This is an optimization exercise on Yosys and OpenROAD, whose aim is small area, not a production implementation.
The RTL was checked by simulation tests, not by an equivalence proof against the original design.
Some runs may be left out. An edit can pass the tests and still lose a function that they never use.
Power figures rest on the tool's default switching activity, not on a simulated workload.

[run.sh]
#!/bin/bash
# synth_recipe.tcl (not shown) runs the flow's synth.tcl, then flattens the netlist and writes it again
# the make line also repeats each setting of config.mk as NAME=value (left out here)
make -C /OpenROAD-flow-scripts/flow DESIGN_CONFIG=/design/flow/config.mk WORK_HOME=/design/flow/orfs CLKGATE_MAP_FILE= SYNTH_SCRIPT=/design/flow/synth_recipe.tcl finish
[config.mk]
export PLATFORM = sky130hd
export DESIGN_NAME = top
export DESIGN_NICKNAME = top
export VERILOG_FILES = /design/flow/design.v
export SDC_FILE = /design/flow/constraint.sdc
export NUM_CORES = 4
export LEC_CHECK = 0
export CAP_MARGIN = 20
export CORE_MARGIN = 2
export CORE_UTILIZATION = 40
export SLEW_MARGIN = 20
[constraint.sdc]
create_clock -name core_clock -period 20.0 [get_ports {clk}]
set_input_delay 4.0000 -clock core_clock [delete_from_list [all_inputs] [get_ports {clk}]]
set_output_delay 4.0000 -clock core_clock [all_outputs]
set_load 0.01 [all_outputs]
[design.v]
module sync(input clk, rst, output hsync, vsync, output reg [9:0] row, col, output indisplayinterval);
localparam
	H_DISPLAY = 640,
	H_FRONT_PORCH = 16,
	H_BACK_PORCH = 48,
	H_SYNC_PULSE = 96;
localparam
	V_DISPLAY = 480,
	V_FRONT_PORCH = 10,
	V_BACK_PORCH = 33,
	V_SYNC_PULSE = 2;
wire hsync_done, vsync_done;
reg hsync_pulse, vsync_pulse;
reg pclk;
	always @(posedge clk or posedge rst)
	begin
		if(rst == 1)
			pclk <= 1'b0;
		else
			pclk <= ~ pclk;
	end
always @(posedge clk or posedge rst)
begin
	if(rst == 1)
	begin
		row <= 10'd0;
		col <= 10'd0;
	end
	else if(pclk == 1'b0)
	begin
		if(hsync_done)
		begin
			col <= 10'd0;
			if(vsync_done)
				row <= 10'd0;
			else
				row <= row + 10'd1;
		end
		else
			col <= col + 10'd1;
	end
end
always @(posedge clk or posedge rst)
begin
	if(rst == 1)
	begin
		hsync_pulse <= 1'b0;
		vsync_pulse <= 1'b0;
	end
	else if(pclk == 1'b0)
	begin
	hsync_pulse <= (col >= (H_DISPLAY + H_FRONT_PORCH)) && (col < (H_DISPLAY + H_FRONT_PORCH + H_BACK_PORCH));  
	vsync_pulse <= (row >= (V_DISPLAY + V_FRONT_PORCH)) && (row < (V_DISPLAY + V_FRONT_PORCH + V_BACK_PORCH));  
	end
end
assign indisplayinterval = (col < H_DISPLAY) && (row < V_DISPLAY);
assign hsync_done = (col >= (H_DISPLAY + H_FRONT_PORCH + H_BACK_PORCH + H_SYNC_PULSE));
assign vsync_done = (row >= (V_DISPLAY + V_FRONT_PORCH + V_BACK_PORCH + V_SYNC_PULSE));
assign hsync = hsync_pulse;
assign vsync = vsync_pulse;
endmodule
module render(
	input clk, reset,
	input sw,
	input indisplayinterval,
	input square_on,
	output [11:0]rgb,
	input [8:0] switches
	);
	reg [11:0] rgb_reg;
	always @(posedge clk)
	begin
			if(square_on)
			begin
				rgb_reg[11] = 1'b0;
				rgb_reg[7] = 1'b0;
				rgb_reg[3] = 1'b0;
				rgb_reg[10:8] = switches[8:6];
				rgb_reg[6:4] = switches[5:3];
				rgb_reg[2:0] = switches[2:0];
			end
			else
				rgb_reg <= 12'b111111111111;
	end
	assign rgb = (indisplayinterval) ? rgb_reg : 12'b000000000000;
endmodule
module shapeselector(input[9:0] x, y,
            input clk, input rst,
				output square_on,
				input fkey,input bkey);
reg so;
reg [1:0] shapeSel;
integer temp, abc, abp,apb, pbc;
reg rec_on;
reg[31:0] fshapecounter;
reg[31:0] bshapecounter;
localparam
	centerX = 320,
	centerY = 240,
	radius = 100;
localparam
	RECT = 0,
	SQUARE = 1,
	CIRCLE = 2,
	TRIANGLE = 3;
localparam
	SAx = 270, SAy=340,
	SCx = 370, SCy = 340,
	SBx = 320, SBy = 140;
always @(posedge clk or posedge rst)
begin
  if(rst == 1)
  begin
    fshapecounter <= 32'd0;
    bshapecounter <= 32'd0;
    shapeSel <= 2'd0;
    rec_on <= 1'b0;
  end
  else
  begin
   if(fkey == 0)
	begin
	  fshapecounter = fshapecounter + 32'd1;
	  bshapecounter = 32'd0;
	end
	else if(bkey == 0)
	begin
	  bshapecounter = bshapecounter + 32'd1;
	  fshapecounter = 32'd0;
	end
	if(fkey == 1 && fshapecounter > 0)
	begin
	   fshapecounter = 32'd0;
		bshapecounter = 32'd0;
		if(shapeSel == 2'd3)
		   shapeSel = 2'd0;
	   else
	      shapeSel = shapeSel + 2'd1;
	end
	else if(bkey == 1 && bshapecounter > 0)
	begin
	   bshapecounter = 32'd0;
		fshapecounter = 32'd0;
		if(shapeSel == 2'd0)
		   shapeSel = 2'd3;
		else
	      shapeSel = shapeSel - 2'd1;
	end
   if(shapeSel == RECT)
	  rec_on <= (x >= (centerX-200) && x <= (centerX+200)) && (y>= (centerY-100) && y <= (centerY+100)) ?1:0;
	else if(shapeSel == SQUARE)
	  rec_on <= (x >= (centerX-150) && x <= (centerX+150)) && (y>= (centerY-150) && y <= (centerY+150)) ?1:0;
	else if(shapeSel == CIRCLE)
	begin
		temp = ((x - centerX) * (x - centerX)) + ((y - centerY) * (y - centerY));
		rec_on <= temp <= (radius * radius);
	end
	else if(shapeSel == TRIANGLE)
	begin
		 abc = ((SAx * (SBy-SCy)) + (SBx * (SCy-SAy)) + (SCx * (SAy-SBy)));
		 if(abc[31] == 1'b1)
		     abc = -abc;
		 abp = ((SAx * (SBy-y)) + (SBx * (y-SAy)) + (x *(SAy-SBy)));
		 if(abp[31] == 1'b1)
		     abp = -abp;
		 apb = ((SAx * (y-SCy)) + (x * (SCy-SAy)) + (SCx * (SAy-y)));
		 if(apb[31] == 1'b1)
		     apb = -apb;
		 pbc = ((x * (SBy-SCy)) + (SBx * (SCy-y)) + (SCx * (y-SBy)));
		 if(pbc[31] == 1'b1)
		     pbc = -pbc;
		 rec_on <= abc == (abp+apb+pbc);
	end
  end
end
assign square_on = rec_on;
endmodule 
module top (
	input clk, reset,
	input[8:0] switches,
	input fkey,
	input bkey,
	output [11:0] rgb,
	output [7:0]sevseg0,sevseg1,sevseg2,
	output hsync, vsync
	);
	wire [9:0] x,y;
	wire indisplayinterval;
	wire square_on;
	sync v1 (.clk(clk), .rst(reset), .hsync(hsync), .vsync(vsync), .col(x), .row(y), .indisplayinterval(indisplayinterval));
	render r1 (.clk(clk), .reset(reset), .sw(1'b0), .indisplayinterval(indisplayinterval), .square_on(square_on), .rgb(rgb),.switches(switches));
	shapeselector ss1 (.x(x), .y(y), .clk(clk), .rst(reset), .square_on(square_on), .fkey(fkey),.bkey(bkey));
	DisplayDecoder d2({1'b0, switches[8:6]},sevseg2[6:0]);
	DisplayDecoder d1({1'b0, switches[5:3]},sevseg1[6:0]);
	DisplayDecoder d0({1'b0, switches[2:0]},sevseg0[6:0]);
	assign sevseg2[7] = 1'b1;
	assign sevseg1[7] = 1'b1;
	assign sevseg0[7] = 1'b1;
endmodule
module DisplayDecoder(hex_input,sevseg);
   input [0:3]hex_input;
   output [0:6]sevseg;
	hex1 zero(sevseg,hex_input);
endmodule
module hex1(out,H);
  input  [3:0] H;
  output [6:0]out;
	assign out[0] = (~H[3]&~H[2]&~H[1]&H[0])|(~H[3]&H[2]&~H[1]&~H[0])|(H[3]&~H[2]&H[1]&H[0])|(H[3]&H[2]&~H[1]&H[0]);
	assign out[1] = (~H[3]&H[2]&~H[1]&H[0])|(~H[3]&H[2]&H[1]&~H[0])|(H[3]&~H[2]&H[1]&H[0])|(H[3]&H[2]&~H[1]&~H[0])|(H[3]&H[2]&H[1]&~H[0])|(H[3]&H[2]&H[1]&H[0]);
	assign out[2] = (~H[3]&~H[2]&H[1]&~H[0])|(H[3]&H[2]&~H[1]&~H[0])|(H[3]&H[2]&H[1]&~H[0])|(H[3]&H[2]&H[1]&H[0]);
	assign out[3] = (~H[3]&~H[2]&~H[1]&H[0])|(~H[3]&H[2]&~H[1]&~H[0])|(~H[3]&H[2]&H[1]&H[0])|(H[3]&~H[2]&~H[1]&H[0])|(H[3]&~H[2]&H[1]&~H[0])|(H[3]&H[2]&H[1]&H[0]);
	assign out[4] = (~H[3]&~H[2]&~H[1]&H[0])|(~H[3]&~H[2]&H[1]&H[0])|(~H[3]&H[2]&~H[1]&~H[0])|(~H[3]&H[2]&~H[1]&H[0])|(~H[3]&H[2]&H[1]&H[0])|(H[3]&~H[2]&~H[1]&H[0]);
	assign out[5] = (~H[3]&~H[2]&~H[1]&H[0])|(~H[3]&~H[2]&H[1]&~H[0])|(~H[3]&~H[2]&H[1]&H[0])|(~H[3]&H[2]&H[1]&H[0])|(H[3]&H[2]&~H[1]&H[0]);
	assign out[6] = (~H[3]&~H[2]&~H[1]&~H[0])|(~H[3]&~H[2]&~H[1]&H[0])|(~H[3]&H[2]&H[1]&H[0])|(H[3]&H[2]&~H[1]&~H[0]);
endmodule
==> run_1/cts.png <==
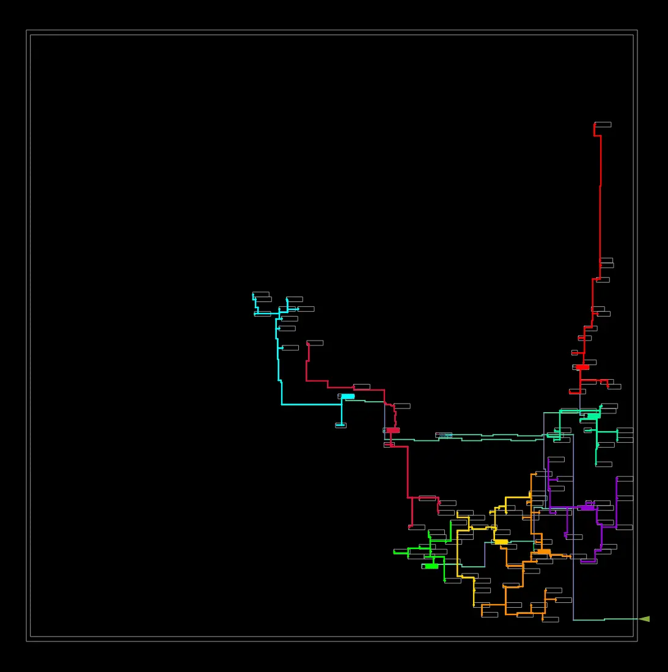
Num CTS Buffers: 9
CTS sink cnt: 100
H-tree Lvls: 3

==> run_1/floorplan.png <==
Pins as bars on the die edge. Tap cells in grey.
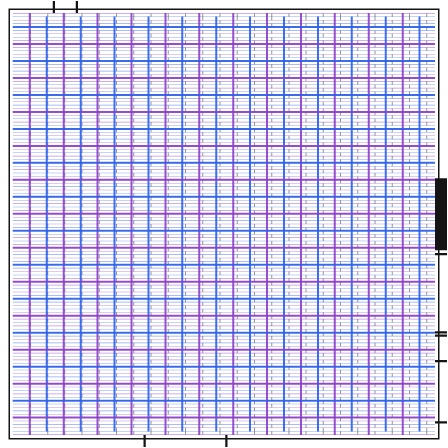
| colour | net |
|---|---|
| blue | VDD |
| purple | VSS |
rows: 124
met1 rails: 125
signal pins: 51
met4 straps: 24
tap cells: 1,512

==> out/metrics.yaml, run 1 <==
cts:
  clk_latency_ns: 0.39
  cts_setup_buffers: 0
  tritoncts: "built"
synthesis:
  syn_area_per_cell_sq_um: 8.66
layout:
  area_growth_pct: 5.53
  antenna_cells: 0
  clock_area_share_pct: 0.643
  mostFrequentLayoutCell: "inv_1"
  seq_cells: 100
  layout_common_cells: "1,191 x inv_1, 732 x fa_1, 679 x ha_1"
  seq_share_pct: 5.06
status:
  outcome: "timing/DRC/antenna clean"
power_and_ir_drop:
  power_mw: 0.796
  internal_power_mw: 0.451
  p_leak_nw: 24.2
  clkPwrFrac_pct: 24.3
grt:
  grt_overflow: 0
  grt_max_degree: 51
detailed_routing:
  postRouteAntennaNets: 0
  drc_errors: 0
floorplan:
  taps: 1512
setup_path:
  reg2reg_depth: 54
  crit_path_max_incr_delay_ns: 0.70
hold_path:
  holdCritPathClass: "flip-flop to flip-flop"
sta:
  final.setup.tns_ns: 0
==> run_1/route_heat.png <==
Bar = 100 um. 34 x 34 tiles, from black (low) to pale yellow (high), scaled to the fullest tile. Values are wire area over tile area, all layers added.
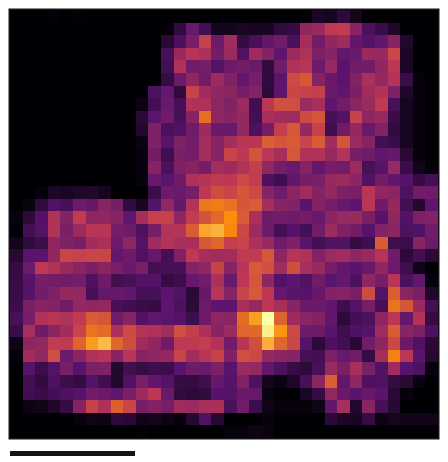
nearly empty tiles: 22%
tiles over half the peak: 11%
fullest tile: 0.63

-- run 1: logic make-up (layout without fill, tap and decap cells) --
group	after synthesis	count (layout)	synth area share [%]
AO/OA/AOI/OAI	878	878	12.4
other	2	5	0.0164
AND/OR/NAND/NOR	1137	1137	12.2
buffers and inverters	1318	1302	10.9
flip-flops	100	100	5.34
XOR/XNOR	423	423	8.10
adder cells (fa/ha/maj)	1411	1411	50.4
multiplexers	28	28	0.641
-- run 1: cells in the mapped netlist (22+ instances only) --
library cell	n	area [sq um]
a31oi_1	33	206
nand4_1	39	244
xor2_1	140	1230
a21oi_1	241	1210
o21ai_0	207	1040
o211ai_1	24	180
nand2b_1	66	413
o31ai_1	34	255
xnor2_1	282	2470
a21o_1	76	571
o21bai_1	30	225
ha_1	679	8500
inv_1	1192	4470
nor2_1	326	1220
or3_1	26	163
nand2_1	272	1020
nor3_1	75	375
clkbuf_1	98	368
a21boi_0	24	180
and2_1	47	294
o21a_1	50	375
nand3_1	94	470
and3_1	41	257
nor2b_1	38	238
dfrtp_1	90	2250
a211oi_1	22	165
fa_1	732	14700
==> run_1/util_map.png <==
Bar = 100 um. 34 x 34 tiles, from black (low) to pale yellow (high), 0 to 100% covered.
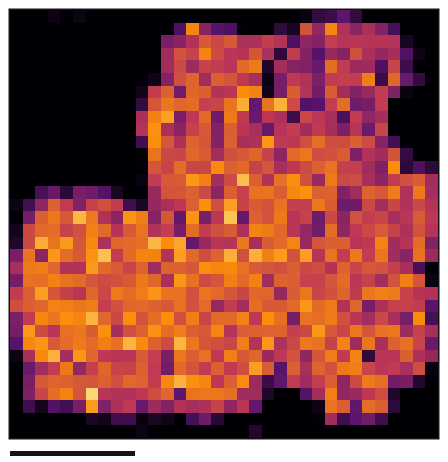

--- run 2 (changed files replaced; the others as in run 1) ---
==> design.v <==
module sync(input clk, rst, output hsync, vsync, output reg [9:0] row, col, output indisplayinterval);
reg pclk;
reg hsync_pulse, vsync_pulse;
wire hsync_done = col[9] & col[8] & col[5];
wire vsync_done = row[9] & row[3] & row[2] & row[0];
always @(posedge clk or posedge rst)
begin
	if (rst)
		pclk <= 1'b0;
	else
		pclk <= ~pclk;
end
always @(posedge clk or posedge rst)
begin
	if (rst) begin
		row <= 10'd0;
		col <= 10'd0;
	end else if (!pclk) begin
		if (hsync_done) begin
			col <= 10'd0;
			if (vsync_done)
				row <= 10'd0;
			else
				row <= row + 10'd1;
		end else
			col <= col + 10'd1;
	end
end
always @(posedge clk or posedge rst)
begin
	if (rst) begin
		hsync_pulse <= 1'b0;
		vsync_pulse <= 1'b0;
	end else if (!pclk) begin
		hsync_pulse <= (col >= 10'd656) && (col < 10'd704);
		vsync_pulse <= (row >= 10'd490) && (row < 10'd523);
	end
end
assign indisplayinterval = (col < 10'd640) && (row < 10'd480);
assign hsync = hsync_pulse;
assign vsync = vsync_pulse;
endmodule
module render(
	input clk,
	input indisplayinterval,
	input square_on,
	output [11:0] rgb,
	input [8:0] switches
	);
reg [8:0] sw_reg;
reg hitd;
always @(posedge clk)
begin
	sw_reg <= switches;
	hitd <= square_on;
end
wire [11:0] rgb_reg = hitd ? {1'b0, sw_reg[8:6], 1'b0, sw_reg[5:3], 1'b0, sw_reg[2:0]} : 12'hFFF;
assign rgb = indisplayinterval ? rgb_reg : 12'h000;
endmodule
module shapeselector(input [9:0] x, y,
		input clk, input rst,
		output square_on,
		input fkey, input bkey);
reg [1:0] shapeSel;
reg fpend, bpend;
reg rec_on;
wire fgo = fkey & bkey & fpend;
wire bgo = fkey & bkey & bpend;
wire [1:0] s_new = fgo ? shapeSel + 2'd1 : bgo ? shapeSel - 2'd1 : shapeSel;
always @(posedge clk or posedge rst)
begin
	if (rst) begin
		shapeSel <= 2'd0;
		fpend <= 1'b0;
		bpend <= 1'b0;
	end else begin
		shapeSel <= s_new;
		fpend <= ~fkey | (bkey & fpend & ~fgo);
		bpend <= fkey & (~bkey | (bpend & ~bgo));
	end
end
wire [9:0] m = (x >= 10'd320) ? x - 10'd320 : 10'd320 - x;
wire [9:0] dy = (y >= 10'd240) ? y - 10'd240 : 10'd240 - y;
reg [7:0] wc;
always @(*)
begin
	case (dy[6:0])
		7'd0: wc = 8'd100;
		7'd1: wc = 8'd99;
		7'd2: wc = 8'd99;
		7'd3: wc = 8'd99;
		7'd4: wc = 8'd99;
		7'd5: wc = 8'd99;
		7'd6: wc = 8'd99;
		7'd7: wc = 8'd99;
		7'd8: wc = 8'd99;
		7'd9: wc = 8'd99;
		7'd10: wc = 8'd99;
		7'd11: wc = 8'd99;
		7'd12: wc = 8'd99;
		7'd13: wc = 8'd99;
		7'd14: wc = 8'd99;
		7'd15: wc = 8'd98;
		7'd16: wc = 8'd98;
		7'd17: wc = 8'd98;
		7'd18: wc = 8'd98;
		7'd19: wc = 8'd98;
		7'd20: wc = 8'd97;
		7'd21: wc = 8'd97;
		7'd22: wc = 8'd97;
		7'd23: wc = 8'd97;
		7'd24: wc = 8'd97;
		7'd25: wc = 8'd96;
		7'd26: wc = 8'd96;
		7'd27: wc = 8'd96;
		7'd28: wc = 8'd96;
		7'd29: wc = 8'd95;
		7'd30: wc = 8'd95;
		7'd31: wc = 8'd95;
		7'd32: wc = 8'd94;
		7'd33: wc = 8'd94;
		7'd34: wc = 8'd94;
		7'd35: wc = 8'd93;
		7'd36: wc = 8'd93;
		7'd37: wc = 8'd92;
		7'd38: wc = 8'd92;
		7'd39: wc = 8'd92;
		7'd40: wc = 8'd91;
		7'd41: wc = 8'd91;
		7'd42: wc = 8'd90;
		7'd43: wc = 8'd90;
		7'd44: wc = 8'd89;
		7'd45: wc = 8'd89;
		7'd46: wc = 8'd88;
		7'd47: wc = 8'd88;
		7'd48: wc = 8'd87;
		7'd49: wc = 8'd87;
		7'd50: wc = 8'd86;
		7'd51: wc = 8'd86;
		7'd52: wc = 8'd85;
		7'd53: wc = 8'd84;
		7'd54: wc = 8'd84;
		7'd55: wc = 8'd83;
		7'd56: wc = 8'd82;
		7'd57: wc = 8'd82;
		7'd58: wc = 8'd81;
		7'd59: wc = 8'd80;
		7'd60: wc = 8'd80;
		7'd61: wc = 8'd79;
		7'd62: wc = 8'd78;
		7'd63: wc = 8'd77;
		7'd64: wc = 8'd76;
		7'd65: wc = 8'd75;
		7'd66: wc = 8'd75;
		7'd67: wc = 8'd74;
		7'd68: wc = 8'd73;
		7'd69: wc = 8'd72;
		7'd70: wc = 8'd71;
		7'd71: wc = 8'd70;
		7'd72: wc = 8'd69;
		7'd73: wc = 8'd68;
		7'd74: wc = 8'd67;
		7'd75: wc = 8'd66;
		7'd76: wc = 8'd64;
		7'd77: wc = 8'd63;
		7'd78: wc = 8'd62;
		7'd79: wc = 8'd61;
		7'd80: wc = 8'd60;
		7'd81: wc = 8'd58;
		7'd82: wc = 8'd57;
		7'd83: wc = 8'd55;
		7'd84: wc = 8'd54;
		7'd85: wc = 8'd52;
		7'd86: wc = 8'd51;
		7'd87: wc = 8'd49;
		7'd88: wc = 8'd47;
		7'd89: wc = 8'd45;
		7'd90: wc = 8'd43;
		7'd91: wc = 8'd41;
		7'd92: wc = 8'd39;
		7'd93: wc = 8'd36;
		7'd94: wc = 8'd34;
		7'd95: wc = 8'd31;
		7'd96: wc = 8'd28;
		7'd97: wc = 8'd24;
		7'd98: wc = 8'd19;
		7'd99: wc = 8'd14;
		7'd100: wc = 8'd0;
		7'd101: wc = 8'd0;
		7'd102: wc = 8'd0;
		7'd103: wc = 8'd0;
		7'd104: wc = 8'd0;
		7'd105: wc = 8'd0;
		7'd106: wc = 8'd0;
		7'd107: wc = 8'd0;
		7'd108: wc = 8'd0;
		7'd109: wc = 8'd0;
		7'd110: wc = 8'd0;
		7'd111: wc = 8'd0;
		7'd112: wc = 8'd0;
		7'd113: wc = 8'd0;
		7'd114: wc = 8'd0;
		7'd115: wc = 8'd0;
		7'd116: wc = 8'd0;
		7'd117: wc = 8'd0;
		7'd118: wc = 8'd0;
		7'd119: wc = 8'd0;
		7'd120: wc = 8'd0;
		7'd121: wc = 8'd0;
		7'd122: wc = 8'd0;
		7'd123: wc = 8'd0;
		7'd124: wc = 8'd0;
		7'd125: wc = 8'd0;
		7'd126: wc = 8'd0;
		7'd127: wc = 8'd0;
	endcase
end
wire rows_mid = (y >= 10'd140) && (y <= 10'd340);
wire rows_sq  = (y >= 10'd90) && (y <= 10'd390);
wire [7:0] wt = y[9:2] - 8'd35;
reg [7:0] w;
reg valid;
always @(*)
begin
	case (s_new)
	2'd0: begin w = 8'd200; valid = rows_mid; end
	2'd1: begin w = 8'd150; valid = rows_sq; end
	2'd2: begin w = wc;     valid = rows_mid; end
	default: begin w = wt;  valid = rows_mid; end
	endcase
end
always @(posedge clk or posedge rst)
begin
	if (rst)
		rec_on <= 1'b0;
	else
		rec_on <= valid && (m <= {2'b00, w});
end
assign square_on = rec_on;
endmodule
module top (
	input clk, reset,
	input [8:0] switches,
	input fkey,
	input bkey,
	output [11:0] rgb,
	output [7:0] sevseg0, sevseg1, sevseg2,
	output hsync, vsync
	);
	wire [9:0] x, y;
	wire indisplayinterval;
	wire square_on;
	sync v1 (.clk(clk), .rst(reset), .hsync(hsync), .vsync(vsync), .col(x), .row(y), .indisplayinterval(indisplayinterval));
	render r1 (.clk(clk), .indisplayinterval(indisplayinterval), .square_on(square_on), .rgb(rgb), .switches(switches));
	shapeselector ss1 (.x(x), .y(y), .clk(clk), .rst(reset), .square_on(square_on), .fkey(fkey), .bkey(bkey));
	DisplayDecoder d2(switches[8:6], sevseg2);
	DisplayDecoder d1(switches[5:3], sevseg1);
	DisplayDecoder d0(switches[2:0], sevseg0);
endmodule
module DisplayDecoder(input [2:0] v, output reg [7:0] seg);
	always @(*)
	begin
		case (v)
		3'd0: seg = 8'hC0;
		3'd1: seg = 8'hF9;
		3'd2: seg = 8'hA4;
		3'd3: seg = 8'hB0;
		3'd4: seg = 8'h99;
		3'd5: seg = 8'h92;
		3'd6: seg = 8'h82;
		default: seg = 8'hF8;
		endcase
	end
endmodule
==> config.mk <==
export PLATFORM = sky130hd
export DESIGN_NAME = top
export DESIGN_NICKNAME = top
export VERILOG_FILES = /design/flow/design.v
export SDC_FILE = /design/flow/constraint.sdc
export NUM_CORES = 4
export LEC_CHECK = 0
export ABC_AREA = 1
export CAP_MARGIN = 20
export CORE_MARGIN = 2
export CORE_UTILIZATION = 40
export SLEW_MARGIN = 20
==> run_2/util_map.png <==
Bar = 20 um. 10 x 10 tiles, from black (low) to pale yellow (high), 0 to 100% covered.
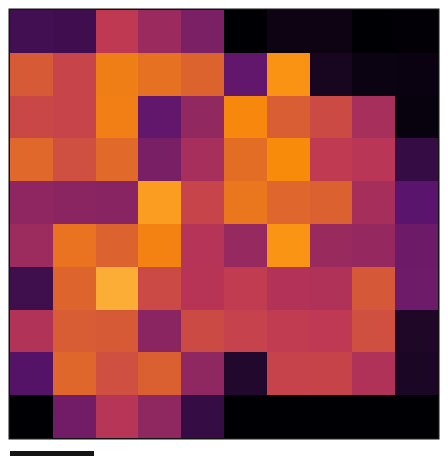
nearly empty tiles: 9.0%
densest ninth of the die: middle
tiles over 75% full: 4.0%
fullest tile: 82%

==> run_2/route_heat.png <==
Bar = 20 um. 20 x 20 tiles, from black (low) to pale yellow (high), scaled to the fullest tile. Values are wire area over tile area, all layers added.
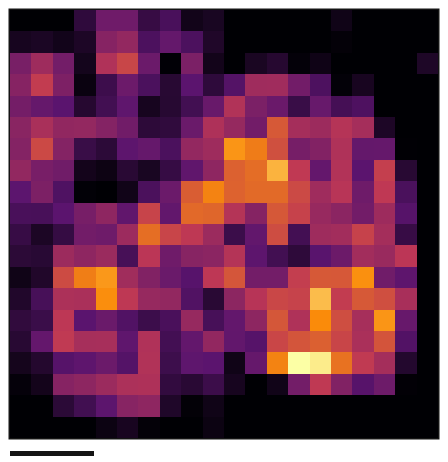
densest ninth of the die: middle
fullest tile: 0.60
tiles over half the peak: 16%

==> out/metrics.yaml, run 2 <==
synthesis:
  synthTopCellsByCount: "120 x nand2_1, 73 x inv_1, 50 x nand3_1, 50 x nor2_1, 45 x a21oi_1"  # was 1,192 x inv_1, 732 x fa_1, 679 x ha_1, 326 x nor2_1, 282 x xnor2_1
  synth.area.mux_share_pct: 0.259  # was 0.641%
  synth_area_leader_cell: "dfrtp_1"  # was fa_1
  synth_area_leaders: "dfrtp_1 18%, nand2_1 12%, ha_1 11%"  # was fa_1 32%, ha_1 19%, inv_1 9.7%
  synth_top_family_by_area: "simple AND/OR/NAND/NOR gates"  # was adder cells
  synth.most_common_cell: "nand2_1"  # was inv_1
  synthAdderAreaFrac_pct: 10.7  # was 50.4%
  yosys.area_share.simple_pct: 34.8  # was 12.2%
  synth_top_area_share_pct: 18.1  # was 31.9%
  synth_compound_area_share_pct: 16.2  # was 12.4%
  netlist_area_sq_mm: 0.00386  # was 0.0459 sq mm
  synthXorXnorAreaFrac_pct: 3.85  # was 8.10%
  syn_area_per_cell_sq_um: 6.68  # was 8.66 sq um
placed_design:
  post-place-ws_ns: 10.50  # was 4.90 ns
  place.gp.congestion: 0.909  # was 0.927
cts:
  cts_max_level: 2  # was 3
  clk_latency_ns: 0.29  # was 0.39 ns
  cts_buffer_depth: 2  # unchanged
  cts_setup_buffers: 0  # unchanged
  clk_pin_slew_ns: 0.08  # about the same
  tritoncts: "built"  # unchanged
detailed_routing:
  drtIter0Drc: 149  # was 2,114
  drc_errors: 0  # unchanged
  postRouteAntennaNets: 0  # unchanged
setup_path:
  crit_path_max_incr_delay_ns: 0.55  # was 0.70 ns
  crit_start: "switches[0]"  # was v1.row[2]$_DFFE_PP0P_
  crit_family: "buffers and inverters"  # was compound AO/OA/AOI/OAI gates
  cp.depth: 5  # was 54
  path_cells: "clkdlybuf4s50_1 > nor2_1 > nor2_1 > o21ai_0 > clkdlybuf4s50_1"
  reg2reg_depth: 25  # was 54
power_and_ir_drop:
  swShare_pct: 31.5  # was 43.4%
  clkPwrFrac_pct: 31.6  # was 24.3%
  power_mw: 0.202  # was 0.796 mW
  p_switching_mw: 0.0635  # was 0.345 mW
  p_leak_nw: 2.18  # was 24.2 nW
  seqPwrFrac_pct: 40.3  # was 26.1%
  internal_power_mw: 0.138  # was 0.451 mW
layout:
  layout_common_cells: "120 x nand2_1, 73 x inv_1, 50 x nor2_1, 50 x nand3_1, 47 x clkdlybuf4s50_1"  # was 1,191 x inv_1, 732 x fa_1, 679 x ha_1
  area_growth_pct: 16.8  # was 5.53%
  seq_share_pct: 20.0  # was 5.06%
  mostFrequentLayoutCell: "nand2_1"  # was inv_1
  stdcell_area_sq_mm: 0.00451  # was 0.0484 sq mm
  clock_area_share_pct: 2.47  # was 0.643%
  inverters: 82  # was 1,203
  antenna_cells: 0  # unchanged
floorplan:
  rows: 35  # was 124
  taps: 129  # was 1,512
  start_util_pct: 41.4  # was 40.2%
sta:
  final.setup.tns_ns: 0  # unchanged
  max_slew.worst_pin.slew_ns: 0.571  # was 1.09 ns
  fin_crit_ns: 9.51  # was 14.74 ns
grt:
  grtUsageTotal_pct: 20.6  # was 21.0%
  grt_max_degree: 29  # was 51
  grt_overflow: 0  # unchanged
hold_path:
  holdCritPathClass: "flip-flop to flip-flop"  # unchanged
status:
  outcome: "timing/DRC/antenna clean"  # unchanged
==> run_2/pinout.png <==
Bar = 20 um. Pins as bars across the die edge, other pins in grey.
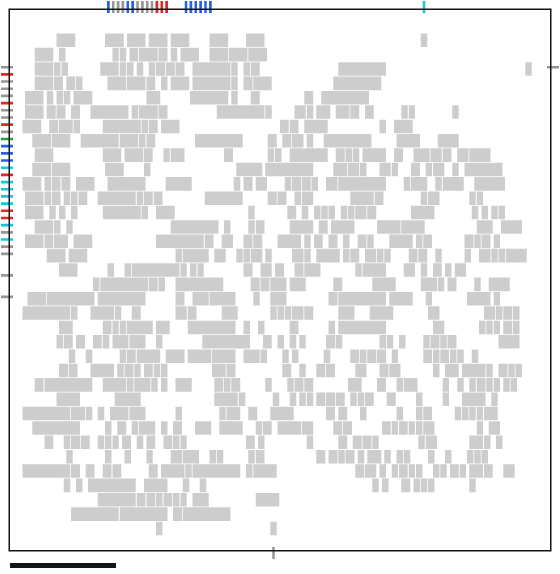
| colour | port | pins | direction | edge |
|---|---|---|---|---|
| cyan | sevseg2 | 8 | output | 7 left, 1 top |
| red | switches | 9 | input | 6 left, 3 top |
| blue | rgb | 12 | output | 9 top, 3 left |
| green | reset | 1 | input | left |
all pins by edge: 29 left, 20 top, 1 bottom, 1 right

==> run_2/cts.png <==
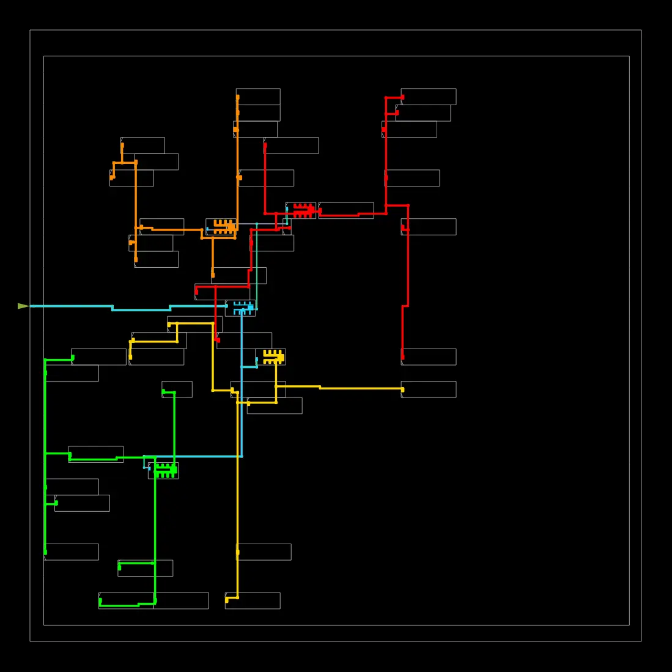
clock root buffer: clkbuf_8
CTS sink cnt: 38
FFs & Latches: 38
Num CTS Buffers: 5

run 2: cell count changes in the layout (fill, tap and decap cells not counted), sizes merged, moves of 66 or more:
cell,previous run,this run
inv,1199,80
a21o,77,0
o21ai,212,40
ha,679,33
fa,732,0
xor2,140,15
nor2,326,60
nand2,272,136
a21oi,242,47
nand2b,66,0
xnor2,282,2
run 2: per-layer routing:
layer / global-route usage, % / up-vias / wire [um]
met5: 0 / - / 0
met4: 4.72 / 0 / 136
met3: 4.24 / 13 / 609
met2: 32.9 / 114 / 4780
met1: 28.7 / 1739 / 4830
li1: - / 1981 / -
run 2: worst reg2reg max path: stages, from the launching register on:
cell and delay (ns):
dfrtp_1 0.65, inv_1 0.27, ha_1 0.28, nand2_2 0.13, nor2_4 0.07, nor2_8 0.18, nand2_1 0.09, nand2_2 0.12
ha_1 0.16, inv_1 0.09, nor2_1 0.20, nand2_1 0.10, o21ai_0 0.20, a21oi_1 0.10, a21oi_1 0.13, ha_1 0.26
nand2_1 0.07, inv_1 0.04, nand3_1 0.09, o21bai_1 0.12, nand3_1 0.08, nand3_1 0.07, nand2_1 0.05, o31ai_1 0.07
nand4_1 0.13, nor2_1 0.11
==> run_2/floorplan.png <==
Pins as bars on the die edge. Tap cells in grey.
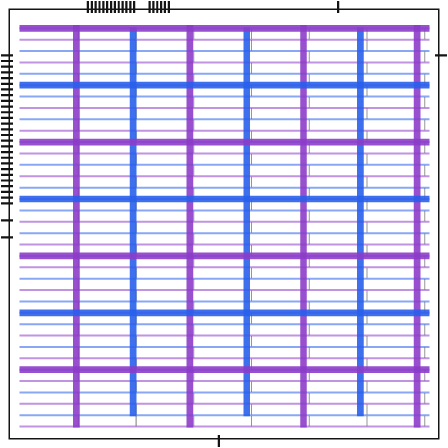

==> run 3: a larger rewrite; changed files in full <==
removed: run.sh
==> design.v <==
module sync(input clk, rst, output hsync, vsync, output reg [9:0] row, col, output indisplayinterval);
reg pclk;
wire hsync_done = col[9] & col[8] & col[5];
wire vsync_done = row[9] & row[3] & row[2] & row[0];
always @(posedge clk or posedge rst)
begin
	if (rst)
		pclk <= 1'b0;
	else
		pclk <= ~pclk;
end
always @(posedge clk or posedge rst)
begin
	if (rst) begin
		row <= 10'd0;
		col <= 10'd0;
	end else if (!pclk) begin
		if (hsync_done) begin
			col <= 10'd0;
			if (vsync_done)
				row <= 10'd0;
			else
				row <= row + 10'd1;
		end else
			col <= col + 10'd1;
	end
end
assign indisplayinterval = (col < 10'd640) && (row < 10'd480);
assign hsync = (col >= 10'd657) && (col <= 10'd704);
assign vsync = (col == 10'd0) ? ((row >= 10'd491) && (row <= 10'd523)) : ((row >= 10'd490) && (row <= 10'd522));
endmodule
module render(
	input clk,
	input indisplayinterval,
	input square_on,
	output [11:0] rgb,
	input [8:0] switches
	);
reg [8:0] sw_reg;
reg hitd;
always @(posedge clk)
begin
	sw_reg <= switches;
	hitd <= square_on;
end
wire [11:0] rgb_reg = hitd ? {1'b0, sw_reg[8:6], 1'b0, sw_reg[5:3], 1'b0, sw_reg[2:0]} : 12'hFFF;
assign rgb = indisplayinterval ? rgb_reg : 12'h000;
endmodule
module shapeselector(input [9:0] x, y,
		input clk, input rst,
		output square_on,
		input fkey, input bkey);
reg [1:0] shapeSel;
reg fpend, bpend;
reg rec_on;
wire fgo = fkey & bkey & fpend;
wire bgo = fkey & bkey & bpend;
wire [1:0] s_new = fgo ? shapeSel + 2'd1 : bgo ? shapeSel - 2'd1 : shapeSel;
always @(posedge clk or posedge rst)
begin
	if (rst) begin
		shapeSel <= 2'd0;
		fpend <= 1'b0;
		bpend <= 1'b0;
	end else begin
		shapeSel <= s_new;
		fpend <= ~fkey;
		bpend <= fkey & ~bkey;
	end
end
wire [9:0] ady = (y >= 10'd240) ? y - 10'd240 : 10'd240 - y;
reg [6:0] wc;
always @(*)
begin
	case (ady[6:0])
	7'd0: wc = 7'd100;
	7'd1: wc = 7'd99;
	7'd2: wc = 7'd99;
	7'd3: wc = 7'd99;
	7'd4: wc = 7'd99;
	7'd5: wc = 7'd99;
	7'd6: wc = 7'd99;
	7'd7: wc = 7'd99;
	7'd8: wc = 7'd99;
	7'd9: wc = 7'd99;
	7'd10: wc = 7'd99;
	7'd11: wc = 7'd99;
	7'd12: wc = 7'd99;
	7'd13: wc = 7'd99;
	7'd14: wc = 7'd99;
	7'd15: wc = 7'd98;
	7'd16: wc = 7'd98;
	7'd17: wc = 7'd98;
	7'd18: wc = 7'd98;
	7'd19: wc = 7'd98;
	7'd20: wc = 7'd97;
	7'd21: wc = 7'd97;
	7'd22: wc = 7'd97;
	7'd23: wc = 7'd97;
	7'd24: wc = 7'd97;
	7'd25: wc = 7'd96;
	7'd26: wc = 7'd96;
	7'd27: wc = 7'd96;
	7'd28: wc = 7'd96;
	7'd29: wc = 7'd95;
	7'd30: wc = 7'd95;
	7'd31: wc = 7'd95;
	7'd32: wc = 7'd94;
	7'd33: wc = 7'd94;
	7'd34: wc = 7'd94;
	7'd35: wc = 7'd93;
	7'd36: wc = 7'd93;
	7'd37: wc = 7'd92;
	7'd38: wc = 7'd92;
	7'd39: wc = 7'd92;
	7'd40: wc = 7'd91;
	7'd41: wc = 7'd91;
	7'd42: wc = 7'd90;
	7'd43: wc = 7'd90;
	7'd44: wc = 7'd89;
	7'd45: wc = 7'd89;
	7'd46: wc = 7'd88;
	7'd47: wc = 7'd88;
	7'd48: wc = 7'd87;
	7'd49: wc = 7'd87;
	7'd50: wc = 7'd86;
	7'd51: wc = 7'd86;
	7'd52: wc = 7'd85;
	7'd53: wc = 7'd84;
	7'd54: wc = 7'd84;
	7'd55: wc = 7'd83;
	7'd56: wc = 7'd82;
	7'd57: wc = 7'd82;
	7'd58: wc = 7'd81;
	7'd59: wc = 7'd80;
	7'd60: wc = 7'd80;
	7'd61: wc = 7'd79;
	7'd62: wc = 7'd78;
	7'd63: wc = 7'd77;
	7'd64: wc = 7'd76;
	7'd65: wc = 7'd75;
	7'd66: wc = 7'd75;
	7'd67: wc = 7'd74;
	7'd68: wc = 7'd73;
	7'd69: wc = 7'd72;
	7'd70: wc = 7'd71;
	7'd71: wc = 7'd70;
	7'd72: wc = 7'd69;
	7'd73: wc = 7'd68;
	7'd74: wc = 7'd67;
	7'd75: wc = 7'd66;
	7'd76: wc = 7'd64;
	7'd77: wc = 7'd63;
	7'd78: wc = 7'd62;
	7'd79: wc = 7'd61;
	7'd80: wc = 7'd60;
	7'd81: wc = 7'd58;
	7'd82: wc = 7'd57;
	7'd83: wc = 7'd55;
	7'd84: wc = 7'd54;
	7'd85: wc = 7'd52;
	7'd86: wc = 7'd51;
	7'd87: wc = 7'd49;
	7'd88: wc = 7'd47;
	7'd89: wc = 7'd45;
	7'd90: wc = 7'd43;
	7'd91: wc = 7'd41;
	7'd92: wc = 7'd39;
	7'd93: wc = 7'd36;
	7'd94: wc = 7'd34;
	7'd95: wc = 7'd31;
	7'd96: wc = 7'd28;
	7'd97: wc = 7'd24;
	7'd98: wc = 7'd19;
	7'd99: wc = 7'd14;
	7'd100: wc = 7'd0;
	default: wc = 7'd0;
	endcase
end
wire rows_mid = (y >= 10'd140) && (y <= 10'd340);
wire rows_sq  = (y >= 10'd90) && (y <= 10'd390);
wire [6:0] wt = y[8:2] - 7'd35;
wire [6:0] wv = s_new[0] ? wt : wc;
wire nx = x < 10'd320;
wire [9:0] dx = x - 10'd320;
wire [8:0] m1 = dx[8:0] ^ {9{nx}};
wire inv = (m1[8:7] == 2'b00) && ({m1[6:0], nx} <= {wv, 1'b0});
wire in_rect = (x >= 10'd120) && (x <= 10'd520);
wire in_sq   = (x >= 10'd170) && (x <= 10'd470);
wire hit = s_new[1] ? (rows_mid & inv) :
           s_new[0] ? (rows_sq & in_sq) : (rows_mid & in_rect);
always @(posedge clk)
	rec_on <= hit;
assign square_on = rec_on;
endmodule
module top (
	input clk, reset,
	input [8:0] switches,
	input fkey,
	input bkey,
	output [11:0] rgb,
	output [7:0] sevseg0, sevseg1, sevseg2,
	output hsync, vsync
	);
	wire [9:0] x, y;
	wire indisplayinterval;
	wire square_on;
	sync v1 (.clk(clk), .rst(reset), .hsync(hsync), .vsync(vsync), .col(x), .row(y), .indisplayinterval(indisplayinterval));
	render r1 (.clk(clk), .indisplayinterval(indisplayinterval), .square_on(square_on), .rgb(rgb), .switches(switches));
	shapeselector ss1 (.x(x), .y(y), .clk(clk), .rst(reset), .square_on(square_on), .fkey(fkey), .bkey(bkey));
	DisplayDecoder d2(switches[8:6], sevseg2);
	DisplayDecoder d1(switches[5:3], sevseg1);
	DisplayDecoder d0(switches[2:0], sevseg0);
endmodule
module DisplayDecoder(input [2:0] v, output reg [7:0] seg);
	always @(*)
	begin
		case (v)
		3'd0: seg = 8'hC0;
		3'd1: seg = 8'hF9;
		3'd2: seg = 8'hA4;
		3'd3: seg = 8'hB0;
		3'd4: seg = 8'h99;
		3'd5: seg = 8'h92;
		3'd6: seg = 8'h82;
		default: seg = 8'hF8;
		endcase
	end
endmodule
==> flow/run.sh <==
#!/bin/bash
# Layout flow: the standard synthesis, then the combinational logic between the
# registers is re-optimised and re-mapped for area with ABC (registers, their names
# and cells are kept as the standard synthesis made them), then the standard ORFS
# steps from floorplan to finish, with the port buffers made of the smallest buffer.
set -euo pipefail
HERE=$(pwd)
export BUFFER_PORTS_ARGS="-buffer_cell sky130_fd_sc_hd__buf_1"
export CTS_ARGS="-buf_list sky130_fd_sc_hd__clkbuf_8 -root_buf sky130_fd_sc_hd__clkbuf_8 -sink_clustering_enable -sink_clustering_size 50 -sink_clustering_max_diameter 500 -dont_use_dummy_load -repair_clock_nets"

bash standard.sh synth > log_synth.txt 2>&1

RES=$HERE/orfs/results/$FLOW_PLATFORM/top/base
LIB=$FLOW_HOME/platforms/sky130hd/lib/sky130_fd_sc_hd__tt_025C_1v80.lib
cp $RES/1_2_yosys.v $HERE/std_synth.v
DONT=$(grep -o "cell *( *\"\?sky130_fd_sc_hd__[a-z0-9_]*" $LIB | grep -o "sky130_fd_sc_hd__[a-z0-9_]*" | grep -E "probe|lpflow|clkdly|dlygate|dlymetal|clkbuf|clkinv|einv|ebuf|sparecell|__fa_|__ha_|__fah" | sed "s/^/-dont_use /" | tr "\n" " ")
cat > remap.ys <<EOT
read_liberty -ignore_miss_func $LIB
setattr -mod -set blackbox 1 sky130_fd_sc_hd__df* sky130_fd_sc_hd__conb*
read_verilog $HERE/std_synth.v
hierarchy -top $FLOW_TOP
flatten
opt_clean -purge
tee -o $HERE/stat_before.txt stat -liberty $LIB
abc -liberty $LIB $DONT -script $HERE/flow/remap.abc
opt_clean -purge
write_verilog -noattr $HERE/remap_raw.v
design -reset
read_liberty -lib $LIB
read_verilog $HERE/remap_raw.v
hierarchy -top $FLOW_TOP
check -assert
splitnets
opt_clean -purge
hilomap -hicell sky130_fd_sc_hd__conb_1 HI -locell sky130_fd_sc_hd__conb_1 LO
insbuf -buf sky130_fd_sc_hd__buf_1 A X
opt_clean -purge
check -assert -mapped
tee -o $HERE/stat_after.txt stat -liberty $LIB
write_verilog -noattr -noexpr -nohex -nodec $HERE/remapped.v
EOT
yosys remap.ys > log_remap.txt 2>&1

# equivalence of the re-mapped netlist with the standard one (registers matched by name)
cat > equiv.ys <<EOT
read_liberty -ignore_miss_func $LIB
read_verilog $HERE/std_synth.v
rename $FLOW_TOP gold
read_verilog $HERE/remapped.v
rename $FLOW_TOP gate
hierarchy -check
flatten
opt_clean
async2sync
equiv_make gold gate eq
hierarchy -top eq
equiv_simple -undef
equiv_induct -undef
equiv_status -assert
EOT
yosys equiv.ys > log_equiv.txt 2>&1

cp $HERE/remapped.v $RES/1_2_yosys.v
rm -f $RES/1_synth.odb $RES/1_synth.sdc
bash standard.sh finish > log_finish.txt 2>&1
==> flow/remap.abc <==
strash
&get -n
&deepsyn -T 30
&put
dch
amap
topo
==> standard.sh <==
#!/bin/bash
# synth_recipe.tcl (not shown) runs the flow's synth.tcl, then flattens the netlist and writes it again
# the make line also repeats each setting of config.mk as NAME=value (left out here)
make -C /OpenROAD-flow-scripts/flow DESIGN_CONFIG=/design/flow/config.mk WORK_HOME=/design/flow/orfs CLKGATE_MAP_FILE= SYNTH_SCRIPT=/design/flow/synth_recipe.tcl "${@:-finish}"
==> run_3/floorplan.png <==
Pins as bars on the die edge. Tap cells in grey.
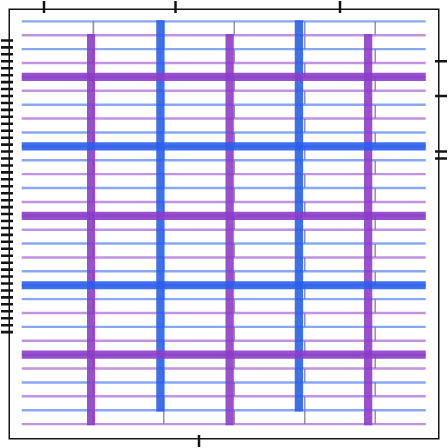
| colour | net |
|---|---|
| blue | VDD |
| purple | VSS |
met4 straps: 5
tap cells: 77
signal pins: 51
rows: 29
met5 straps: 5

==> run_3/util_map.png <==
Bar = 20 um. 8 x 8 tiles, from black (low) to pale yellow (high), 0 to 100% covered.
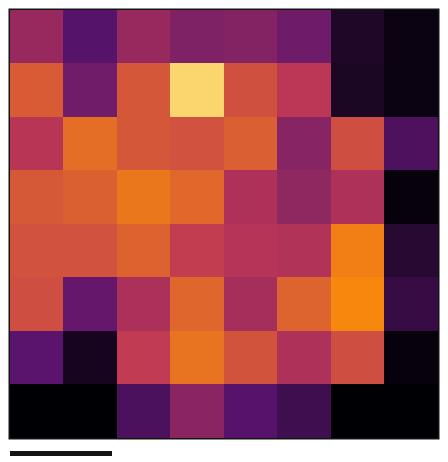
tiles over 75% full: 1.6%
mean over tiles: 40%
densest ninth of the die: left middle
nearly empty tiles: 9.4%

==> run_3/route_heat.png <==
Bar = 20 um. 17 x 17 tiles, from black (low) to pale yellow (high), scaled to the fullest tile. Values are wire area over tile area, all layers added.
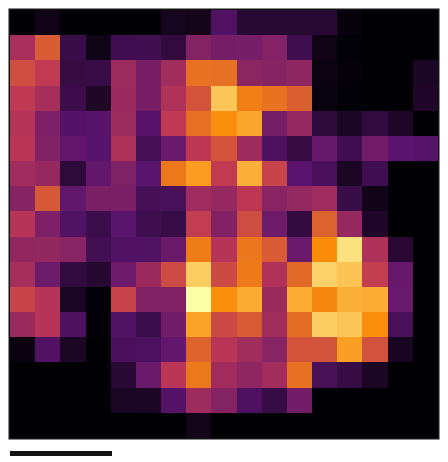
emptiest ninth of the die: top right
mean over tiles: 0.16
nearly empty tiles: 23%

==> run_3/cts.png <==
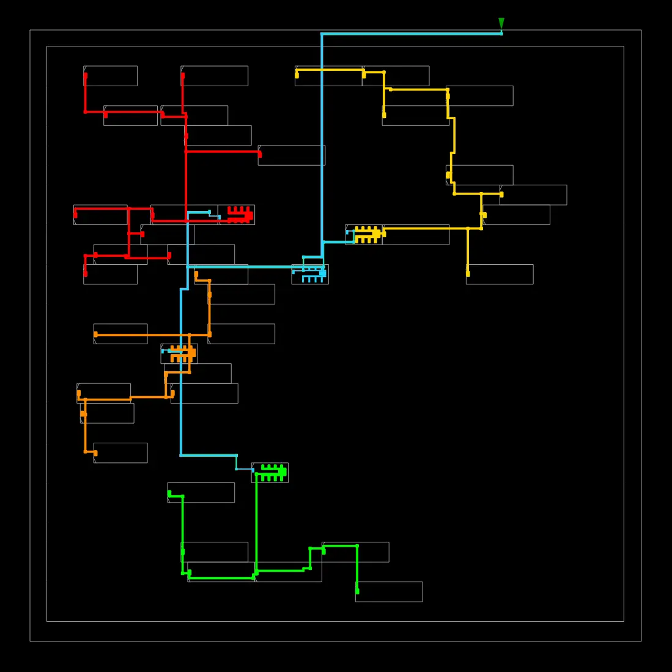
CTS sink cnt: 36
FFs & Latches: 36
H-tree Lvls: 2

==> out/metrics.yaml, run 3 <==
status:
  outcome: "timing/DRC/antenna clean"  # unchanged
detailed_routing:
  wl_met1_um: 3240  # was 4830 um
  drc_errors: 0  # unchanged
  postRouteAntennaNets: 0  # unchanged
  wl_met2_um: 3070  # was 4780 um
  wl_met3_um: 491  # was 609 um
  drtIter0Drc: 194  # was 149
  top_layer_used: "met4"  # unchanged
sta:
  max_slew.worst_pin.slew_ns: 0.890  # was 0.571 ns
  fin_crit_ns: 9.09  # was 9.51 ns
  whs_ns: 0.323  # was 0.333 ns
grt:
  use_met2_pct: 32.1  # was 32.9%
  grt_max_degree: 26  # was 29
  grtUsageTotal_pct: 19.7  # was 20.6%
  met1_usage_pct: 27.0  # was 28.7%
  grt_overflow: 0  # unchanged
  gr-usage-met3_pct: 3.07  # was 4.24%
  gr-max-usage-layer: "met2"  # unchanged
power_and_ir_drop:
  internal_power_mw: 0.105  # was 0.138 mW
  swShare_pct: 26.3  # was 31.5%
  seqPwrFrac_pct: 53.4  # was 40.3%
  p_leak_nw: 1.21  # was 2.18 nW
  p_switching_mw: 0.0374  # was 0.0635 mW
  clkPwrFrac_pct: 31.6  # about the same
  power_mw: 0.142  # was 0.202 mW
placed_design:
  post-place-ws_ns: 10.92  # was 10.50 ns
layout:
  layout_common_cells: "110 x nor2_1, 55 x inv_1, 47 x buf_1"  # was 120 x nand2_1, 73 x inv_1, 50 x nor2_1, 50 x nand3_1, 47 x clkdlybuf4s50_1
  stdcell_area_sq_mm: 0.00293  # was 0.00451 sq mm
  antenna_cells: 0  # unchanged
  mostFrequentLayoutCell: "nor2_1"  # was nand2_1
  area_growth_pct: 14.9  # was 16.8%
cts:
  cts_buffers: 5  # unchanged
  clk_pin_slew_ns: 0.08  # about the same
  cts_buffer_depth: 2  # unchanged
  clk_latency_ns: 0.29  # about the same
  cts_root_buf: "clkbuf_8"  # unchanged
floorplan:
  rows: 29  # was 35
synthesis:
  netlist_area_sq_mm: 0.00255  # was 0.00386 sq mm
  syn_area_per_cell_sq_um: 6.62  # was 6.68 sq um
hold_path:
  holdCritPathClass: "flip-flop to flip-flop"  # unchanged
==> run 3: cell type report <==
| type | instances | area share, % |
|---|---|---|
| clock buffers | 5 | 2.35 |
| inverters | 55 | 7.05 |
| multi-input cells | 291 | 50.7 |
| flip-flops and latches | 36 | 28.9 |
| well taps | 77 | 3.29 |
| repair buffers | 51 | 7.73 |
==> run 3: path summary, 6_finish.rpt <==
path,startpoint,endpoint,slack [ns],cells past startpoint
min reg2reg,ss1.rec_on$_DFF_P_,r1.hitd$_DFF_P_,0.32,0
max reg2reg,v1.row[4]$_DFFE_PP0P_,ss1.rec_on$_DFF_P_,15.69,19
max,switches[2],sevseg0[1],10.91,7
min,ss1.rec_on$_DFF_P_,r1.hitd$_DFF_P_,0.32,0
min in group asynchronous,reset,v1.row[5]$_DFFE_PP0P_,3.72,2
max in group asynchronous,reset,ss1.shapeSel[1]$_DFF_PP0_,15.84,3
==> run 3: worst max-delay path, cell delays in order <==
cell     delay [ns]
buf_1          0.17
inv_1          0.10
o21ai_0        0.24
or2_0          0.17
o21ai_0        0.13
nor2_1         0.12
buf_1          0.16
==> run_3/pinout.png <==
Bar = 20 um. Pins as bars across the die edge, other pins in grey.
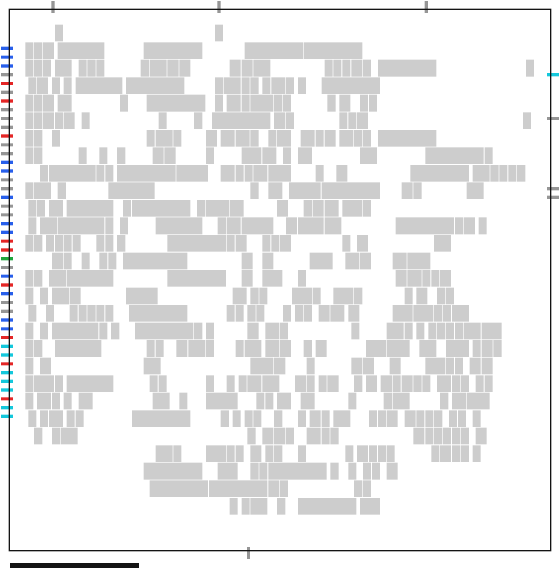

## Run 4: what changed since run 3
--- a/flow/run.sh
+++ b/flow/run.sh
@@ -7,5 +7,4 @@
 HERE=$(pwd)
 export BUFFER_PORTS_ARGS="-buffer_cell sky130_fd_sc_hd__buf_1"
-export CTS_ARGS="-buf_list sky130_fd_sc_hd__clkbuf_8 -root_buf sky130_fd_sc_hd__clkbuf_8 -sink_clustering_enable -sink_clustering_size 50 -sink_clustering_max_diameter 500 -dont_use_dummy_load -repair_clock_nets"
 
 bash standard.sh synth > log_synth.txt 2>&1
==> run_4/pinout.png <==
Bar = 20 um. Pins as bars across the die edge, other pins in grey.
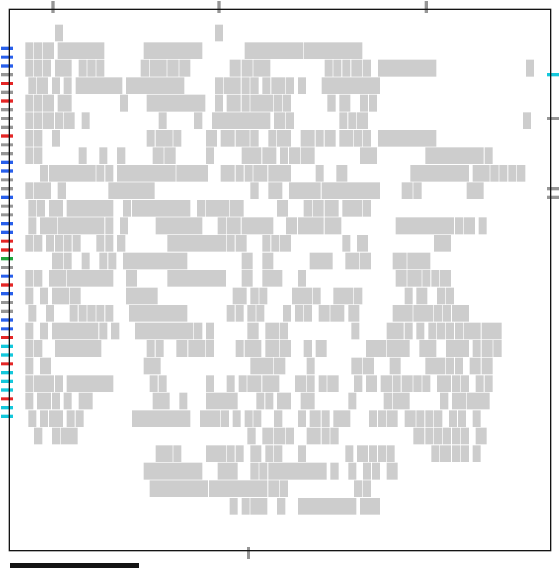
| colour | port | pins | direction | edge |
|---|---|---|---|---|
| green | reset | 1 | input | left |
| cyan | sevseg2 | 8 | output | 7 left, 1 right |
| red | switches | 9 | input | left |
| blue | rgb | 12 | output | left |

==> run_4/util_map.png <==
Bar = 20 um. 8 x 8 tiles, from black (low) to pale yellow (high), 0 to 100% covered.
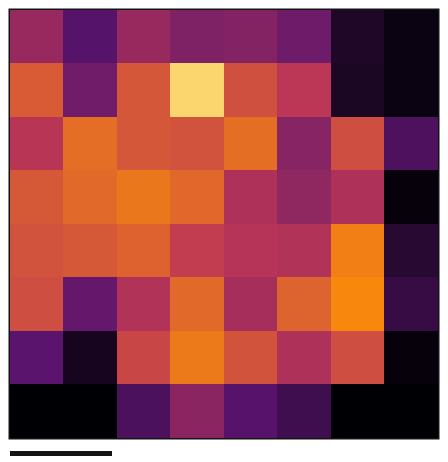
tiles over 75% full: 1.6%
mean over tiles: 41%
nearly empty tiles: 9.4%

==> run_4/cts.png <==
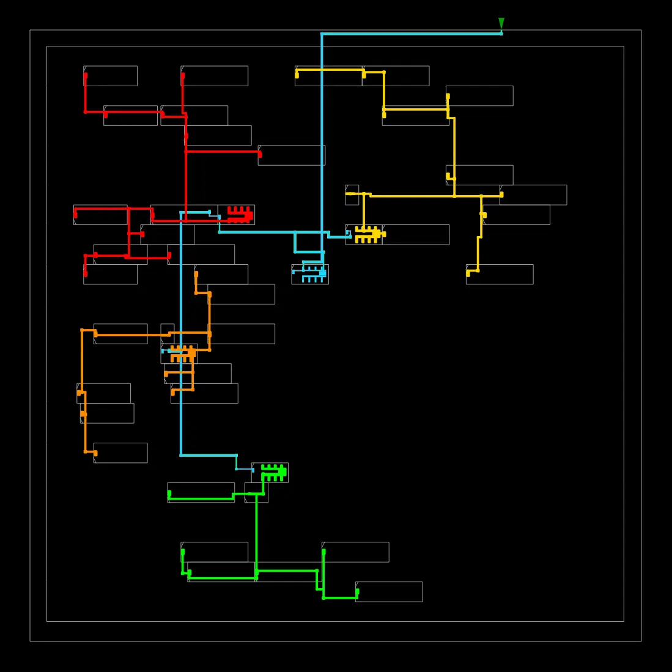

==> run_4/route_heat.png <==
Bar = 20 um. 17 x 17 tiles, from black (low) to pale yellow (high), scaled to the fullest tile. Values are wire area over tile area, all layers added.
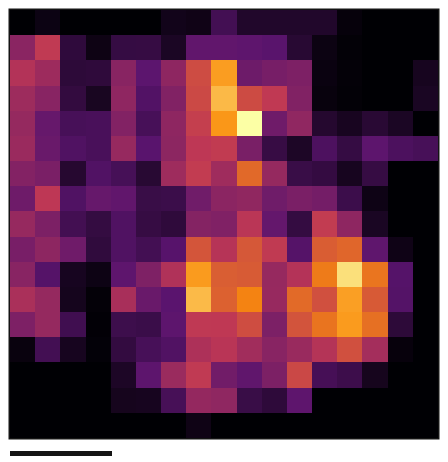
fullest tile: 0.66
mean over tiles: 0.16
nearly empty tiles: 23%
tiles over half the peak: 15%
emptiest ninth of the die: top right
densest ninth of the die: middle

==> out/metrics.yaml, run 4 <==
status:
  outcome: "timing/DRC/antenna clean"  # unchanged
synthesis:
  syn_area_per_cell_sq_um: 6.62  # unchanged
  netlist_area_sq_mm: 0.00255  # unchanged
detailed_routing:
  postRouteAntennaNets: 0  # unchanged
  wl_met3_um: 478  # was 491 um
  wl_met2_um: 3060  # was 3070 um
  top_layer_used: "met4"  # unchanged
  drtIter0Drc: 231  # was 194
grt:
  grtUsageTotal_pct: 19.7  # unchanged
  grt_overflow: 0  # unchanged
power_and_ir_drop:
  power_mw: 0.148  # was 0.142 mW
  internal_power_mw: 0.107  # was 0.105 mW
  clkPwrFrac_pct: 34.3  # was 31.6%
  seqPwrFrac_pct: 51.2  # was 53.4%
  swShare_pct: 28.0  # was 26.3%
  p_leak_nw: 1.22  # was 1.21 nW
  p_switching_mw: 0.0415  # was 0.0374 mW
cts:
  cts_max_level: 2  # unchanged
  tritoncts: "built"  # unchanged
  cts.sink_count: 36  # unchanged
  clk_pin_slew_ns: 0.08  # about the same
  clk_latency_ns: 0.29  # about the same
sta:
  fin_crit_ns: 9.09  # about the same
  max_slew.worst_pin.slew_ns: 0.888  # was 0.890 ns
  final.setup.tns_ns: 0  # unchanged
layout:
  layout_common_cells: "110 x nor2_1, 55 x inv_1, 47 x buf_1"  # unchanged
  mostFrequentLayoutCell: "nor2_1"  # unchanged
  antenna_cells: 0  # unchanged
  area_growth_pct: 15.7  # was 14.9%
  seq_share_pct: 28.7  # was 28.9%
  inverters: 55  # unchanged
  clockBufferCount: 5  # unchanged
placed_design:
  post-place-ws_ns: 10.92  # unchanged
floorplan:
  taps: 77  # unchanged
==> run 4: cell types whose count changed in the layout (fill, tap and decap cells not counted) <==
cell	delta
clkinv_2	+2
clkinv_4	+1
==> run 4: final timing paths <==
| kind | depth (start not counted) | slack (ns) | end | startpoint |
|---|---|---|---|---|
| max reg2reg | 19 | 15.66 | ss1.rec_on$_DFF_P_ | v1.row[4]$_DFFE_PP0P_ |
| max in group asynchronous | 3 | 15.85 | ss1.shapeSel[1]$_DFF_PP0_ | reset |
| min in group asynchronous | 2 | 3.71 | v1.row[7]$_DFFE_PP0P_ | reset |
| min reg2reg | 0 | 0.33 | r1.hitd$_DFF_P_ | ss1.rec_on$_DFF_P_ |
| max | 7 | 10.91 | sevseg0[1] | switches[2] |
| min | 0 | 0.33 | r1.hitd$_DFF_P_ | ss1.rec_on$_DFF_P_ |
==> run 4: power groups by stage <==
stage / Clock, mW / Combinational, mW / Sequential [mW]
final: 0.0509 / 0.0214 / 0.0759
after global routing: 0.0558 / 0.0240 / 0.0764
after CTS: 0.0521 / 0.0209 / 0.0759
after global placement: 0 / 0.0202 / 0.0774
after detailed placement: 0 / 0.0207 / 0.0774
after floorplan: 0 / 0.0134 / 0.0773
## Run 5: what changed since run 4
--- a/flow/run.sh
+++ b/flow/run.sh
@@ -7,4 +7,5 @@
 HERE=$(pwd)
 export BUFFER_PORTS_ARGS="-buffer_cell sky130_fd_sc_hd__buf_1"
+export CTS_ARGS="-buf_list sky130_fd_sc_hd__clkbuf_4 -root_buf sky130_fd_sc_hd__clkbuf_4 -sink_clustering_enable -sink_clustering_size 50 -sink_clustering_max_diameter 500 -dont_use_dummy_load -repair_clock_nets"
 
 bash standard.sh synth > log_synth.txt 2>&1
==> run_5/route_heat.png <==
Bar = 20 um. 17 x 17 tiles, from black (low) to pale yellow (high), scaled to the fullest tile. Values are wire area over tile area, all layers added.
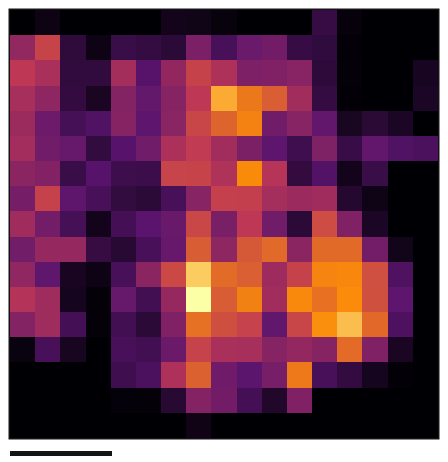
densest ninth of the die: middle
tiles over half the peak: 17%
fullest tile: 0.62

==> run_5/util_map.png <==
Bar = 20 um. 8 x 8 tiles, from black (low) to pale yellow (high), 0 to 100% covered.
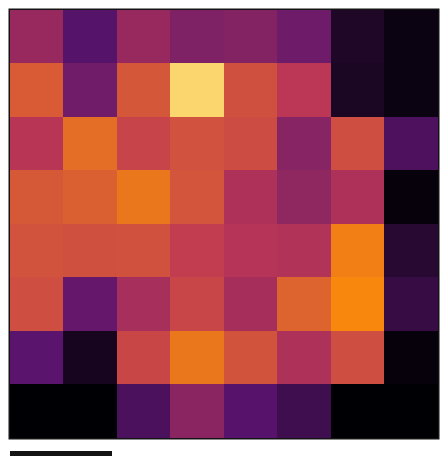
mean over tiles: 40%
densest ninth of the die: left middle
nearly empty tiles: 9.4%
fullest tile: 91%
tiles over 75% full: 1.6%

==> run_5/pinout.png <==
Bar = 20 um. Pins as bars across the die edge, other pins in grey.
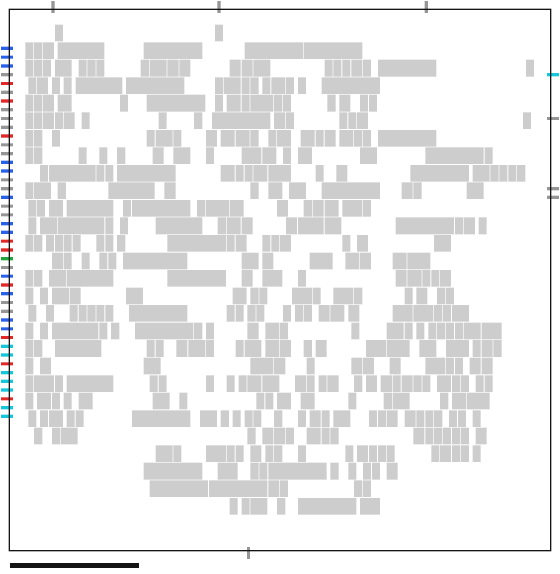
| colour | port | pins | direction | edge |
|---|---|---|---|---|
| cyan | sevseg2 | 8 | output | 7 left, 1 right |
| green | reset | 1 | input | left |
| blue | rgb | 12 | output | left |
| red | switches | 9 | input | left |
all pins by edge: 43 left, 4 right, 3 top, 1 bottom

==> run_5/cts.png <==
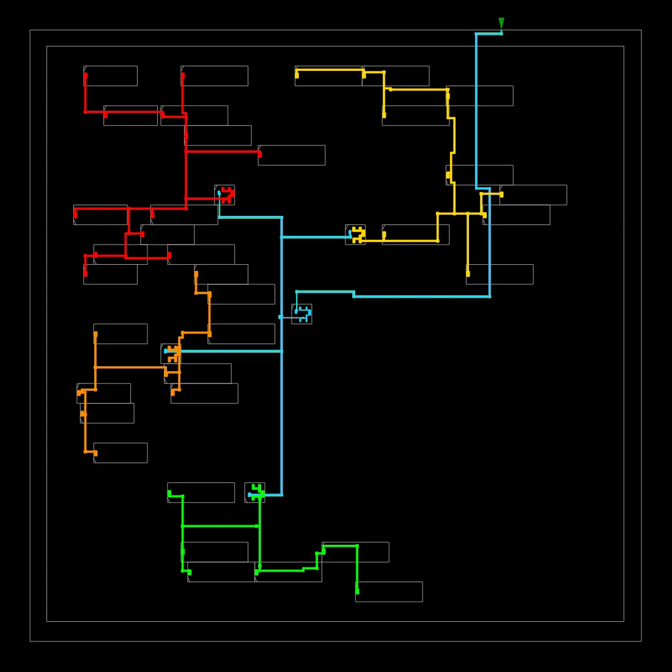
clock root buffer: clkbuf_4

==> out/metrics.yaml, run 5 <==
status:
  outcome: "timing/DRC/antenna clean"  # unchanged
cts:
  clk_pin_slew_ns: 0.12  # was 0.08 ns
  cts_setup_buffers: 0  # unchanged
  tritoncts: "built"  # unchanged
  cts_buffer_depth: 2  # unchanged
  cts.sink_count: 36  # unchanged
  cts_max_level: 2  # unchanged
  cts_buffers: 5  # unchanged
layout:
  antenna_cells: 0  # unchanged
  mostFrequentLayoutCell: "nor2_1"  # unchanged
  area_growth_pct: 13.7  # was 15.7%
  layout_common_cells: "110 x nor2_1, 55 x inv_1, 47 x buf_1"  # unchanged
  stdcell_area_sq_mm: 0.00290  # was 0.00295 sq mm
detailed_routing:
  wl_met1_um: 3310  # was 3250 um
  drtIter0Drc: 206  # was 231
  postRouteAntennaNets: 0  # unchanged
  wl_met3_um: 413  # was 478 um
  wl_met2_um: 3110  # was 3060 um
  drc_errors: 0  # unchanged
  top_layer_used: "met4"  # unchanged
floorplan:
  rows: 29  # unchanged
  start_util_pct: 40.8  # unchanged
  die_area_sq_mm: 0.00703  # unchanged
power_and_ir_drop:
  internal_power_mw: 0.0942  # was 0.107 mW
  seqPwrFrac_pct: 58.2  # was 51.2%
  swShare_pct: 27.7  # was 28.0%
  p_leak_nw: 1.19  # was 1.22 nW
  power_mw: 0.130  # was 0.148 mW
  clkPwrFrac_pct: 25.4  # was 34.3%
  p_switching_mw: 0.0361  # was 0.0415 mW
grt:
  met1_usage_pct: 26.9  # was 27.0%
  grt_max_degree: 26  # unchanged
  grt_overflow: 0  # unchanged
  grtUsageTotal_pct: 19.9  # was 19.7%
  use_met2_pct: 32.1  # unchanged
  gr-usage-met3_pct: 3.76  # was 3.07%
  gr-max-usage-layer: "met2"  # unchanged
setup_path:
  crit_family: "buffers and inverters"  # unchanged
  timing.rr.start: "v1.row[4]$_DFFE_PP0P_"  # unchanged
  r2r_slack_ns: 15.70  # was 15.66 ns
  startpoint_type: "input port"  # unchanged
  cp_slowest_cell: "o21ai_0"  # unchanged
  crit_path_max_incr_delay_ns: 0.24  # was 0.25 ns
  reg2reg_depth: 19  # unchanged
  cp.depth: 7  # unchanged
  timing.rr.end: "ss1.rec_on$_DFF_P_"  # unchanged
  path_cells: "buf_1 > inv_1 > o21ai_0 > or2_0 > o21ai_0 > nor2_1 > buf_1"  # unchanged
  setup.worst_path.end: "sevseg0[1]"  # unchanged
  cp_num_buf_inv: 3  # unchanged
hold_path:
  min_delay_path_depth: 0  # unchanged
  holdCritPathClass: "flip-flop to flip-flop"  # unchanged
  worstHoldStart: "ss1.rec_on$_DFF_P_"  # unchanged
sta:
  max_slew.worst_pin.slew_ns: 0.891  # was 0.888 ns
  fin_crit_ns: 9.09  # about the same
  whs_ns: 0.321  # was 0.334 ns
  clock_skew_ns: 0.0351  # was 0.00892 ns
placed_design:
  post-place-ws_ns: 10.92  # unchanged
  place.gp.congestion: 0.971  # unchanged
synthesis:
  netlist_area_sq_mm: 0.00255  # unchanged
  syn_area_per_cell_sq_um: 6.62  # unchanged
[run 5: cell count changes in the layout (fill, tap and decap cells not counted), sizes merged]
cell | before | now
clkinv | 3 | 0
[run 5: how the worst min path moves through the flow]
stage / slack [ns] / end
floorplan: 0.31 / r1.hitd$_DFF_P_
global placement: 0.33 / r1.hitd$_DFF_P_
detailed placement: 0.32 / r1.hitd$_DFF_P_
CTS: 0.33 / r1.hitd$_DFF_P_
global route: 0.34 / r1.hitd$_DFF_P_
finish: 0.32 / r1.hitd$_DFF_P_
[run 5: power by group through the flow]
| stage | clock (mW) | sequential (mW) | combinational (mW) |
|---|---|---|---|
| finish | 0.0331 | 0.0759 | 0.0213 |
| global route | 0.0384 | 0.0765 | 0.0240 |
| CTS | 0.0346 | 0.0759 | 0.0209 |
| detailed placement | 0 | 0.0774 | 0.0207 |
| global placement | 0 | 0.0774 | 0.0202 |
| floorplan | 0 | 0.0773 | 0.0134 |
[run 5: final cells by class]
class,count,area (sq um),area share [%]
multi-input combinational,291,1490,51.3
sequential,36,846,29.2
timing repair buffer,51,226,7.82
inverter,55,206,7.12
tap,77,96.3,3.32
clock buffer,5,37.5,1.30
## Run 6: what changed since run 5
--- a/design.v
+++ b/design.v
@@ -1,6 +1,10 @@
-module sync(input clk, rst, output hsync, vsync, output reg [9:0] row, col, output indisplayinterval);
+module sync(input clk, rst, output hsync, vsync, output reg [8:0] cdist, rdist,
+	output reg cleft, rtop, output indisplayinterval);
 reg pclk;
-wire hsync_done = col[9] & col[8] & col[5];
-wire vsync_done = row[9] & row[3] & row[2] & row[0];
+wire hsync_done = ~cleft & cdist[8] & cdist[7] & cdist[6] & cdist[5];
+wire vsync_done = ~rtop & rdist[8] & rdist[4] & rdist[3] & rdist[2] & rdist[0];
+wire cdist_one = (cdist == 9'd1);
+wire rdist_one = (rdist == 9'd1);
+wire col_zero = cleft & cdist[8] & cdist[6];
 always @(posedge clk or posedge rst)
 begin
@@ -13,20 +17,30 @@
 begin
 	if (rst) begin
-		row <= 10'd0;
-		col <= 10'd0;
+		cleft <= 1'b1;
+		cdist <= 9'd320;    
+		rtop <= 1'b1;
+		rdist <= 9'd240;    
 	end else if (!pclk) begin
 		if (hsync_done) begin
-			col <= 10'd0;
-			if (vsync_done)
-				row <= 10'd0;
-			else
-				row <= row + 10'd1;
+			cleft <= 1'b1;
+			cdist <= 9'd320;
+			if (rtop) begin
+				rdist <= rdist - 9'd1;
+				rtop <= ~rdist_one;
+			end else if (vsync_done) begin
+				rtop <= 1'b1;
+				rdist <= 9'd240;
+			end else
+				rdist <= rdist + 9'd1;
+		end else if (cleft) begin
+			cdist <= cdist - 9'd1;
+			cleft <= ~cdist_one;
 		end else
-			col <= col + 10'd1;
+			cdist <= cdist + 9'd1;
 	end
 end
-assign indisplayinterval = (col < 10'd640) && (row < 10'd480);
-assign hsync = (col >= 10'd657) && (col <= 10'd704);
-assign vsync = (col == 10'd0) ? ((row >= 10'd491) && (row <= 10'd523)) : ((row >= 10'd490) && (row <= 10'd522));
+assign hsync = ~cleft && (cdist >= 9'd337) && (cdist <= 9'd384);
+assign vsync = ~rtop && (col_zero ? ((rdist >= 9'd251) && (rdist <= 9'd283)) : ((rdist >= 9'd250) && (rdist <= 9'd282)));
+assign indisplayinterval = (cleft || (cdist < 9'd320)) && (rtop || (rdist < 9'd240));
 endmodule
 module render(
@@ -47,5 +61,5 @@
 assign rgb = indisplayinterval ? rgb_reg : 12'h000;
 endmodule
-module shapeselector(input [9:0] x, y,
+module shapeselector(input [8:0] m, d, input top,
 		input clk, input rst,
 		output square_on,
@@ -69,9 +83,8 @@
 	end
 end
-wire [9:0] ady = (y >= 10'd240) ? y - 10'd240 : 10'd240 - y;
 reg [6:0] wc;
 always @(*)
 begin
-	case (ady[6:0])
+	case (d[6:0])
 	7'd0: wc = 7'd100;
 	7'd1: wc = 7'd99;
@@ -178,16 +191,14 @@
 	endcase
 end
-wire rows_mid = (y >= 10'd140) && (y <= 10'd340);
-wire rows_sq  = (y >= 10'd90) && (y <= 10'd390);
-wire [6:0] wt = y[8:2] - 7'd35;
-wire [6:0] wv = s_new[0] ? wt : wc;
-wire nx = x < 10'd320;
-wire [9:0] dx = x - 10'd320;
-wire [8:0] m1 = dx[8:0] ^ {9{nx}};
-wire inv = (m1[8:7] == 2'b00) && ({m1[6:0], nx} <= {wv, 1'b0});
-wire in_rect = (x >= 10'd120) && (x <= 10'd520);
-wire in_sq   = (x >= 10'd170) && (x <= 10'd470);
-wire hit = s_new[1] ? (rows_mid & inv) :
-           s_new[0] ? (rows_sq & in_sq) : (rows_mid & in_rect);
+wire [4:0] q = d[6:2];
+wire frac = d[1] | d[0];
+wire [6:0] wt = top ? 7'd25 - q - frac : 7'd25 + q;
+wire rows_mid = d <= 9'd100;
+wire in_circ = rows_mid && (m <= {2'b00, wc});
+wire in_tri  = rows_mid && (m <= {2'b00, wt});
+wire in_rect = rows_mid && (m <= 9'd200);
+wire in_sq   = (d <= 9'd150) && (m <= 9'd150);
+wire hit = s_new[1] ? (s_new[0] ? in_tri : in_circ) :
+           (s_new[0] ? in_sq : in_rect);
 always @(posedge clk)
 	rec_on <= hit;
@@ -203,10 +214,11 @@
 	output hsync, vsync
 	);
-	wire [9:0] x, y;
+	wire [8:0] m, d;
+	wire cleft, rtop;
 	wire indisplayinterval;
 	wire square_on;
-	sync v1 (.clk(clk), .rst(reset), .hsync(hsync), .vsync(vsync), .col(x), .row(y), .indisplayinterval(indisplayinterval));
+	sync v1 (.clk(clk), .rst(reset), .hsync(hsync), .vsync(vsync), .cdist(m), .rdist(d), .cleft(cleft), .rtop(rtop), .indisplayinterval(indisplayinterval));
 	render r1 (.clk(clk), .indisplayinterval(indisplayinterval), .square_on(square_on), .rgb(rgb), .switches(switches));
-	shapeselector ss1 (.x(x), .y(y), .clk(clk), .rst(reset), .square_on(square_on), .fkey(fkey), .bkey(bkey));
+	shapeselector ss1 (.m(m), .d(d), .top(rtop), .clk(clk), .rst(reset), .square_on(square_on), .fkey(fkey), .bkey(bkey));
 	DisplayDecoder d2(switches[8:6], sevseg2);
 	DisplayDecoder d1(switches[5:3], sevseg1);
--- a/flow/run.sh
+++ b/flow/run.sh
@@ -7,5 +7,5 @@
 HERE=$(pwd)
 export BUFFER_PORTS_ARGS="-buffer_cell sky130_fd_sc_hd__buf_1"
-export CTS_ARGS="-buf_list sky130_fd_sc_hd__clkbuf_4 -root_buf sky130_fd_sc_hd__clkbuf_4 -sink_clustering_enable -sink_clustering_size 50 -sink_clustering_max_diameter 500 -dont_use_dummy_load -repair_clock_nets"
+export CTS_ARGS="-buf_list {sky130_fd_sc_hd__clkbuf_2 sky130_fd_sc_hd__clkbuf_4} -root_buf sky130_fd_sc_hd__clkbuf_4 -sink_clustering_enable -sink_clustering_size 8 -sink_clustering_max_diameter 40 -dont_use_dummy_load -repair_clock_nets"
 
 bash standard.sh synth > log_synth.txt 2>&1
==> run_6/route_heat.png <==
Bar = 20 um. 17 x 17 tiles, from black (low) to pale yellow (high), scaled to the fullest tile. Values are wire area over tile area, all layers added.
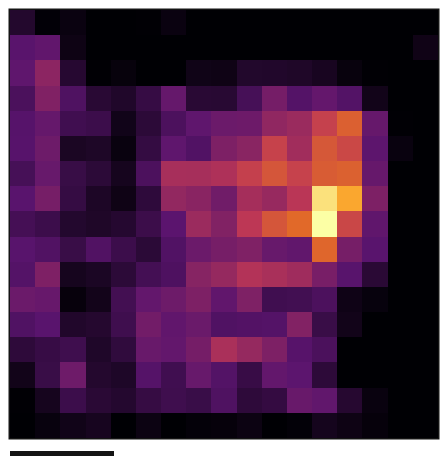
densest ninth of the die: middle
emptiest ninth of the die: bottom right
nearly empty tiles: 26%
mean over tiles: 0.18
tiles over half the peak: 5.9%
fullest tile: 1.0

==> run_6/floorplan.png <==
Pins as bars on the die edge. Tap cells in grey.
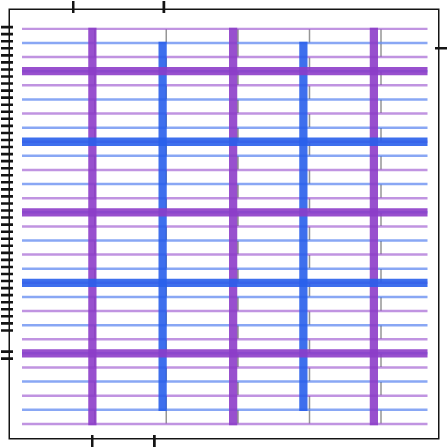
| colour | net |
|---|---|
| purple | VSS |
| blue | VDD |
signal pins: 51
rows: 28
tap cells: 75
met1 rails: 29

==> out/metrics.yaml, run 6 <==
detailed_routing:
  wl_met2_um: 3040  # was 3110 um
  top_layer_used: "met4"  # unchanged
grt:
  grt_max_degree: 26  # unchanged
  gr-usage-met3_pct: 4.57  # was 3.76%
  grt_overflow: 0  # unchanged
  met1_usage_pct: 33.3  # was 26.9%
  grtUsageTotal_pct: 23.2  # was 19.9%
floorplan:
  start_util_pct: 41.4  # was 40.8%
synthesis:
  netlist_area_sq_mm: 0.00247  # was 0.00255 sq mm
  syn_area_per_cell_sq_um: 6.87  # was 6.62 sq um
power_and_ir_drop:
  clkPwrFrac_pct: 24.5  # was 25.4%
  comb-power_mw: 0.0285  # was 0.0213 mW
hold_path:
  worstHoldStart: "ss1.rec_on$_DFF_P_"  # unchanged
  holdPathEnd: "r1.hitd$_DFF_P_"  # unchanged
  holdCritPathClass: "flip-flop to flip-flop"  # unchanged
status:
  outcome: "timing/DRC/antenna clean"  # unchanged
layout:
  antenna_cells: 0  # unchanged
cts:
  clk_pin_slew_ns: 0.11  # was 0.12 ns
  cts_setup_buffers: 0  # unchanged
  cts_buffer_depth: 2  # unchanged
setup_path:
  crit_start: "switches[2]"  # unchanged
  cp_common_cell: "o21ai_0"
  setup.worst_path.end: "sevseg0[1]"  # unchanged
  startpoint_type: "input port"  # unchanged
  crit_path_max_incr_delay_ns: 0.22  # was 0.24 ns
placed_design:
  post-place-ws_ns: 10.92  # about the same
==> run_6/cts.png <==
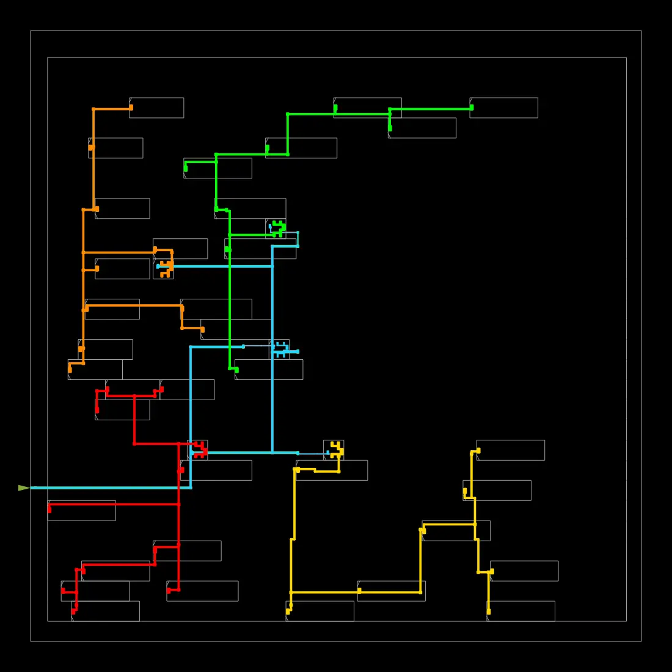

==> run_6/util_map.png <==
Bar = 20 um. 8 x 8 tiles, from black (low) to pale yellow (high), 0 to 100% covered.
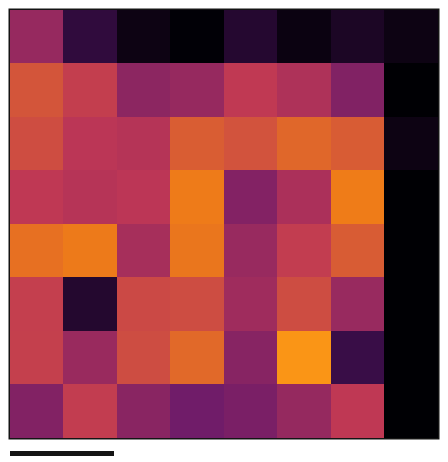
tiles over 75% full: 1.6%
emptiest ninth of the die: top right
fullest tile: 77%
nearly empty tiles: 11%
mean over tiles: 39%

[run 6: cell types whose count changed in the layout (fill, tap and decap cells not counted), moves of 4 or more]
cell,delta
a211oi_1,-6
dfrtp_1,-8
dfstp_2,+8
inv_1,-8
nand3_1,+5
nor2_1,-25
o21a_1,+9
o21ai_0,+6
o221ai_1,+4
[run 6: worst max-delay path: cells and delay by family]
family / cells / cell delay, ns
simple gates: 2 / 0.21
compound gates: 3 / 0.48
buf+inv: 3 / 0.43
[run 6: metrics by stage]
| step | std cells | utilization, % | cell area, sq um | hold slack [ns] |
|---|---|---|---|---|
| finish | 483 | 46.4 | 2760 | 0.338 |
| global route | 483 | 46.4 | 2760 | 0.348 |
| CTS | 483 | 46.4 | 2760 | 0.338 |
| detailed placement | 478 | 45.8 | 2730 | 0.312 |
| global placement | 478 | 45.8 | 2730 | 0.319 |
| floorplan | 361 | - | 2470 | 0.310 |
[run 6: layout make-up]
cell class / instances / area (sq um)
multi-input cells: 272 / 1420
clock buffers: 5 / 37.5
inverters: 48 / 180
fillers: 613 / 3190
repair buffers: 47 / 176
flip-flops and latches: 36 / 856
well taps: 75 / 93.8
==> run_6/pinout.png <==
Bar = 20 um. Pins as bars across the die edge, other pins in grey.
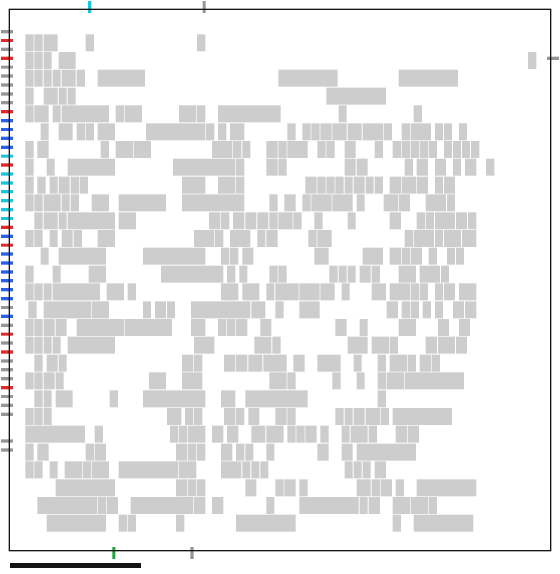

## Run 7: what changed since run 6
--- a/flow/run.sh
+++ b/flow/run.sh
@@ -7,5 +7,5 @@
 HERE=$(pwd)
 export BUFFER_PORTS_ARGS="-buffer_cell sky130_fd_sc_hd__buf_1"
-export CTS_ARGS="-buf_list {sky130_fd_sc_hd__clkbuf_2 sky130_fd_sc_hd__clkbuf_4} -root_buf sky130_fd_sc_hd__clkbuf_4 -sink_clustering_enable -sink_clustering_size 8 -sink_clustering_max_diameter 40 -dont_use_dummy_load -repair_clock_nets"
+export CTS_ARGS="-buf_list sky130_fd_sc_hd__clkbuf_4 -root_buf sky130_fd_sc_hd__clkbuf_4 -sink_clustering_enable -sink_clustering_size 12 -sink_clustering_max_diameter 60 -dont_use_dummy_load -repair_clock_nets"
 
 bash standard.sh synth > log_synth.txt 2>&1
==> run_7/pinout.png <==
Bar = 20 um. Pins as bars across the die edge, other pins in grey.
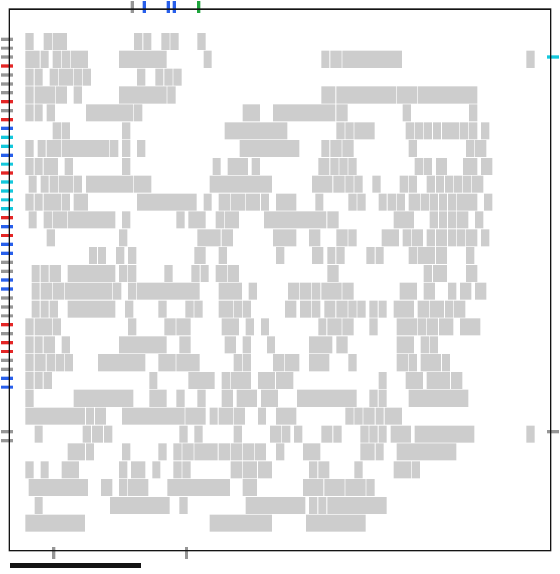
| colour | port | pins | direction | edge |
|---|---|---|---|---|
| blue | rgb | 12 | output | 9 left, 3 top |
| green | reset | 1 | input | top |
| red | switches | 9 | input | left |
| cyan | sevseg2 | 8 | output | 7 left, 1 right |

==> run_7/route_heat.png <==
Bar = 20 um. 16 x 16 tiles, from black (low) to pale yellow (high), scaled to the fullest tile. Values are wire area over tile area, all layers added.
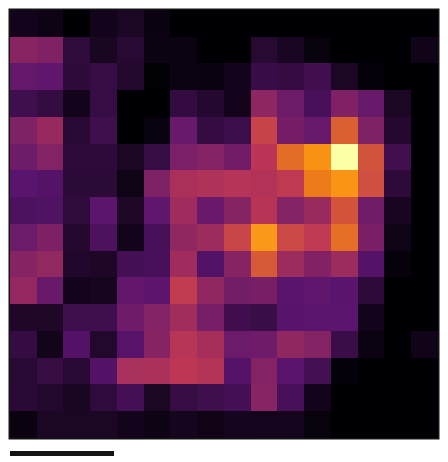
tiles over half the peak: 7.0%
densest ninth of the die: middle
nearly empty tiles: 19%
fullest tile: 0.85
emptiest ninth of the die: bottom right

==> run_7/cts.png <==
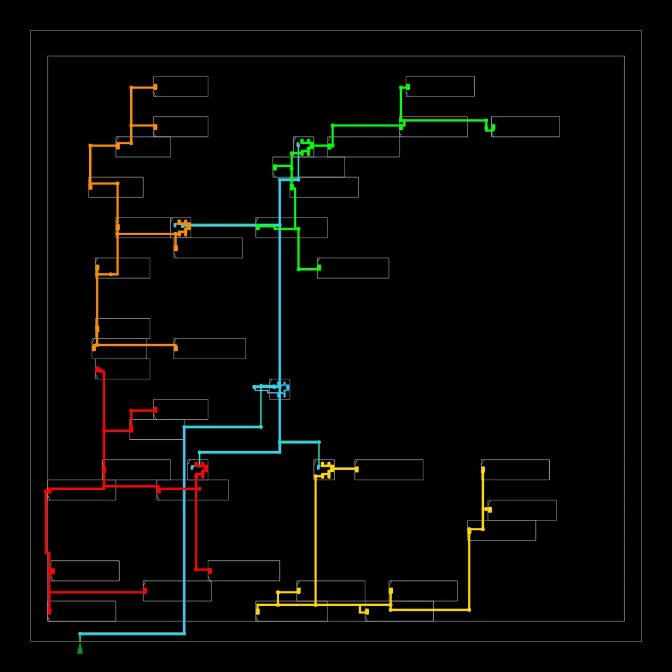

==> run_7/util_map.png <==
Bar = 20 um. 8 x 8 tiles, from black (low) to pale yellow (high), 0 to 100% covered.
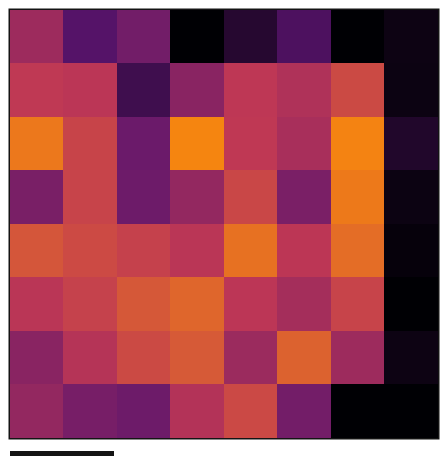
nearly empty tiles: 9.4%
mean over tiles: 39%
fullest tile: 73%

==> out/metrics.yaml, run 7 <==
power_and_ir_drop:
  internal_power_mw: 0.0972  # was 0.0980 mW
  powerClk_mw: 0.0335  # was 0.0344 mW
  swShare_pct: 30.0  # was 30.3%
  clkPwrFrac_pct: 24.1  # was 24.5%
  maxPowerGroup: "sequential cells"  # unchanged
  powerSeq_mw: 0.0775  # was 0.0776 mW
  p_switching_mw: 0.0417  # was 0.0426 mW
  comb-power_mw: 0.0279  # was 0.0285 mW
detailed_routing:
  postRouteAntennaNets: 0  # unchanged
  drtIter0Drc: 302  # was 332
  drc_errors: 0  # unchanged
placed_design:
  place.gp.congestion: 0.907  # was 0.947
  post-place-ws_ns: 10.93  # was 10.92 ns
  dp.cells: 480  # was 478
floorplan:
  die_area_sq_mm: 0.00678  # was 0.00681 sq mm
  rows: 28  # unchanged
setup_path:
  crit_start: "switches[5]"  # was switches[2]
  startpoint_type: "input port"  # unchanged
  cp_common_cell: "buf_1"  # was o21ai_0
  crit_family: "compound AO/OA/AOI/OAI gates"  # unchanged
  cp_num_buf_inv: 3  # unchanged
  timing.rr.start: "v1.rdist[0]$_DFFE_PP0P_"  # was v1.rdist[3]$_DFFE_PP0P_
  path_cells: "buf_1 > inv_1 > a22oi_1 > nand3_1 > o21ai_0 > nor2_1 > buf_1"  # was buf_1 > inv_1 > o21ai_0 > o21ai_0 > nand2_1 > o21ai_0 > nor2_1 > buf_1
  crit_path_max_incr_delay_ns: 0.35  # was 0.22 ns
  cp_slowest_cell: "a22oi_1"  # was o21ai_0
cts:
  cts_buffer_depth: 2  # unchanged
  cts_buffers: 5  # unchanged
  cts_max_level: 2  # unchanged
  clk_pin_slew_ns: 0.10  # was 0.11 ns
  cts.sink_count: 36  # unchanged
  clk_latency_ns: 0.34  # was 0.33 ns
  cts_setup_buffers: 0  # unchanged
layout:
  mostFrequentLayoutCell: "nor2_1"  # unchanged
  layout_common_cells: "98 x nor2_1, 48 x inv_1, 47 x buf_1"  # was 85 x nor2_1, 47 x inv_1, 47 x buf_1
  stdcell_area_sq_mm: 0.00276  # about the same
  area_growth_pct: 12.4  # was 12.0%
  fillerInstances: 605  # was 613
  fin_cells: 485  # was 483
  antenna_cells: 0  # unchanged
hold_path:
  holdCritPathClass: "flip-flop to flip-flop"  # unchanged
  worstHoldStart: "ss1.rec_on$_DFF_P_"  # unchanged
sta:
  clock_skew_ns: 0.0130  # was 0.0118 ns
  final.setup.tns_ns: 0  # unchanged
  max_slew.worst_pin.slew_ns: 0.992  # was 0.922 ns
  fin_crit_ns: 9.10  # was 9.12 ns
  whs_ns: 0.338  # about the same
  setup_violations: 0  # unchanged
synthesis:
  netlist_area_sq_mm: 0.00245  # was 0.00247 sq mm
  syn_area_per_cell_sq_um: 6.82  # was 6.87 sq um
status:
  outcome: "timing/DRC/antenna clean"  # unchanged
grt:
  grt_overflow: 0  # unchanged
  antenna_found_initial: 0  # unchanged
-- run 7: cell type report --
type	count	area (sq um)	area share, %
multi-input cells	272	1400	50.9
flip-flops and latches	36	856	31.0
repair buffers	48	184	6.67
inverters	49	184	6.67
well taps	75	93.8	3.40
clock buffers	5	37.5	1.36
-- run 7: layer usage --
layer	track usage [%]	routed length, um
met5	0	0
met4	7.00	129
met3	4.24	620
met2	34.3	3040
met1	30.5	3180
-- run 7: path summary, 6_finish.rpt --
kind                                                end  slack, ns  depth (start not counted)
worst max-delay path                         sevseg1[1]      10.90                          7
worst min-delay path                    r1.hitd$_DFF_P_       0.34                          0
worst max register to register       ss1.rec_on$_DFF_P_      16.39                         17
worst min register to register          r1.hitd$_DFF_P_       0.34                          0
max in group asynchronous          v1.cleft$_DFFE_PP1N_      15.93                          2
min in group asynchronous       v1.cdist[7]$_DFFE_PP0N_       3.69                          2
-- run 7: stage by stage --
stage	util, %	power (mW)
3_3_place_gp	45.9	0.107
4_1_cts	46.6	0.141
5_1_grt	46.6	0.148
3_5_place_dp	45.9	0.107
6_report	46.6	0.139
2_1_floorplan	-	0.0978
==> run_7/floorplan.png <==
Pins as bars on the die edge. Tap cells in grey.
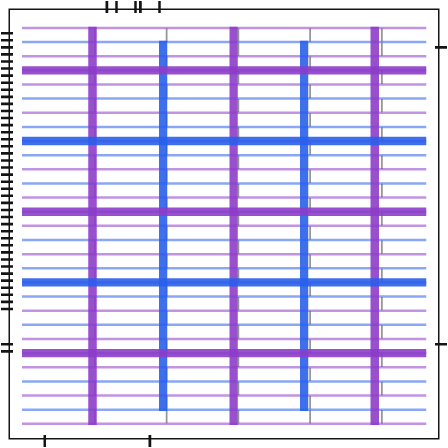

## Run 8: what changed since run 7
--- a/flow/run.sh
+++ b/flow/run.sh
@@ -2,6 +2,8 @@
 # Layout flow: the standard synthesis, then the combinational logic between the
 # registers is re-optimised and re-mapped for area with ABC (registers, their names
-# and cells are kept as the standard synthesis made them), then the standard ORFS
-# steps from floorplan to finish, with the port buffers made of the smallest buffer.
+# and cells are kept as the standard synthesis made them; several ABC seeds are
+# tried and the smallest result is kept), then the standard ORFS steps from
+# floorplan to finish, with the port buffers made of the smallest buffer and a
+# small clock tree.
 set -euo pipefail
 HERE=$(pwd)
@@ -15,5 +17,9 @@
 cp $RES/1_2_yosys.v $HERE/std_synth.v
 DONT=$(grep -o "cell *( *\"\?sky130_fd_sc_hd__[a-z0-9_]*" $LIB | grep -o "sky130_fd_sc_hd__[a-z0-9_]*" | grep -E "probe|lpflow|clkdly|dlygate|dlymetal|clkbuf|clkinv|einv|ebuf|sparecell|__fa_|__ha_|__fah" | sed "s/^/-dont_use /" | tr "\n" " ")
-cat > remap.ys <<EOT
+
+remap() {
+  local S=$1
+  sed "s/SEED/$S/" $HERE/flow/remap.abc > $HERE/remap_$S.abc
+  cat > remap_$S.ys <<EOT
 read_liberty -ignore_miss_func $LIB
 setattr -mod -set blackbox 1 sky130_fd_sc_hd__df* sky130_fd_sc_hd__conb*
@@ -23,10 +29,10 @@
 opt_clean -purge
 tee -o $HERE/stat_before.txt stat -liberty $LIB
-abc -liberty $LIB $DONT -script $HERE/flow/remap.abc
+abc -liberty $LIB $DONT -script $HERE/remap_$S.abc
 opt_clean -purge
-write_verilog -noattr $HERE/remap_raw.v
+write_verilog -noattr $HERE/remap_raw_$S.v
 design -reset
 read_liberty -lib $LIB
-read_verilog $HERE/remap_raw.v
+read_verilog $HERE/remap_raw_$S.v
 hierarchy -top $FLOW_TOP
 check -assert
@@ -37,8 +43,26 @@
 opt_clean -purge
 check -assert -mapped
-tee -o $HERE/stat_after.txt stat -liberty $LIB
-write_verilog -noattr -noexpr -nohex -nodec $HERE/remapped.v
+tee -o $HERE/stat_after_$S.txt stat -liberty $LIB
+write_verilog -noattr -noexpr -nohex -nodec $HERE/remapped_$S.v
 EOT
-yosys remap.ys > log_remap.txt 2>&1
+  yosys remap_$S.ys > log_remap_$S.txt 2>&1 || true
+}
+
+SEEDS="0 1 2 3 4 5 6 7"
+for S in $SEEDS; do
+  remap $S &
+  while [ $(jobs -r | wc -l) -ge 4 ]; do sleep 1; done
+done
+wait
+
+BEST=""; BESTA=""
+for S in $SEEDS; do
+  [ -f $HERE/remapped_$S.v ] || continue
+  A=$(grep "Chip area" $HERE/stat_after_$S.txt | awk '{print $NF}')
+  echo "seed $S area $A" >> $HERE/remap_areas.txt
+  if [ -z "$BEST" ] || awk -v a=$A -v b=$BESTA 'BEGIN{exit !(a<b)}'; then BEST=$S; BESTA=$A; fi
+done
+echo "best seed $BEST area $BESTA" >> $HERE/remap_areas.txt
+cp $HERE/remapped_$BEST.v $HERE/remapped.v
 
 # equivalence of the re-mapped netlist with the standard one (registers matched by name)
==> flow/remap.abc (replaced) <==
strash
&get -n
&deepsyn -T 30 -S SEED
&put
dch
amap
topo
==> run_8/floorplan.png <==
Pins as bars on the die edge. Tap cells in grey.
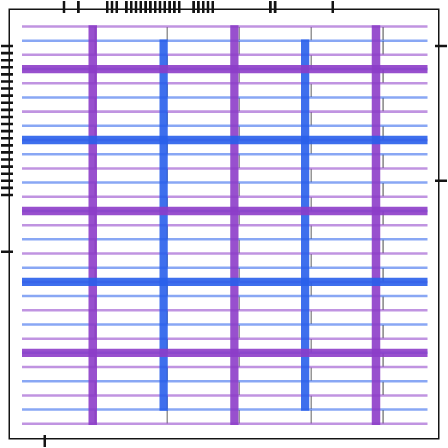
| colour | net |
|---|---|
| purple | VSS |
| blue | VDD |
signal pins: 51
met5 straps: 5
met1 rails: 29
tap cells: 75

==> run_8/cts.png <==
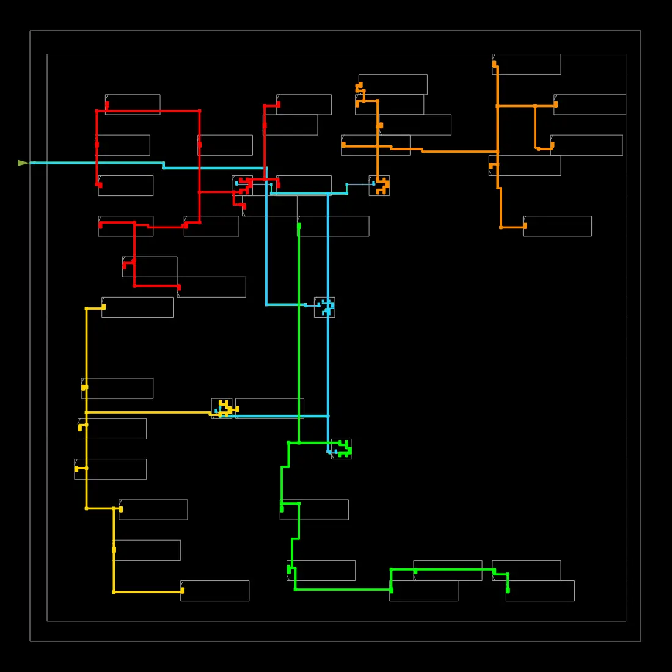

==> run_8/util_map.png <==
Bar = 20 um. 8 x 8 tiles, from black (low) to pale yellow (high), 0 to 100% covered.
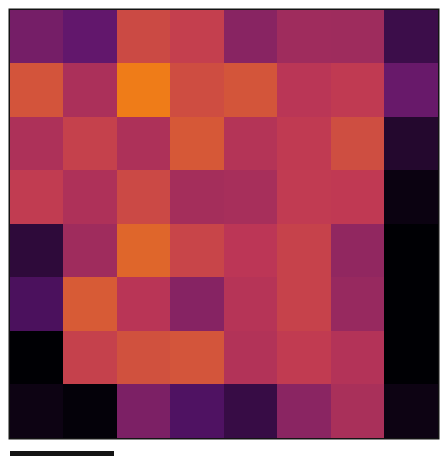
nearly empty tiles: 7.8%
mean over tiles: 40%
fullest tile: 70%

==> run_8/pinout.png <==
Bar = 20 um. Pins as bars across the die edge, other pins in grey.
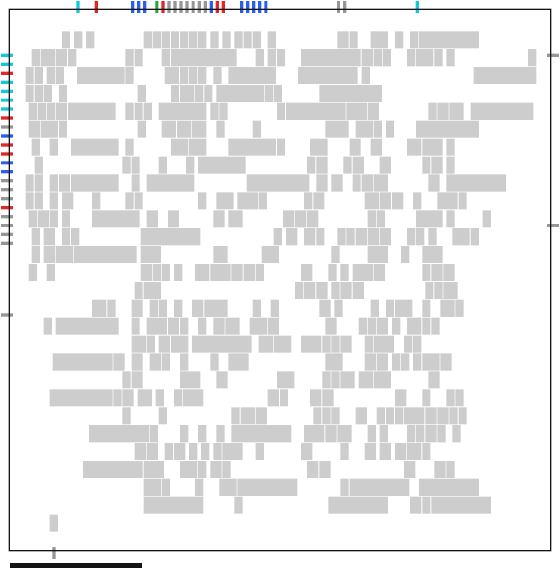
| colour | port | pins | direction | edge |
|---|---|---|---|---|
| cyan | sevseg2 | 8 | output | 6 left, 2 top |
| blue | rgb | 12 | output | 9 top, 3 left |
| red | switches | 9 | input | 5 left, 4 top |
| green | reset | 1 | input | top |

==> out/metrics.yaml, run 8 <==
hold_path:
  holdCritPathClass: "flip-flop to flip-flop"  # unchanged
  worstHoldStart: "ss1.rec_on$_DFF_P_"  # unchanged
  holdPathEnd: "r1.hitd$_DFF_P_"  # unchanged
sta:
  fin_crit_ns: 9.13  # was 9.10 ns
  max_slew.worst_pin.slew_ns: 0.573  # was 0.992 ns
  setup_violations: 0  # unchanged
  whs_ns: 0.342  # was 0.338 ns
floorplan:
  start_util_pct: 41.1  # was 41.4%
  die_area_sq_mm: 0.00673  # was 0.00678 sq mm
  rows: 28  # unchanged
setup_path:
  crit_start: "switches[2]"  # was switches[5]
  timing.rr.end: "v1.rdist[7]$_DFFE_PP1P_"  # was ss1.rec_on$_DFF_P_
  cp_slowest_cell: "o21ai_0"  # was a22oi_1
  startpoint_type: "input port"  # unchanged
  path_cells: "buf_1 > inv_1 > o21ai_0 > o21ai_0 > nand2_1 > o21ai_0 > nor2_1 > buf_1"  # was buf_1 > inv_1 > a22oi_1 > nand3_1 > o21ai_0 > nor2_1 > buf_1
  cp_common_cell: "o21ai_0"  # was buf_1
  r2r_slack_ns: 16.26  # was 16.39 ns
cts:
  cts_max_level: 2  # unchanged
  clk_pin_slew_ns: 0.12  # was 0.10 ns
  cts_buffer_depth: 2  # unchanged
  cts_root_buf: "clkbuf_4"  # unchanged
  cts_buffers: 5  # unchanged
  clk_latency_ns: 0.34  # about the same
  cts.sink_count: 36  # unchanged
grt:
  grt_max_degree: 26  # unchanged
  grtUsageTotal_pct: 23.0  # was 21.9%
power_and_ir_drop:
  p_leak_nw: 1.15  # was 1.19 nW
layout:
  stdcell_area_sq_mm: 0.00276  # about the same
  mostFrequentLayoutCell: "nor2_1"  # unchanged
  fillerInstances: 620  # was 605
  layout_common_cells: "93 x nor2_1, 47 x buf_1, 43 x inv_1"  # was 98 x nor2_1, 48 x inv_1, 47 x buf_1
  antenna_cells: 0  # unchanged
  area_growth_pct: 13.3  # was 12.4%
placed_design:
  place.gp.congestion: 0.984  # was 0.907
  post-place-ws_ns: 10.89  # was 10.93 ns
  place_area_sq_mm: 0.00270  # was 0.00272 sq mm
status:
  outcome: "timing/DRC/antenna clean"  # unchanged
detailed_routing:
  drc_errors: 0  # unchanged
synthesis:
  syn_area_per_cell_sq_um: 6.75  # was 6.82 sq um
## run 8: final cells by class
cell class / instances / area (sq um) / share of cell area, %
sequential: 36 / 856 / 31.0
timing repair buffer: 48 / 204 / 7.39
tap: 75 / 93.8 / 3.40
clock buffer: 5 / 37.5 / 1.36
multi-input combinational: 278 / 1400 / 50.9
inverter: 44 / 165 / 5.98
## run 8: power by group
group	internal [mW]	total, mW	switching (mW)
combinational	0.00549	0.0175	0.0120
clock	0.0118	0.0338	0.0220
sequential	0.0752	0.0760	0.000892
## run 8: metrics by stage
step	power, mW	cells	utilization, %
floorplan	0.0876	363	-
global placement	0.0940	480	45.5
detailed placement	0.0944	480	45.5
CTS	0.129	485	46.2
global route	0.135	486	46.6
finish	0.127	486	46.6
## run 8: layer usage
layer,track usage [%],routed length [um],vias to the layer above
met2,36.7,3410,137
met1,31.3,3270,1308
li1,-,-,1360
met3,3.52,478,19
met4,8.50,186,0
met5,0,0,-
## run 8: critical path: cells and delay by family
family	cells	cell delay [ns]
and+or+nand+nor	2	0.21
AOI/OAI and AO/OA	3	0.48
buffers and inverters	3	0.43
==> run_8/route_heat.png <==
Bar = 20 um. 16 x 16 tiles, from black (low) to pale yellow (high), scaled to the fullest tile. Values are wire area over tile area, all layers added.
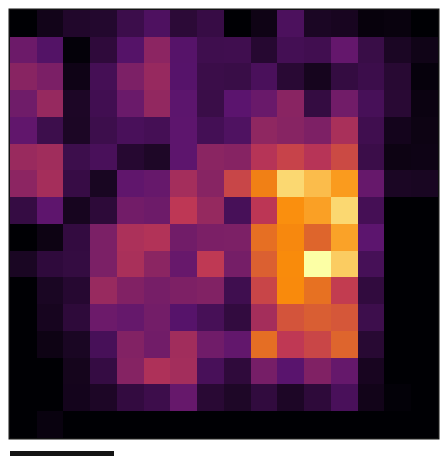

## Run 9: what changed since run 8
--- a/flow/run.sh
+++ b/flow/run.sh
@@ -9,5 +9,5 @@
 HERE=$(pwd)
 export BUFFER_PORTS_ARGS="-buffer_cell sky130_fd_sc_hd__buf_1"
-export CTS_ARGS="-buf_list sky130_fd_sc_hd__clkbuf_4 -root_buf sky130_fd_sc_hd__clkbuf_4 -sink_clustering_enable -sink_clustering_size 12 -sink_clustering_max_diameter 60 -dont_use_dummy_load -repair_clock_nets"
+export CTS_ARGS="-buf_list sky130_fd_sc_hd__clkbuf_4 -root_buf sky130_fd_sc_hd__clkbuf_4 -sink_clustering_enable -sink_clustering_size 10 -sink_clustering_max_diameter 30 -dont_use_dummy_load -repair_clock_nets"
 
 bash standard.sh synth > log_synth.txt 2>&1
@@ -20,5 +20,7 @@
 remap() {
   local S=$1
-  sed "s/SEED/$S/" $HERE/flow/remap.abc > $HERE/remap_$S.abc
+  local SEED=${S%_*} MAP=${S#*_}
+  if [ "$MAP" = m ]; then MAPCMD="amap -m"; else MAPCMD="amap"; fi
+  sed -e "s/SEED/$SEED/" -e "s/MAPCMD/$MAPCMD/" $HERE/flow/remap.abc > $HERE/remap_$S.abc
   cat > remap_$S.ys <<EOT
 read_liberty -ignore_miss_func $LIB
@@ -49,5 +51,5 @@
 }
 
-SEEDS="0 1 2 3 4 5 6 7"
+SEEDS="0_a 0_m 1_a 1_m 2_a 2_m 3_a 3_m 4_a 4_m 5_a 5_m 6_a 6_m 7_a 7_m"
 for S in $SEEDS; do
   remap $S &
@@ -56,22 +58,23 @@
 wait
 
-BEST=""; BESTA=""
+# candidates from smallest to largest; keep the first that is proven equivalent
+# to the standard netlist (registers matched by name; the combinational cells'
+# own names are hidden so that only ports and registers are matched)
 for S in $SEEDS; do
   [ -f $HERE/remapped_$S.v ] || continue
   A=$(grep "Chip area" $HERE/stat_after_$S.txt | awk '{print $NF}')
-  echo "seed $S area $A" >> $HERE/remap_areas.txt
-  if [ -z "$BEST" ] || awk -v a=$A -v b=$BESTA 'BEGIN{exit !(a<b)}'; then BEST=$S; BESTA=$A; fi
-done
-echo "best seed $BEST area $BESTA" >> $HERE/remap_areas.txt
-cp $HERE/remapped_$BEST.v $HERE/remapped.v
-
-# equivalence of the re-mapped netlist with the standard one (registers matched by name)
-cat > equiv.ys <<EOT
+  echo "$A $S"
+done | sort -n > $HERE/remap_areas.txt
+BEST=""
+while read A S; do
+  cat > equiv_$S.ys <<EOT
 read_liberty -ignore_miss_func $LIB
 read_verilog $HERE/std_synth.v
 rename $FLOW_TOP gold
-read_verilog $HERE/remapped.v
+read_verilog $HERE/remapped_$S.v
 rename $FLOW_TOP gate
 hierarchy -check
+rename -hide gold/w:_* gate/w:_*
+rename -hide gold/c:_* gate/c:_*
 flatten
 opt_clean
@@ -83,5 +86,13 @@
 equiv_status -assert
 EOT
-yosys equiv.ys > log_equiv.txt 2>&1
+  if yosys equiv_$S.ys < /dev/null > log_equiv_$S.txt 2>&1; then BEST=$S; break; fi
+done < $HERE/remap_areas.txt
+if [ -n "$BEST" ]; then
+  echo "chosen $BEST" >> $HERE/remap_areas.txt
+  cp $HERE/remapped_$BEST.v $HERE/remapped.v
+else
+  echo "no candidate proven, keeping the standard netlist" >> $HERE/remap_areas.txt
+  cp $HERE/std_synth.v $HERE/remapped.v
+fi
 
 cp $HERE/remapped.v $RES/1_2_yosys.v
==> flow/remap.abc (replaced) <==
strash
&get -n
&deepsyn -T 30 -S SEED
&put
dch
MAPCMD
topo
--- a/config.mk
+++ b/config.mk
@@ -7,6 +7,6 @@
 export LEC_CHECK = 0
 export ABC_AREA = 1
-export CAP_MARGIN = 20
+export CAP_MARGIN = 0
 export CORE_MARGIN = 2
 export CORE_UTILIZATION = 40
-export SLEW_MARGIN = 20
+export SLEW_MARGIN = 0
==> run_9/route_heat.png <==
Bar = 20 um. 16 x 16 tiles, from black (low) to pale yellow (high), scaled to the fullest tile. Values are wire area over tile area, all layers added.
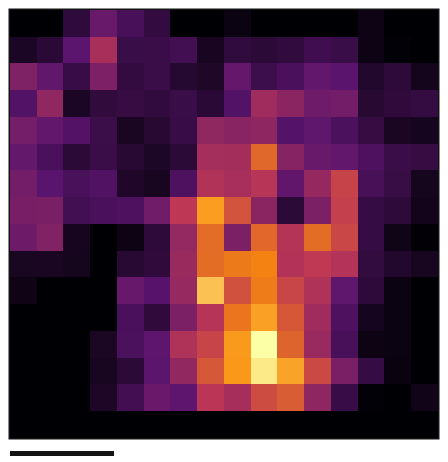
emptiest ninth of the die: bottom left
fullest tile: 0.80
mean over tiles: 0.18
tiles over half the peak: 12%

==> run_9/floorplan.png <==
Pins as bars on the die edge. Tap cells in grey.
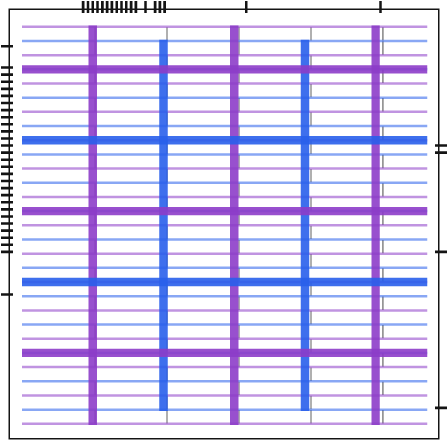
| colour | net |
|---|---|
| blue | VDD |
| purple | VSS |
met1 rails: 29
met4 straps: 5
met5 straps: 5
tap cells: 75
signal pins: 51

==> run_9/cts.png <==
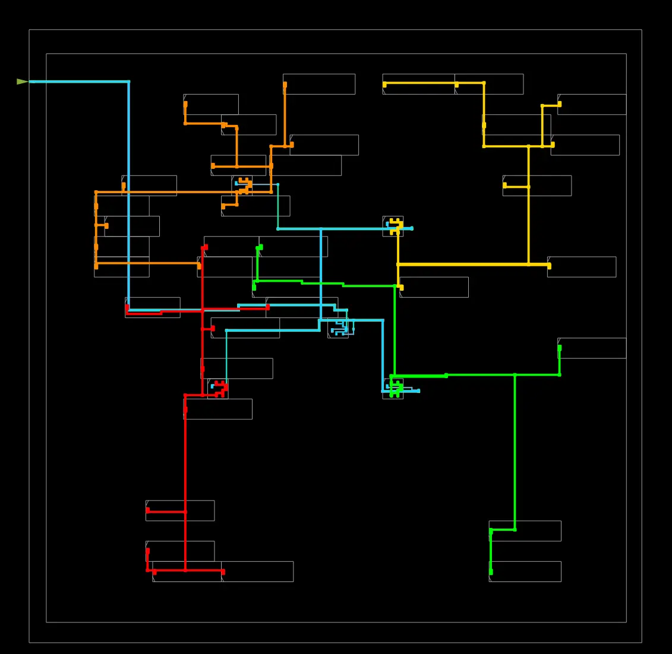

==> run_9/util_map.png <==
Bar = 20 um. 8 x 8 tiles, from black (low) to pale yellow (high), 0 to 100% covered.
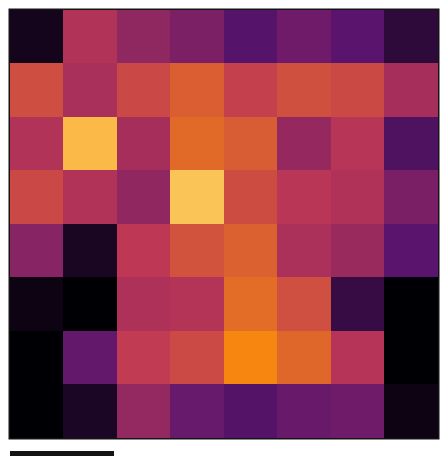
fullest tile: 87%
tiles over 75% full: 3.1%
nearly empty tiles: 7.8%
mean over tiles: 39%
densest ninth of the die: middle

==> out/metrics.yaml, run 9 <==
grt:
  use_met2_pct: 35.0  # was 36.7%
  grt_max_degree: 26  # unchanged
  grtUsageTotal_pct: 22.3  # was 23.0%
  grt_overflow: 0  # unchanged
  gr-max-usage-layer: "met2"  # unchanged
  met1_usage_pct: 30.3  # was 31.3%
  gr-usage-met3_pct: 4.78  # was 3.52%
placed_design:
  place_area_sq_mm: 0.00270  # about the same
  post-place-ws_ns: 11.06  # was 10.89 ns
  place.gp.congestion: 0.992  # was 0.984
setup_path:
  cp_num_buf_inv: 2  # was 3
  timing.rr.start: "v1.rdist[2]$_DFFE_PP0P_"  # was v1.cdist[6]$_DFFE_PP1N_
  crit_start: "switches[2]"  # unchanged
  timing.rr.end: "ss1.rec_on$_DFF_P_"  # was v1.rdist[7]$_DFFE_PP1P_
  reg2reg_depth: 19  # was 13
  crit_family: "simple AND/OR/NAND/NOR gates"  # was compound AO/OA/AOI/OAI gates
  cp_common_cell: "buf_1"  # was o21ai_0
  path_cells: "buf_1 > nand2_1 > o211ai_1 > o21ai_0 > nor2b_1 > nor2_1 > buf_1"  # was buf_1 > inv_1 > o21ai_0 > o21ai_0 > nand2_1 > o21ai_0 > nor2_1 > buf_1
  r2r_slack_ns: 16.38  # was 16.26 ns
sta:
  setup_violations: 0  # unchanged
  whs_ns: 0.369  # was 0.342 ns
  fin_crit_ns: 8.94  # was 9.13 ns
  max_slew.worst_pin.slew_ns: 0.947  # was 0.573 ns
  clock_skew_ns: 0.0283  # was 0.0280 ns
cts:
  clk_latency_ns: 0.36  # was 0.34 ns
  cts_root_buf: "clkbuf_4"  # unchanged
  cts_buffers: 5  # unchanged
  clk_pin_slew_ns: 0.12  # about the same
  tritoncts: "built"  # unchanged
  cts_setup_buffers: 0  # unchanged
  cts_buffer_depth: 2  # unchanged
hold_path:
  worstHoldStart: "ss1.rec_on$_DFF_P_"  # unchanged
detailed_routing:
  drc_errors: 0  # unchanged
  top_layer_used: "met4"  # unchanged
  wl_met2_um: 3200  # was 3410 um
synthesis:
  syn_area_per_cell_sq_um: 6.87  # was 6.75 sq um
  netlist_area_sq_mm: 0.00244  # about the same
layout:
  antenna_cells: 0  # unchanged
  post-route-util_pct: 46.2  # was 46.6%
  mostFrequentLayoutCell: "nor2_1"  # unchanged
  stdcell_area_sq_mm: 0.00274  # was 0.00276 sq mm
  layout_common_cells: "89 x nor2_1, 52 x inv_1, 47 x buf_1"  # was 93 x nor2_1, 47 x buf_1, 43 x inv_1
  fin_cells: 479  # was 486
status:
  outcome: "timing/DRC/antenna clean"  # unchanged
power_and_ir_drop:
  power_mw: 0.127  # about the same
==> run 9: changes by cell type in the layout (fill, tap and decap cells not counted), sizes merged, moves of 3 or more <==
cell and delta:
nor3 -11, inv +9, a211oi +6, o22ai +6
a21oi -5, o21ai -5, nor2 -4, o2111ai +4
o221ai +4, a221oi -3, nand2 -3, o32ai +3
==> run 9: area by class of cell <==
class	count	area, sq um
multi-input combinational	264	1380
inverter	52	195
tap	75	93.8
fill	617	3180
clock buffer	5	37.5
timing repair buffer	47	176
sequential	36	856
==> run 9: how the worst max path moves through the flow <==
stage,end,slack [ns],depth (start not counted)
finish,sevseg0[5],11.06,7
global route,sevseg0[5],10.90,7
CTS,sevseg2[5],11.05,6
detailed placement,sevseg2[5],11.06,6
global placement,sevseg1[5],11.14,7
floorplan,sevseg1[5],11.13,5
==> run 9: where the power goes <==
part | leakage [nW] | total (mW) | internal [mW] | switching [mW]
clock | 0.0230 | 0.0351 | 0.0118 | 0.0233
combinational | 0.759 | 0.0159 | 0.00512 | 0.0108
sequential | 0.383 | 0.0761 | 0.0752 | 0.000893
total | 1.16 | 0.127 | 0.0920 | 0.0350
==> run_9/pinout.png <==
Bar = 20 um. Pins as bars across the die edge, other pins in grey.
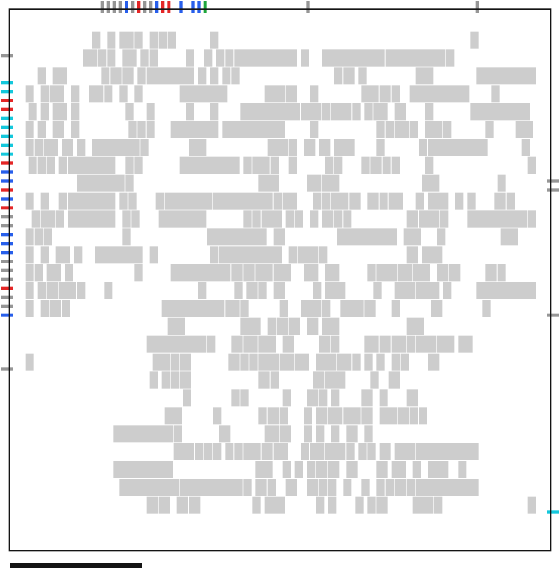

## Run 10: what changed since run 9
--- a/flow/run.sh
+++ b/flow/run.sh
@@ -9,5 +9,5 @@
 HERE=$(pwd)
 export BUFFER_PORTS_ARGS="-buffer_cell sky130_fd_sc_hd__buf_1"
-export CTS_ARGS="-buf_list sky130_fd_sc_hd__clkbuf_4 -root_buf sky130_fd_sc_hd__clkbuf_4 -sink_clustering_enable -sink_clustering_size 10 -sink_clustering_max_diameter 30 -dont_use_dummy_load -repair_clock_nets"
+export CTS_ARGS="-buf_list sky130_fd_sc_hd__clkbuf_4 -root_buf sky130_fd_sc_hd__clkbuf_8 -sink_clustering_enable -sink_clustering_size 12 -sink_clustering_max_diameter 60 -dont_use_dummy_load -repair_clock_nets"
 
 bash standard.sh synth > log_synth.txt 2>&1
==> run_10/pinout.png <==
Bar = 20 um. Pins as bars across the die edge, other pins in grey.
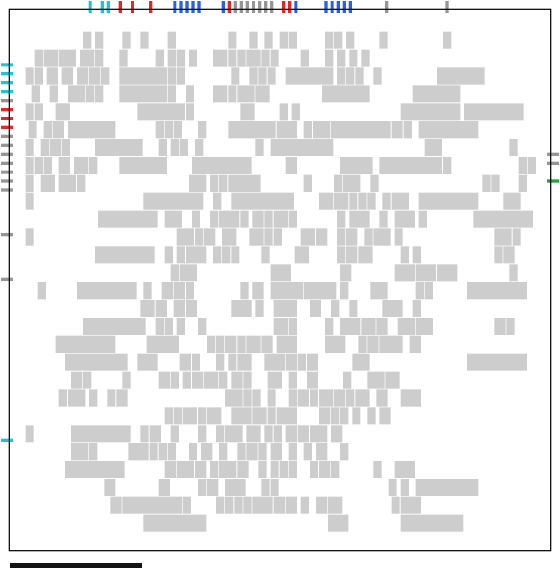
| colour | port | pins | direction | edge |
|---|---|---|---|---|
| cyan | sevseg2 | 8 | output | 5 left, 3 top |
| green | reset | 1 | input | right |
| red | switches | 9 | input | 6 top, 3 left |
| blue | rgb | 12 | output | top |
all pins by edge: 30 top, 18 left, 3 right

==> run_10/floorplan.png <==
Pins as bars on the die edge. Tap cells in grey.
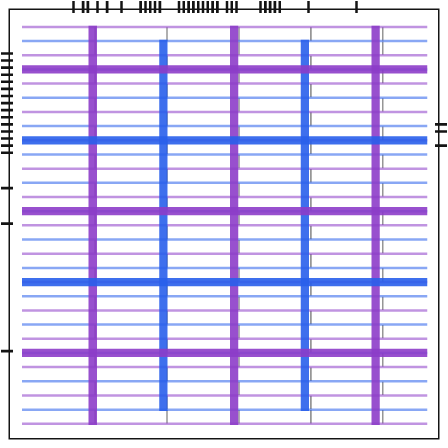
| colour | net |
|---|---|
| purple | VSS |
| blue | VDD |
met4 straps: 5
tap cells: 75
rows: 28
met1 rails: 29

==> run_10/cts.png <==
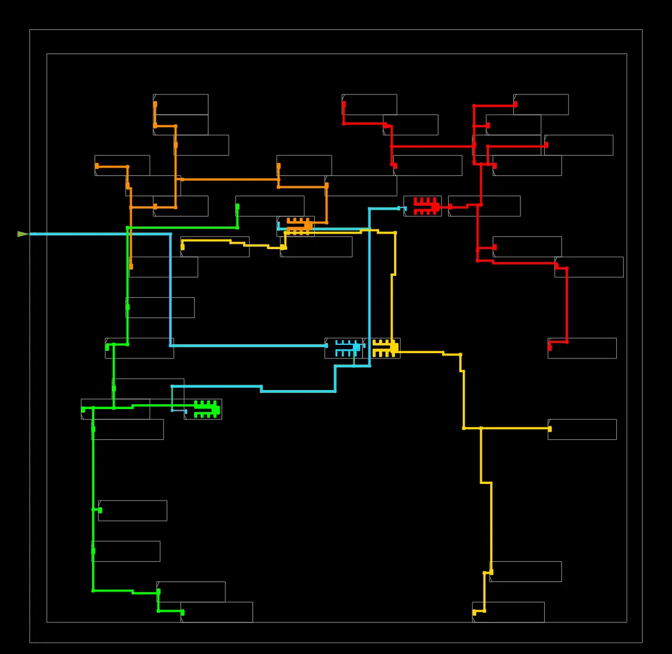
clock root buffer: clkbuf_8

==> run_10/util_map.png <==
Bar = 20 um. 8 x 8 tiles, from black (low) to pale yellow (high), 0 to 100% covered.
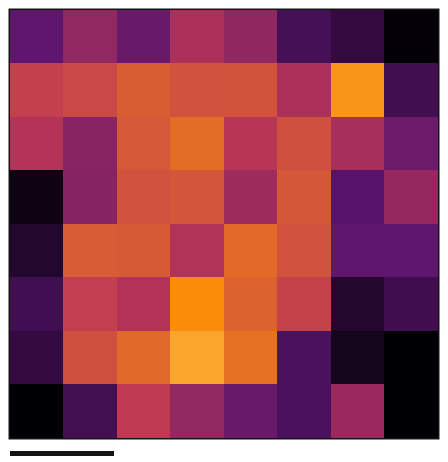
nearly empty tiles: 6.2%
mean over tiles: 40%
fullest tile: 81%
tiles over 75% full: 4.7%

==> out/metrics.yaml, run 10 <==
status:
  outcome: "timing/DRC/antenna clean"  # unchanged
grt:
  met1_usage_pct: 30.4  # was 30.3%
  grt_max_degree: 26  # unchanged
  gr-max-usage-layer: "met2"  # unchanged
  antenna_found_initial: 0  # unchanged
  grtUsageTotal_pct: 21.4  # was 22.3%
  use_met2_pct: 32.3  # was 35.0%
detailed_routing:
  wl_met3_um: 665  # was 683 um
  wl_met2_um: 3170  # was 3200 um
  drc_errors: 0  # unchanged
  wl_met1_um: 3240  # was 3100 um
placed_design:
  place.gp.congestion: 1.03  # was 0.992
  place_area_sq_mm: 0.00271  # was 0.00270 sq mm
  post-place-ws_ns: 10.95  # was 11.06 ns
power_and_ir_drop:
  seqPwrFrac_pct: 54.8  # was 59.9%
  p_switching_mw: 0.0358  # was 0.0350 mW
  internal_power_mw: 0.103  # was 0.0920 mW
  p_leak_nw: 1.12  # was 1.17 nW
cts:
  cts_setup_buffers: 0  # unchanged
  cts.sink_count: 36  # unchanged
  cts_max_level: 2  # unchanged
  cts_buffer_depth: 2  # unchanged
  tritoncts: "built"  # unchanged
layout:
  layout_common_cells: "91 x nor2_1, 48 x inv_1, 47 x buf_1"  # was 89 x nor2_1, 52 x inv_1, 47 x buf_1
  mostFrequentLayoutCell: "nor2_1"  # unchanged
  area_growth_pct: 13.7  # was 12.2%
  antenna_cells: 0  # unchanged
  stdcell_area_sq_mm: 0.00278  # was 0.00274 sq mm
sta:
  clock_skew_ns: 0.0127  # was 0.0283 ns
  fin_crit_ns: 9.05  # was 8.94 ns
  setup_violations: 0  # unchanged
setup_path:
  startpoint_type: "input port"  # unchanged
  crit_path_max_incr_delay_ns: 0.24  # was 0.19 ns
  cp_slowest_cell: "or2_0"  # was buf_1
  path_cells: "buf_1 > or2_0 > and3_1 > o21bai_1 > nor2b_1 > nor2_1 > buf_1"  # was buf_1 > nand2_1 > o211ai_1 > o21ai_0 > nor2b_1 > nor2_1 > buf_1
synthesis:
  netlist_area_sq_mm: 0.00244  # about the same
  syn_area_per_cell_sq_um: 6.92  # was 6.87 sq um
floorplan:
  start_util_pct: 41.2  # about the same
  rows: 28  # unchanged
  die_area_sq_mm: 0.00674  # about the same
hold_path:
  holdCritPathClass: "flip-flop to flip-flop"  # unchanged
run 10: final timing paths:
kind                       cells after the start                       to                     from
hold reg to reg                                0          r1.hitd$_DFF_P_       ss1.rec_on$_DFF_P_
hold / removal                                 0          r1.hitd$_DFF_P_       ss1.rec_on$_DFF_P_
setup reg to reg                              18       ss1.rec_on$_DFF_P_  v1.rdist[2]$_DFFE_PP0P_
min in group asynchronous                      2  v1.cdist[4]$_DFFE_PP0N_                    reset
max in group asynchronous                      2        v1.pclk$_DFF_PP0_                    reset
setup / recovery                               7               sevseg1[5]              switches[5]
run 10: area by class of cell:
cell class / instances / area [sq um] / share of cell area [%]
tap: 75 / 93.8 / 3.38
sequential: 36 / 856 / 30.8
clock buffer: 5 / 68.8 / 2.48
timing repair buffer: 48 / 184 / 6.62
multi-input combinational: 266 / 1390 / 50.2
inverter: 48 / 180 / 6.49
run 10: power by group through the flow:
stage	sequential, mW	clock, mW	combinational, mW
floorplan	0.0773	0	0.0104
global route	0.0765	0.0518	0.0183
detailed placement	0.0776	0	0.0160
finish	0.0761	0.0469	0.0157
CTS	0.0761	0.0488	0.0161
global placement	0.0775	0	0.0155
==> run_10/route_heat.png <==
Bar = 20 um. 16 x 16 tiles, from black (low) to pale yellow (high), scaled to the fullest tile. Values are wire area over tile area, all layers added.
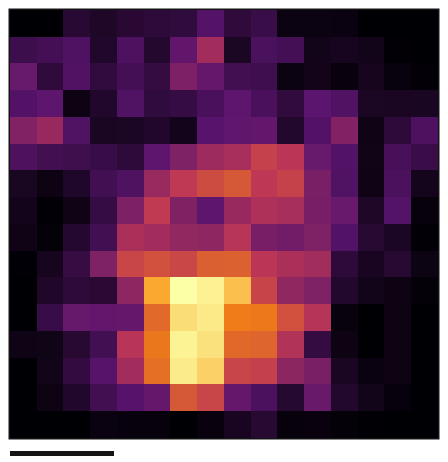

--- run 11: outline of the changes from run 10 ---
design.v: 241 -> 175 lines; modules unchanged: 4
  shapeselector: edited, 144 -> 78 lines
--- a/flow/run.sh
+++ b/flow/run.sh
@@ -9,5 +9,5 @@
 HERE=$(pwd)
 export BUFFER_PORTS_ARGS="-buffer_cell sky130_fd_sc_hd__buf_1"
-export CTS_ARGS="-buf_list sky130_fd_sc_hd__clkbuf_4 -root_buf sky130_fd_sc_hd__clkbuf_8 -sink_clustering_enable -sink_clustering_size 12 -sink_clustering_max_diameter 60 -dont_use_dummy_load -repair_clock_nets"
+export CTS_ARGS="-buf_list sky130_fd_sc_hd__clkbuf_4 -root_buf sky130_fd_sc_hd__clkbuf_4 -sink_clustering_enable -sink_clustering_size 6 -sink_clustering_max_diameter 40 -dont_use_dummy_load -repair_clock_nets"
 
 bash standard.sh synth > log_synth.txt 2>&1
==> run_11/route_heat.png <==
Bar = 20 um. 16 x 16 tiles, from black (low) to pale yellow (high), scaled to the fullest tile. Values are wire area over tile area, all layers added.
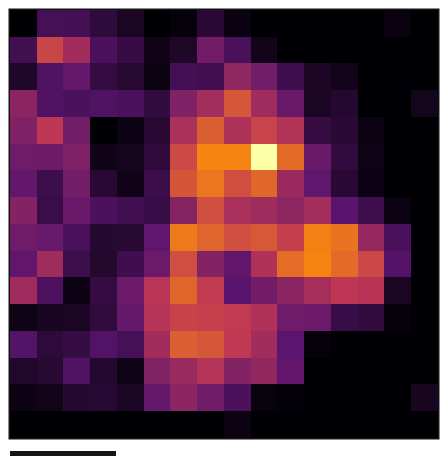
nearly empty tiles: 25%
mean over tiles: 0.16
tiles over half the peak: 13%
fullest tile: 0.72

==> run_11/pinout.png <==
Bar = 20 um. Pins as bars across the die edge, other pins in grey.
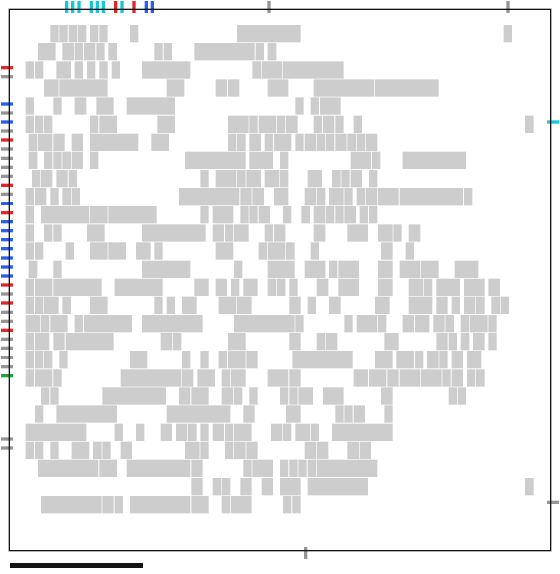
| colour | port | pins | direction | edge |
|---|---|---|---|---|
| green | reset | 1 | input | left |
| blue | rgb | 12 | output | 10 left, 2 top |
| cyan | sevseg2 | 8 | output | 7 top, 1 right |
| red | switches | 9 | input | 7 left, 2 top |
all pins by edge: 35 left, 13 top, 2 right, 1 bottom

==> run_11/cts.png <==
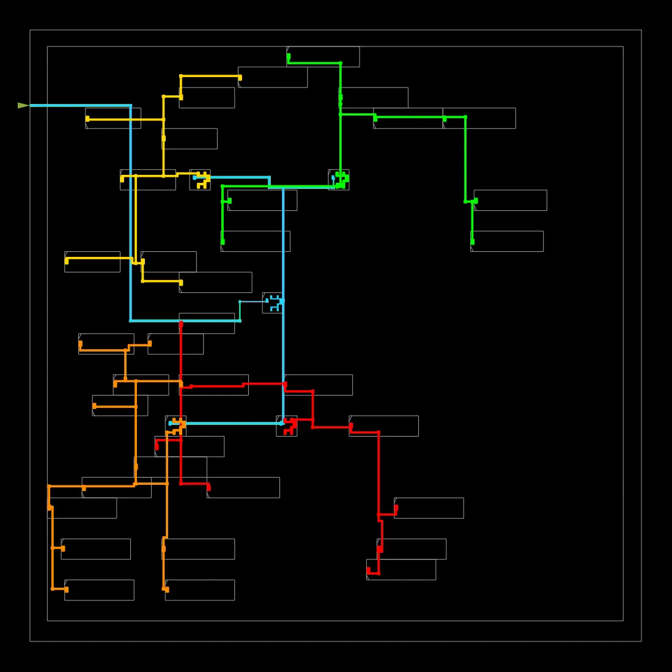
clock root buffer: clkbuf_4

==> run_11/floorplan.png <==
Pins as bars on the die edge. Tap cells in grey.
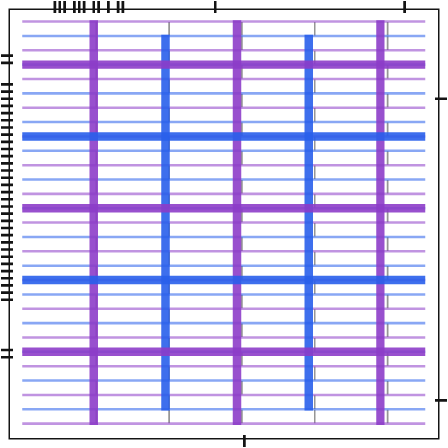
| colour | net |
|---|---|
| blue | VDD |
| purple | VSS |
rows: 28
signal pins: 51
met5 straps: 5
met4 straps: 5

==> out/metrics.yaml, run 11 <==
power_and_ir_drop:
  power_mw: 0.141  # was 0.139 mW
detailed_routing:
  drtIter0Drc: 242  # was 319
  postRouteAntennaNets: 0  # unchanged
setup_path:
  crit_family: "buffers and inverters"  # was simple AND/OR/NAND/NOR gates
  cp.depth: 8  # was 7
  r2r_slack_ns: 15.96  # was 16.27 ns
  setup.worst_path.end: "sevseg2[1]"  # was sevseg1[5]
  reg2reg_depth: 18  # unchanged
  crit_path_max_incr_delay_ns: 0.24  # about the same
  timing.rr.start: "v1.rdist[6]$_DFFE_PP1P_"  # was v1.rdist[2]$_DFFE_PP0P_
  startpoint_type: "input port"  # unchanged
  cp_slowest_cell: "o21ai_0"  # was or2_0
grt:
  grtUsageTotal_pct: 20.6  # was 21.4%
  gr-usage-met3_pct: 2.89  # was 5.11%
  antenna_found_initial: 0  # unchanged
  met1_usage_pct: 28.5  # was 30.4%
  grt_max_degree: 26  # unchanged
  gr-max-usage-layer: "met2"  # unchanged
placed_design:
  place.gp.congestion: 0.880  # was 1.03
  place_area_sq_mm: 0.00264  # was 0.00271 sq mm
  post-place-ws_ns: 10.92  # was 10.95 ns
cts:
  cts_max_level: 2  # unchanged
  cts_setup_buffers: 0  # unchanged
  cts_buffer_depth: 2  # unchanged
  cts.sink_count: 36  # unchanged
  tritoncts: "built"  # unchanged
  clk_pin_slew_ns: 0.11  # was 0.08 ns
floorplan:
  die_area_sq_mm: 0.00657  # was 0.00674 sq mm
layout:
  fillerInstances: 631  # was 642
  antenna_cells: 0  # unchanged
  seq_share_pct: 32.0  # was 30.8%
  buffer_area_share_pct: 6.60  # was 6.62%
  post-route-util_pct: 46.0  # was 46.9%
  area_growth_pct: 12.5  # was 13.7%
  clock_area_share_pct: 1.40  # was 2.48%
  dominant_cells: "multi-input combinational cells"  # unchanged
  seq_area_sq_um: 856  # unchanged
  layout_common_cells: "67 x nor2_1, 52 x inv_1, 47 x buf_1"  # was 91 x nor2_1, 48 x inv_1, 47 x buf_1
  multi_input_area_sq_mm: 0.00131  # was 0.00139 sq mm
  fin_cells: 454  # was 478
  mostFrequentLayoutCell: "nor2_1"  # unchanged
synthesis:
  netlist_area_sq_mm: 0.00238  # was 0.00244 sq mm
  syn_area_per_cell_sq_um: 7.20  # was 6.92 sq um
sta:
  whs_ns: 0.354  # was 0.332 ns
status:
  outcome: "timing/DRC/antenna clean"  # unchanged
[run 11: cell types whose count changed in the layout (fill, tap and decap cells not counted), sizes merged, moves of 4 or more]
cell,previous run,this run
nand2,24,10
nor2,91,67
inv,48,52
o21a,2,14
o21ai,23,30
a211oi,12,6
a31oi,6,2
o22ai,8,16
[run 11: how the worst min path moves through the flow]
stage                             startpoint               to  slack, ns  cells past startpoint
after floorplan           ss1.rec_on$_DFF_P_  r1.hitd$_DFF_P_       0.31                      0
after global placement    ss1.rec_on$_DFF_P_  r1.hitd$_DFF_P_       0.32                      0
after detailed placement  ss1.rec_on$_DFF_P_  r1.hitd$_DFF_P_       0.32                      0
after CTS                 ss1.rec_on$_DFF_P_  r1.hitd$_DFF_P_       0.36                      0
final                     ss1.rec_on$_DFF_P_  r1.hitd$_DFF_P_       0.35                      0
after global routing      ss1.rec_on$_DFF_P_  r1.hitd$_DFF_P_       0.38                      0
[run 11: power breakdown]
group | leakage, nW | switching [mW] | internal (mW)
logic | 0.690 | 0.0190 | 0.0103
clock network | 0.0230 | 0.0222 | 0.0118
registers | 0.383 | 0.00126 | 0.0763
total | 1.10 | 0.0424 | 0.0984

## separate check: timing with driven ports
The results above use ideal ports. As a check the final layouts listed here were re-extracted and re-timed, cells and wires unchanged.
Step 1, drivers: a clkbuf_16 drives clk and a buf_2 each remaining input, both assumed.
Step 2 also shifts input and output timing later by t, the mid clock arrival at the registers, as if the neighbouring blocks saw the same clock.
Three values: ideal, step 1, step 2; two values: the first two.
run	t, ns	setup slack, ns
run 1	0.443	5.263 / 5.263 / 5.263
run 2	0.308	10.494 / 10.472 / 10.472
run 3	0.305	10.909 / 10.889 / 10.889
run 4	0.312	10.908 / 10.887 / 10.887
run 5	0.356	10.909 / 10.889 / 10.889
run 6	0.350	10.879 / 10.858 / 10.858
run 7	0.356	10.899 / 10.872 / 10.872
run 8	0.351	10.872 / 10.847 / 10.847
run 9	0.371	11.058 / 11.036 / 11.036
run 10	0.310	10.954 / 10.934 / 10.934
run 11	0.355	10.917 / 10.897 / 10.897
After both steps every run listed still meets setup and hold.
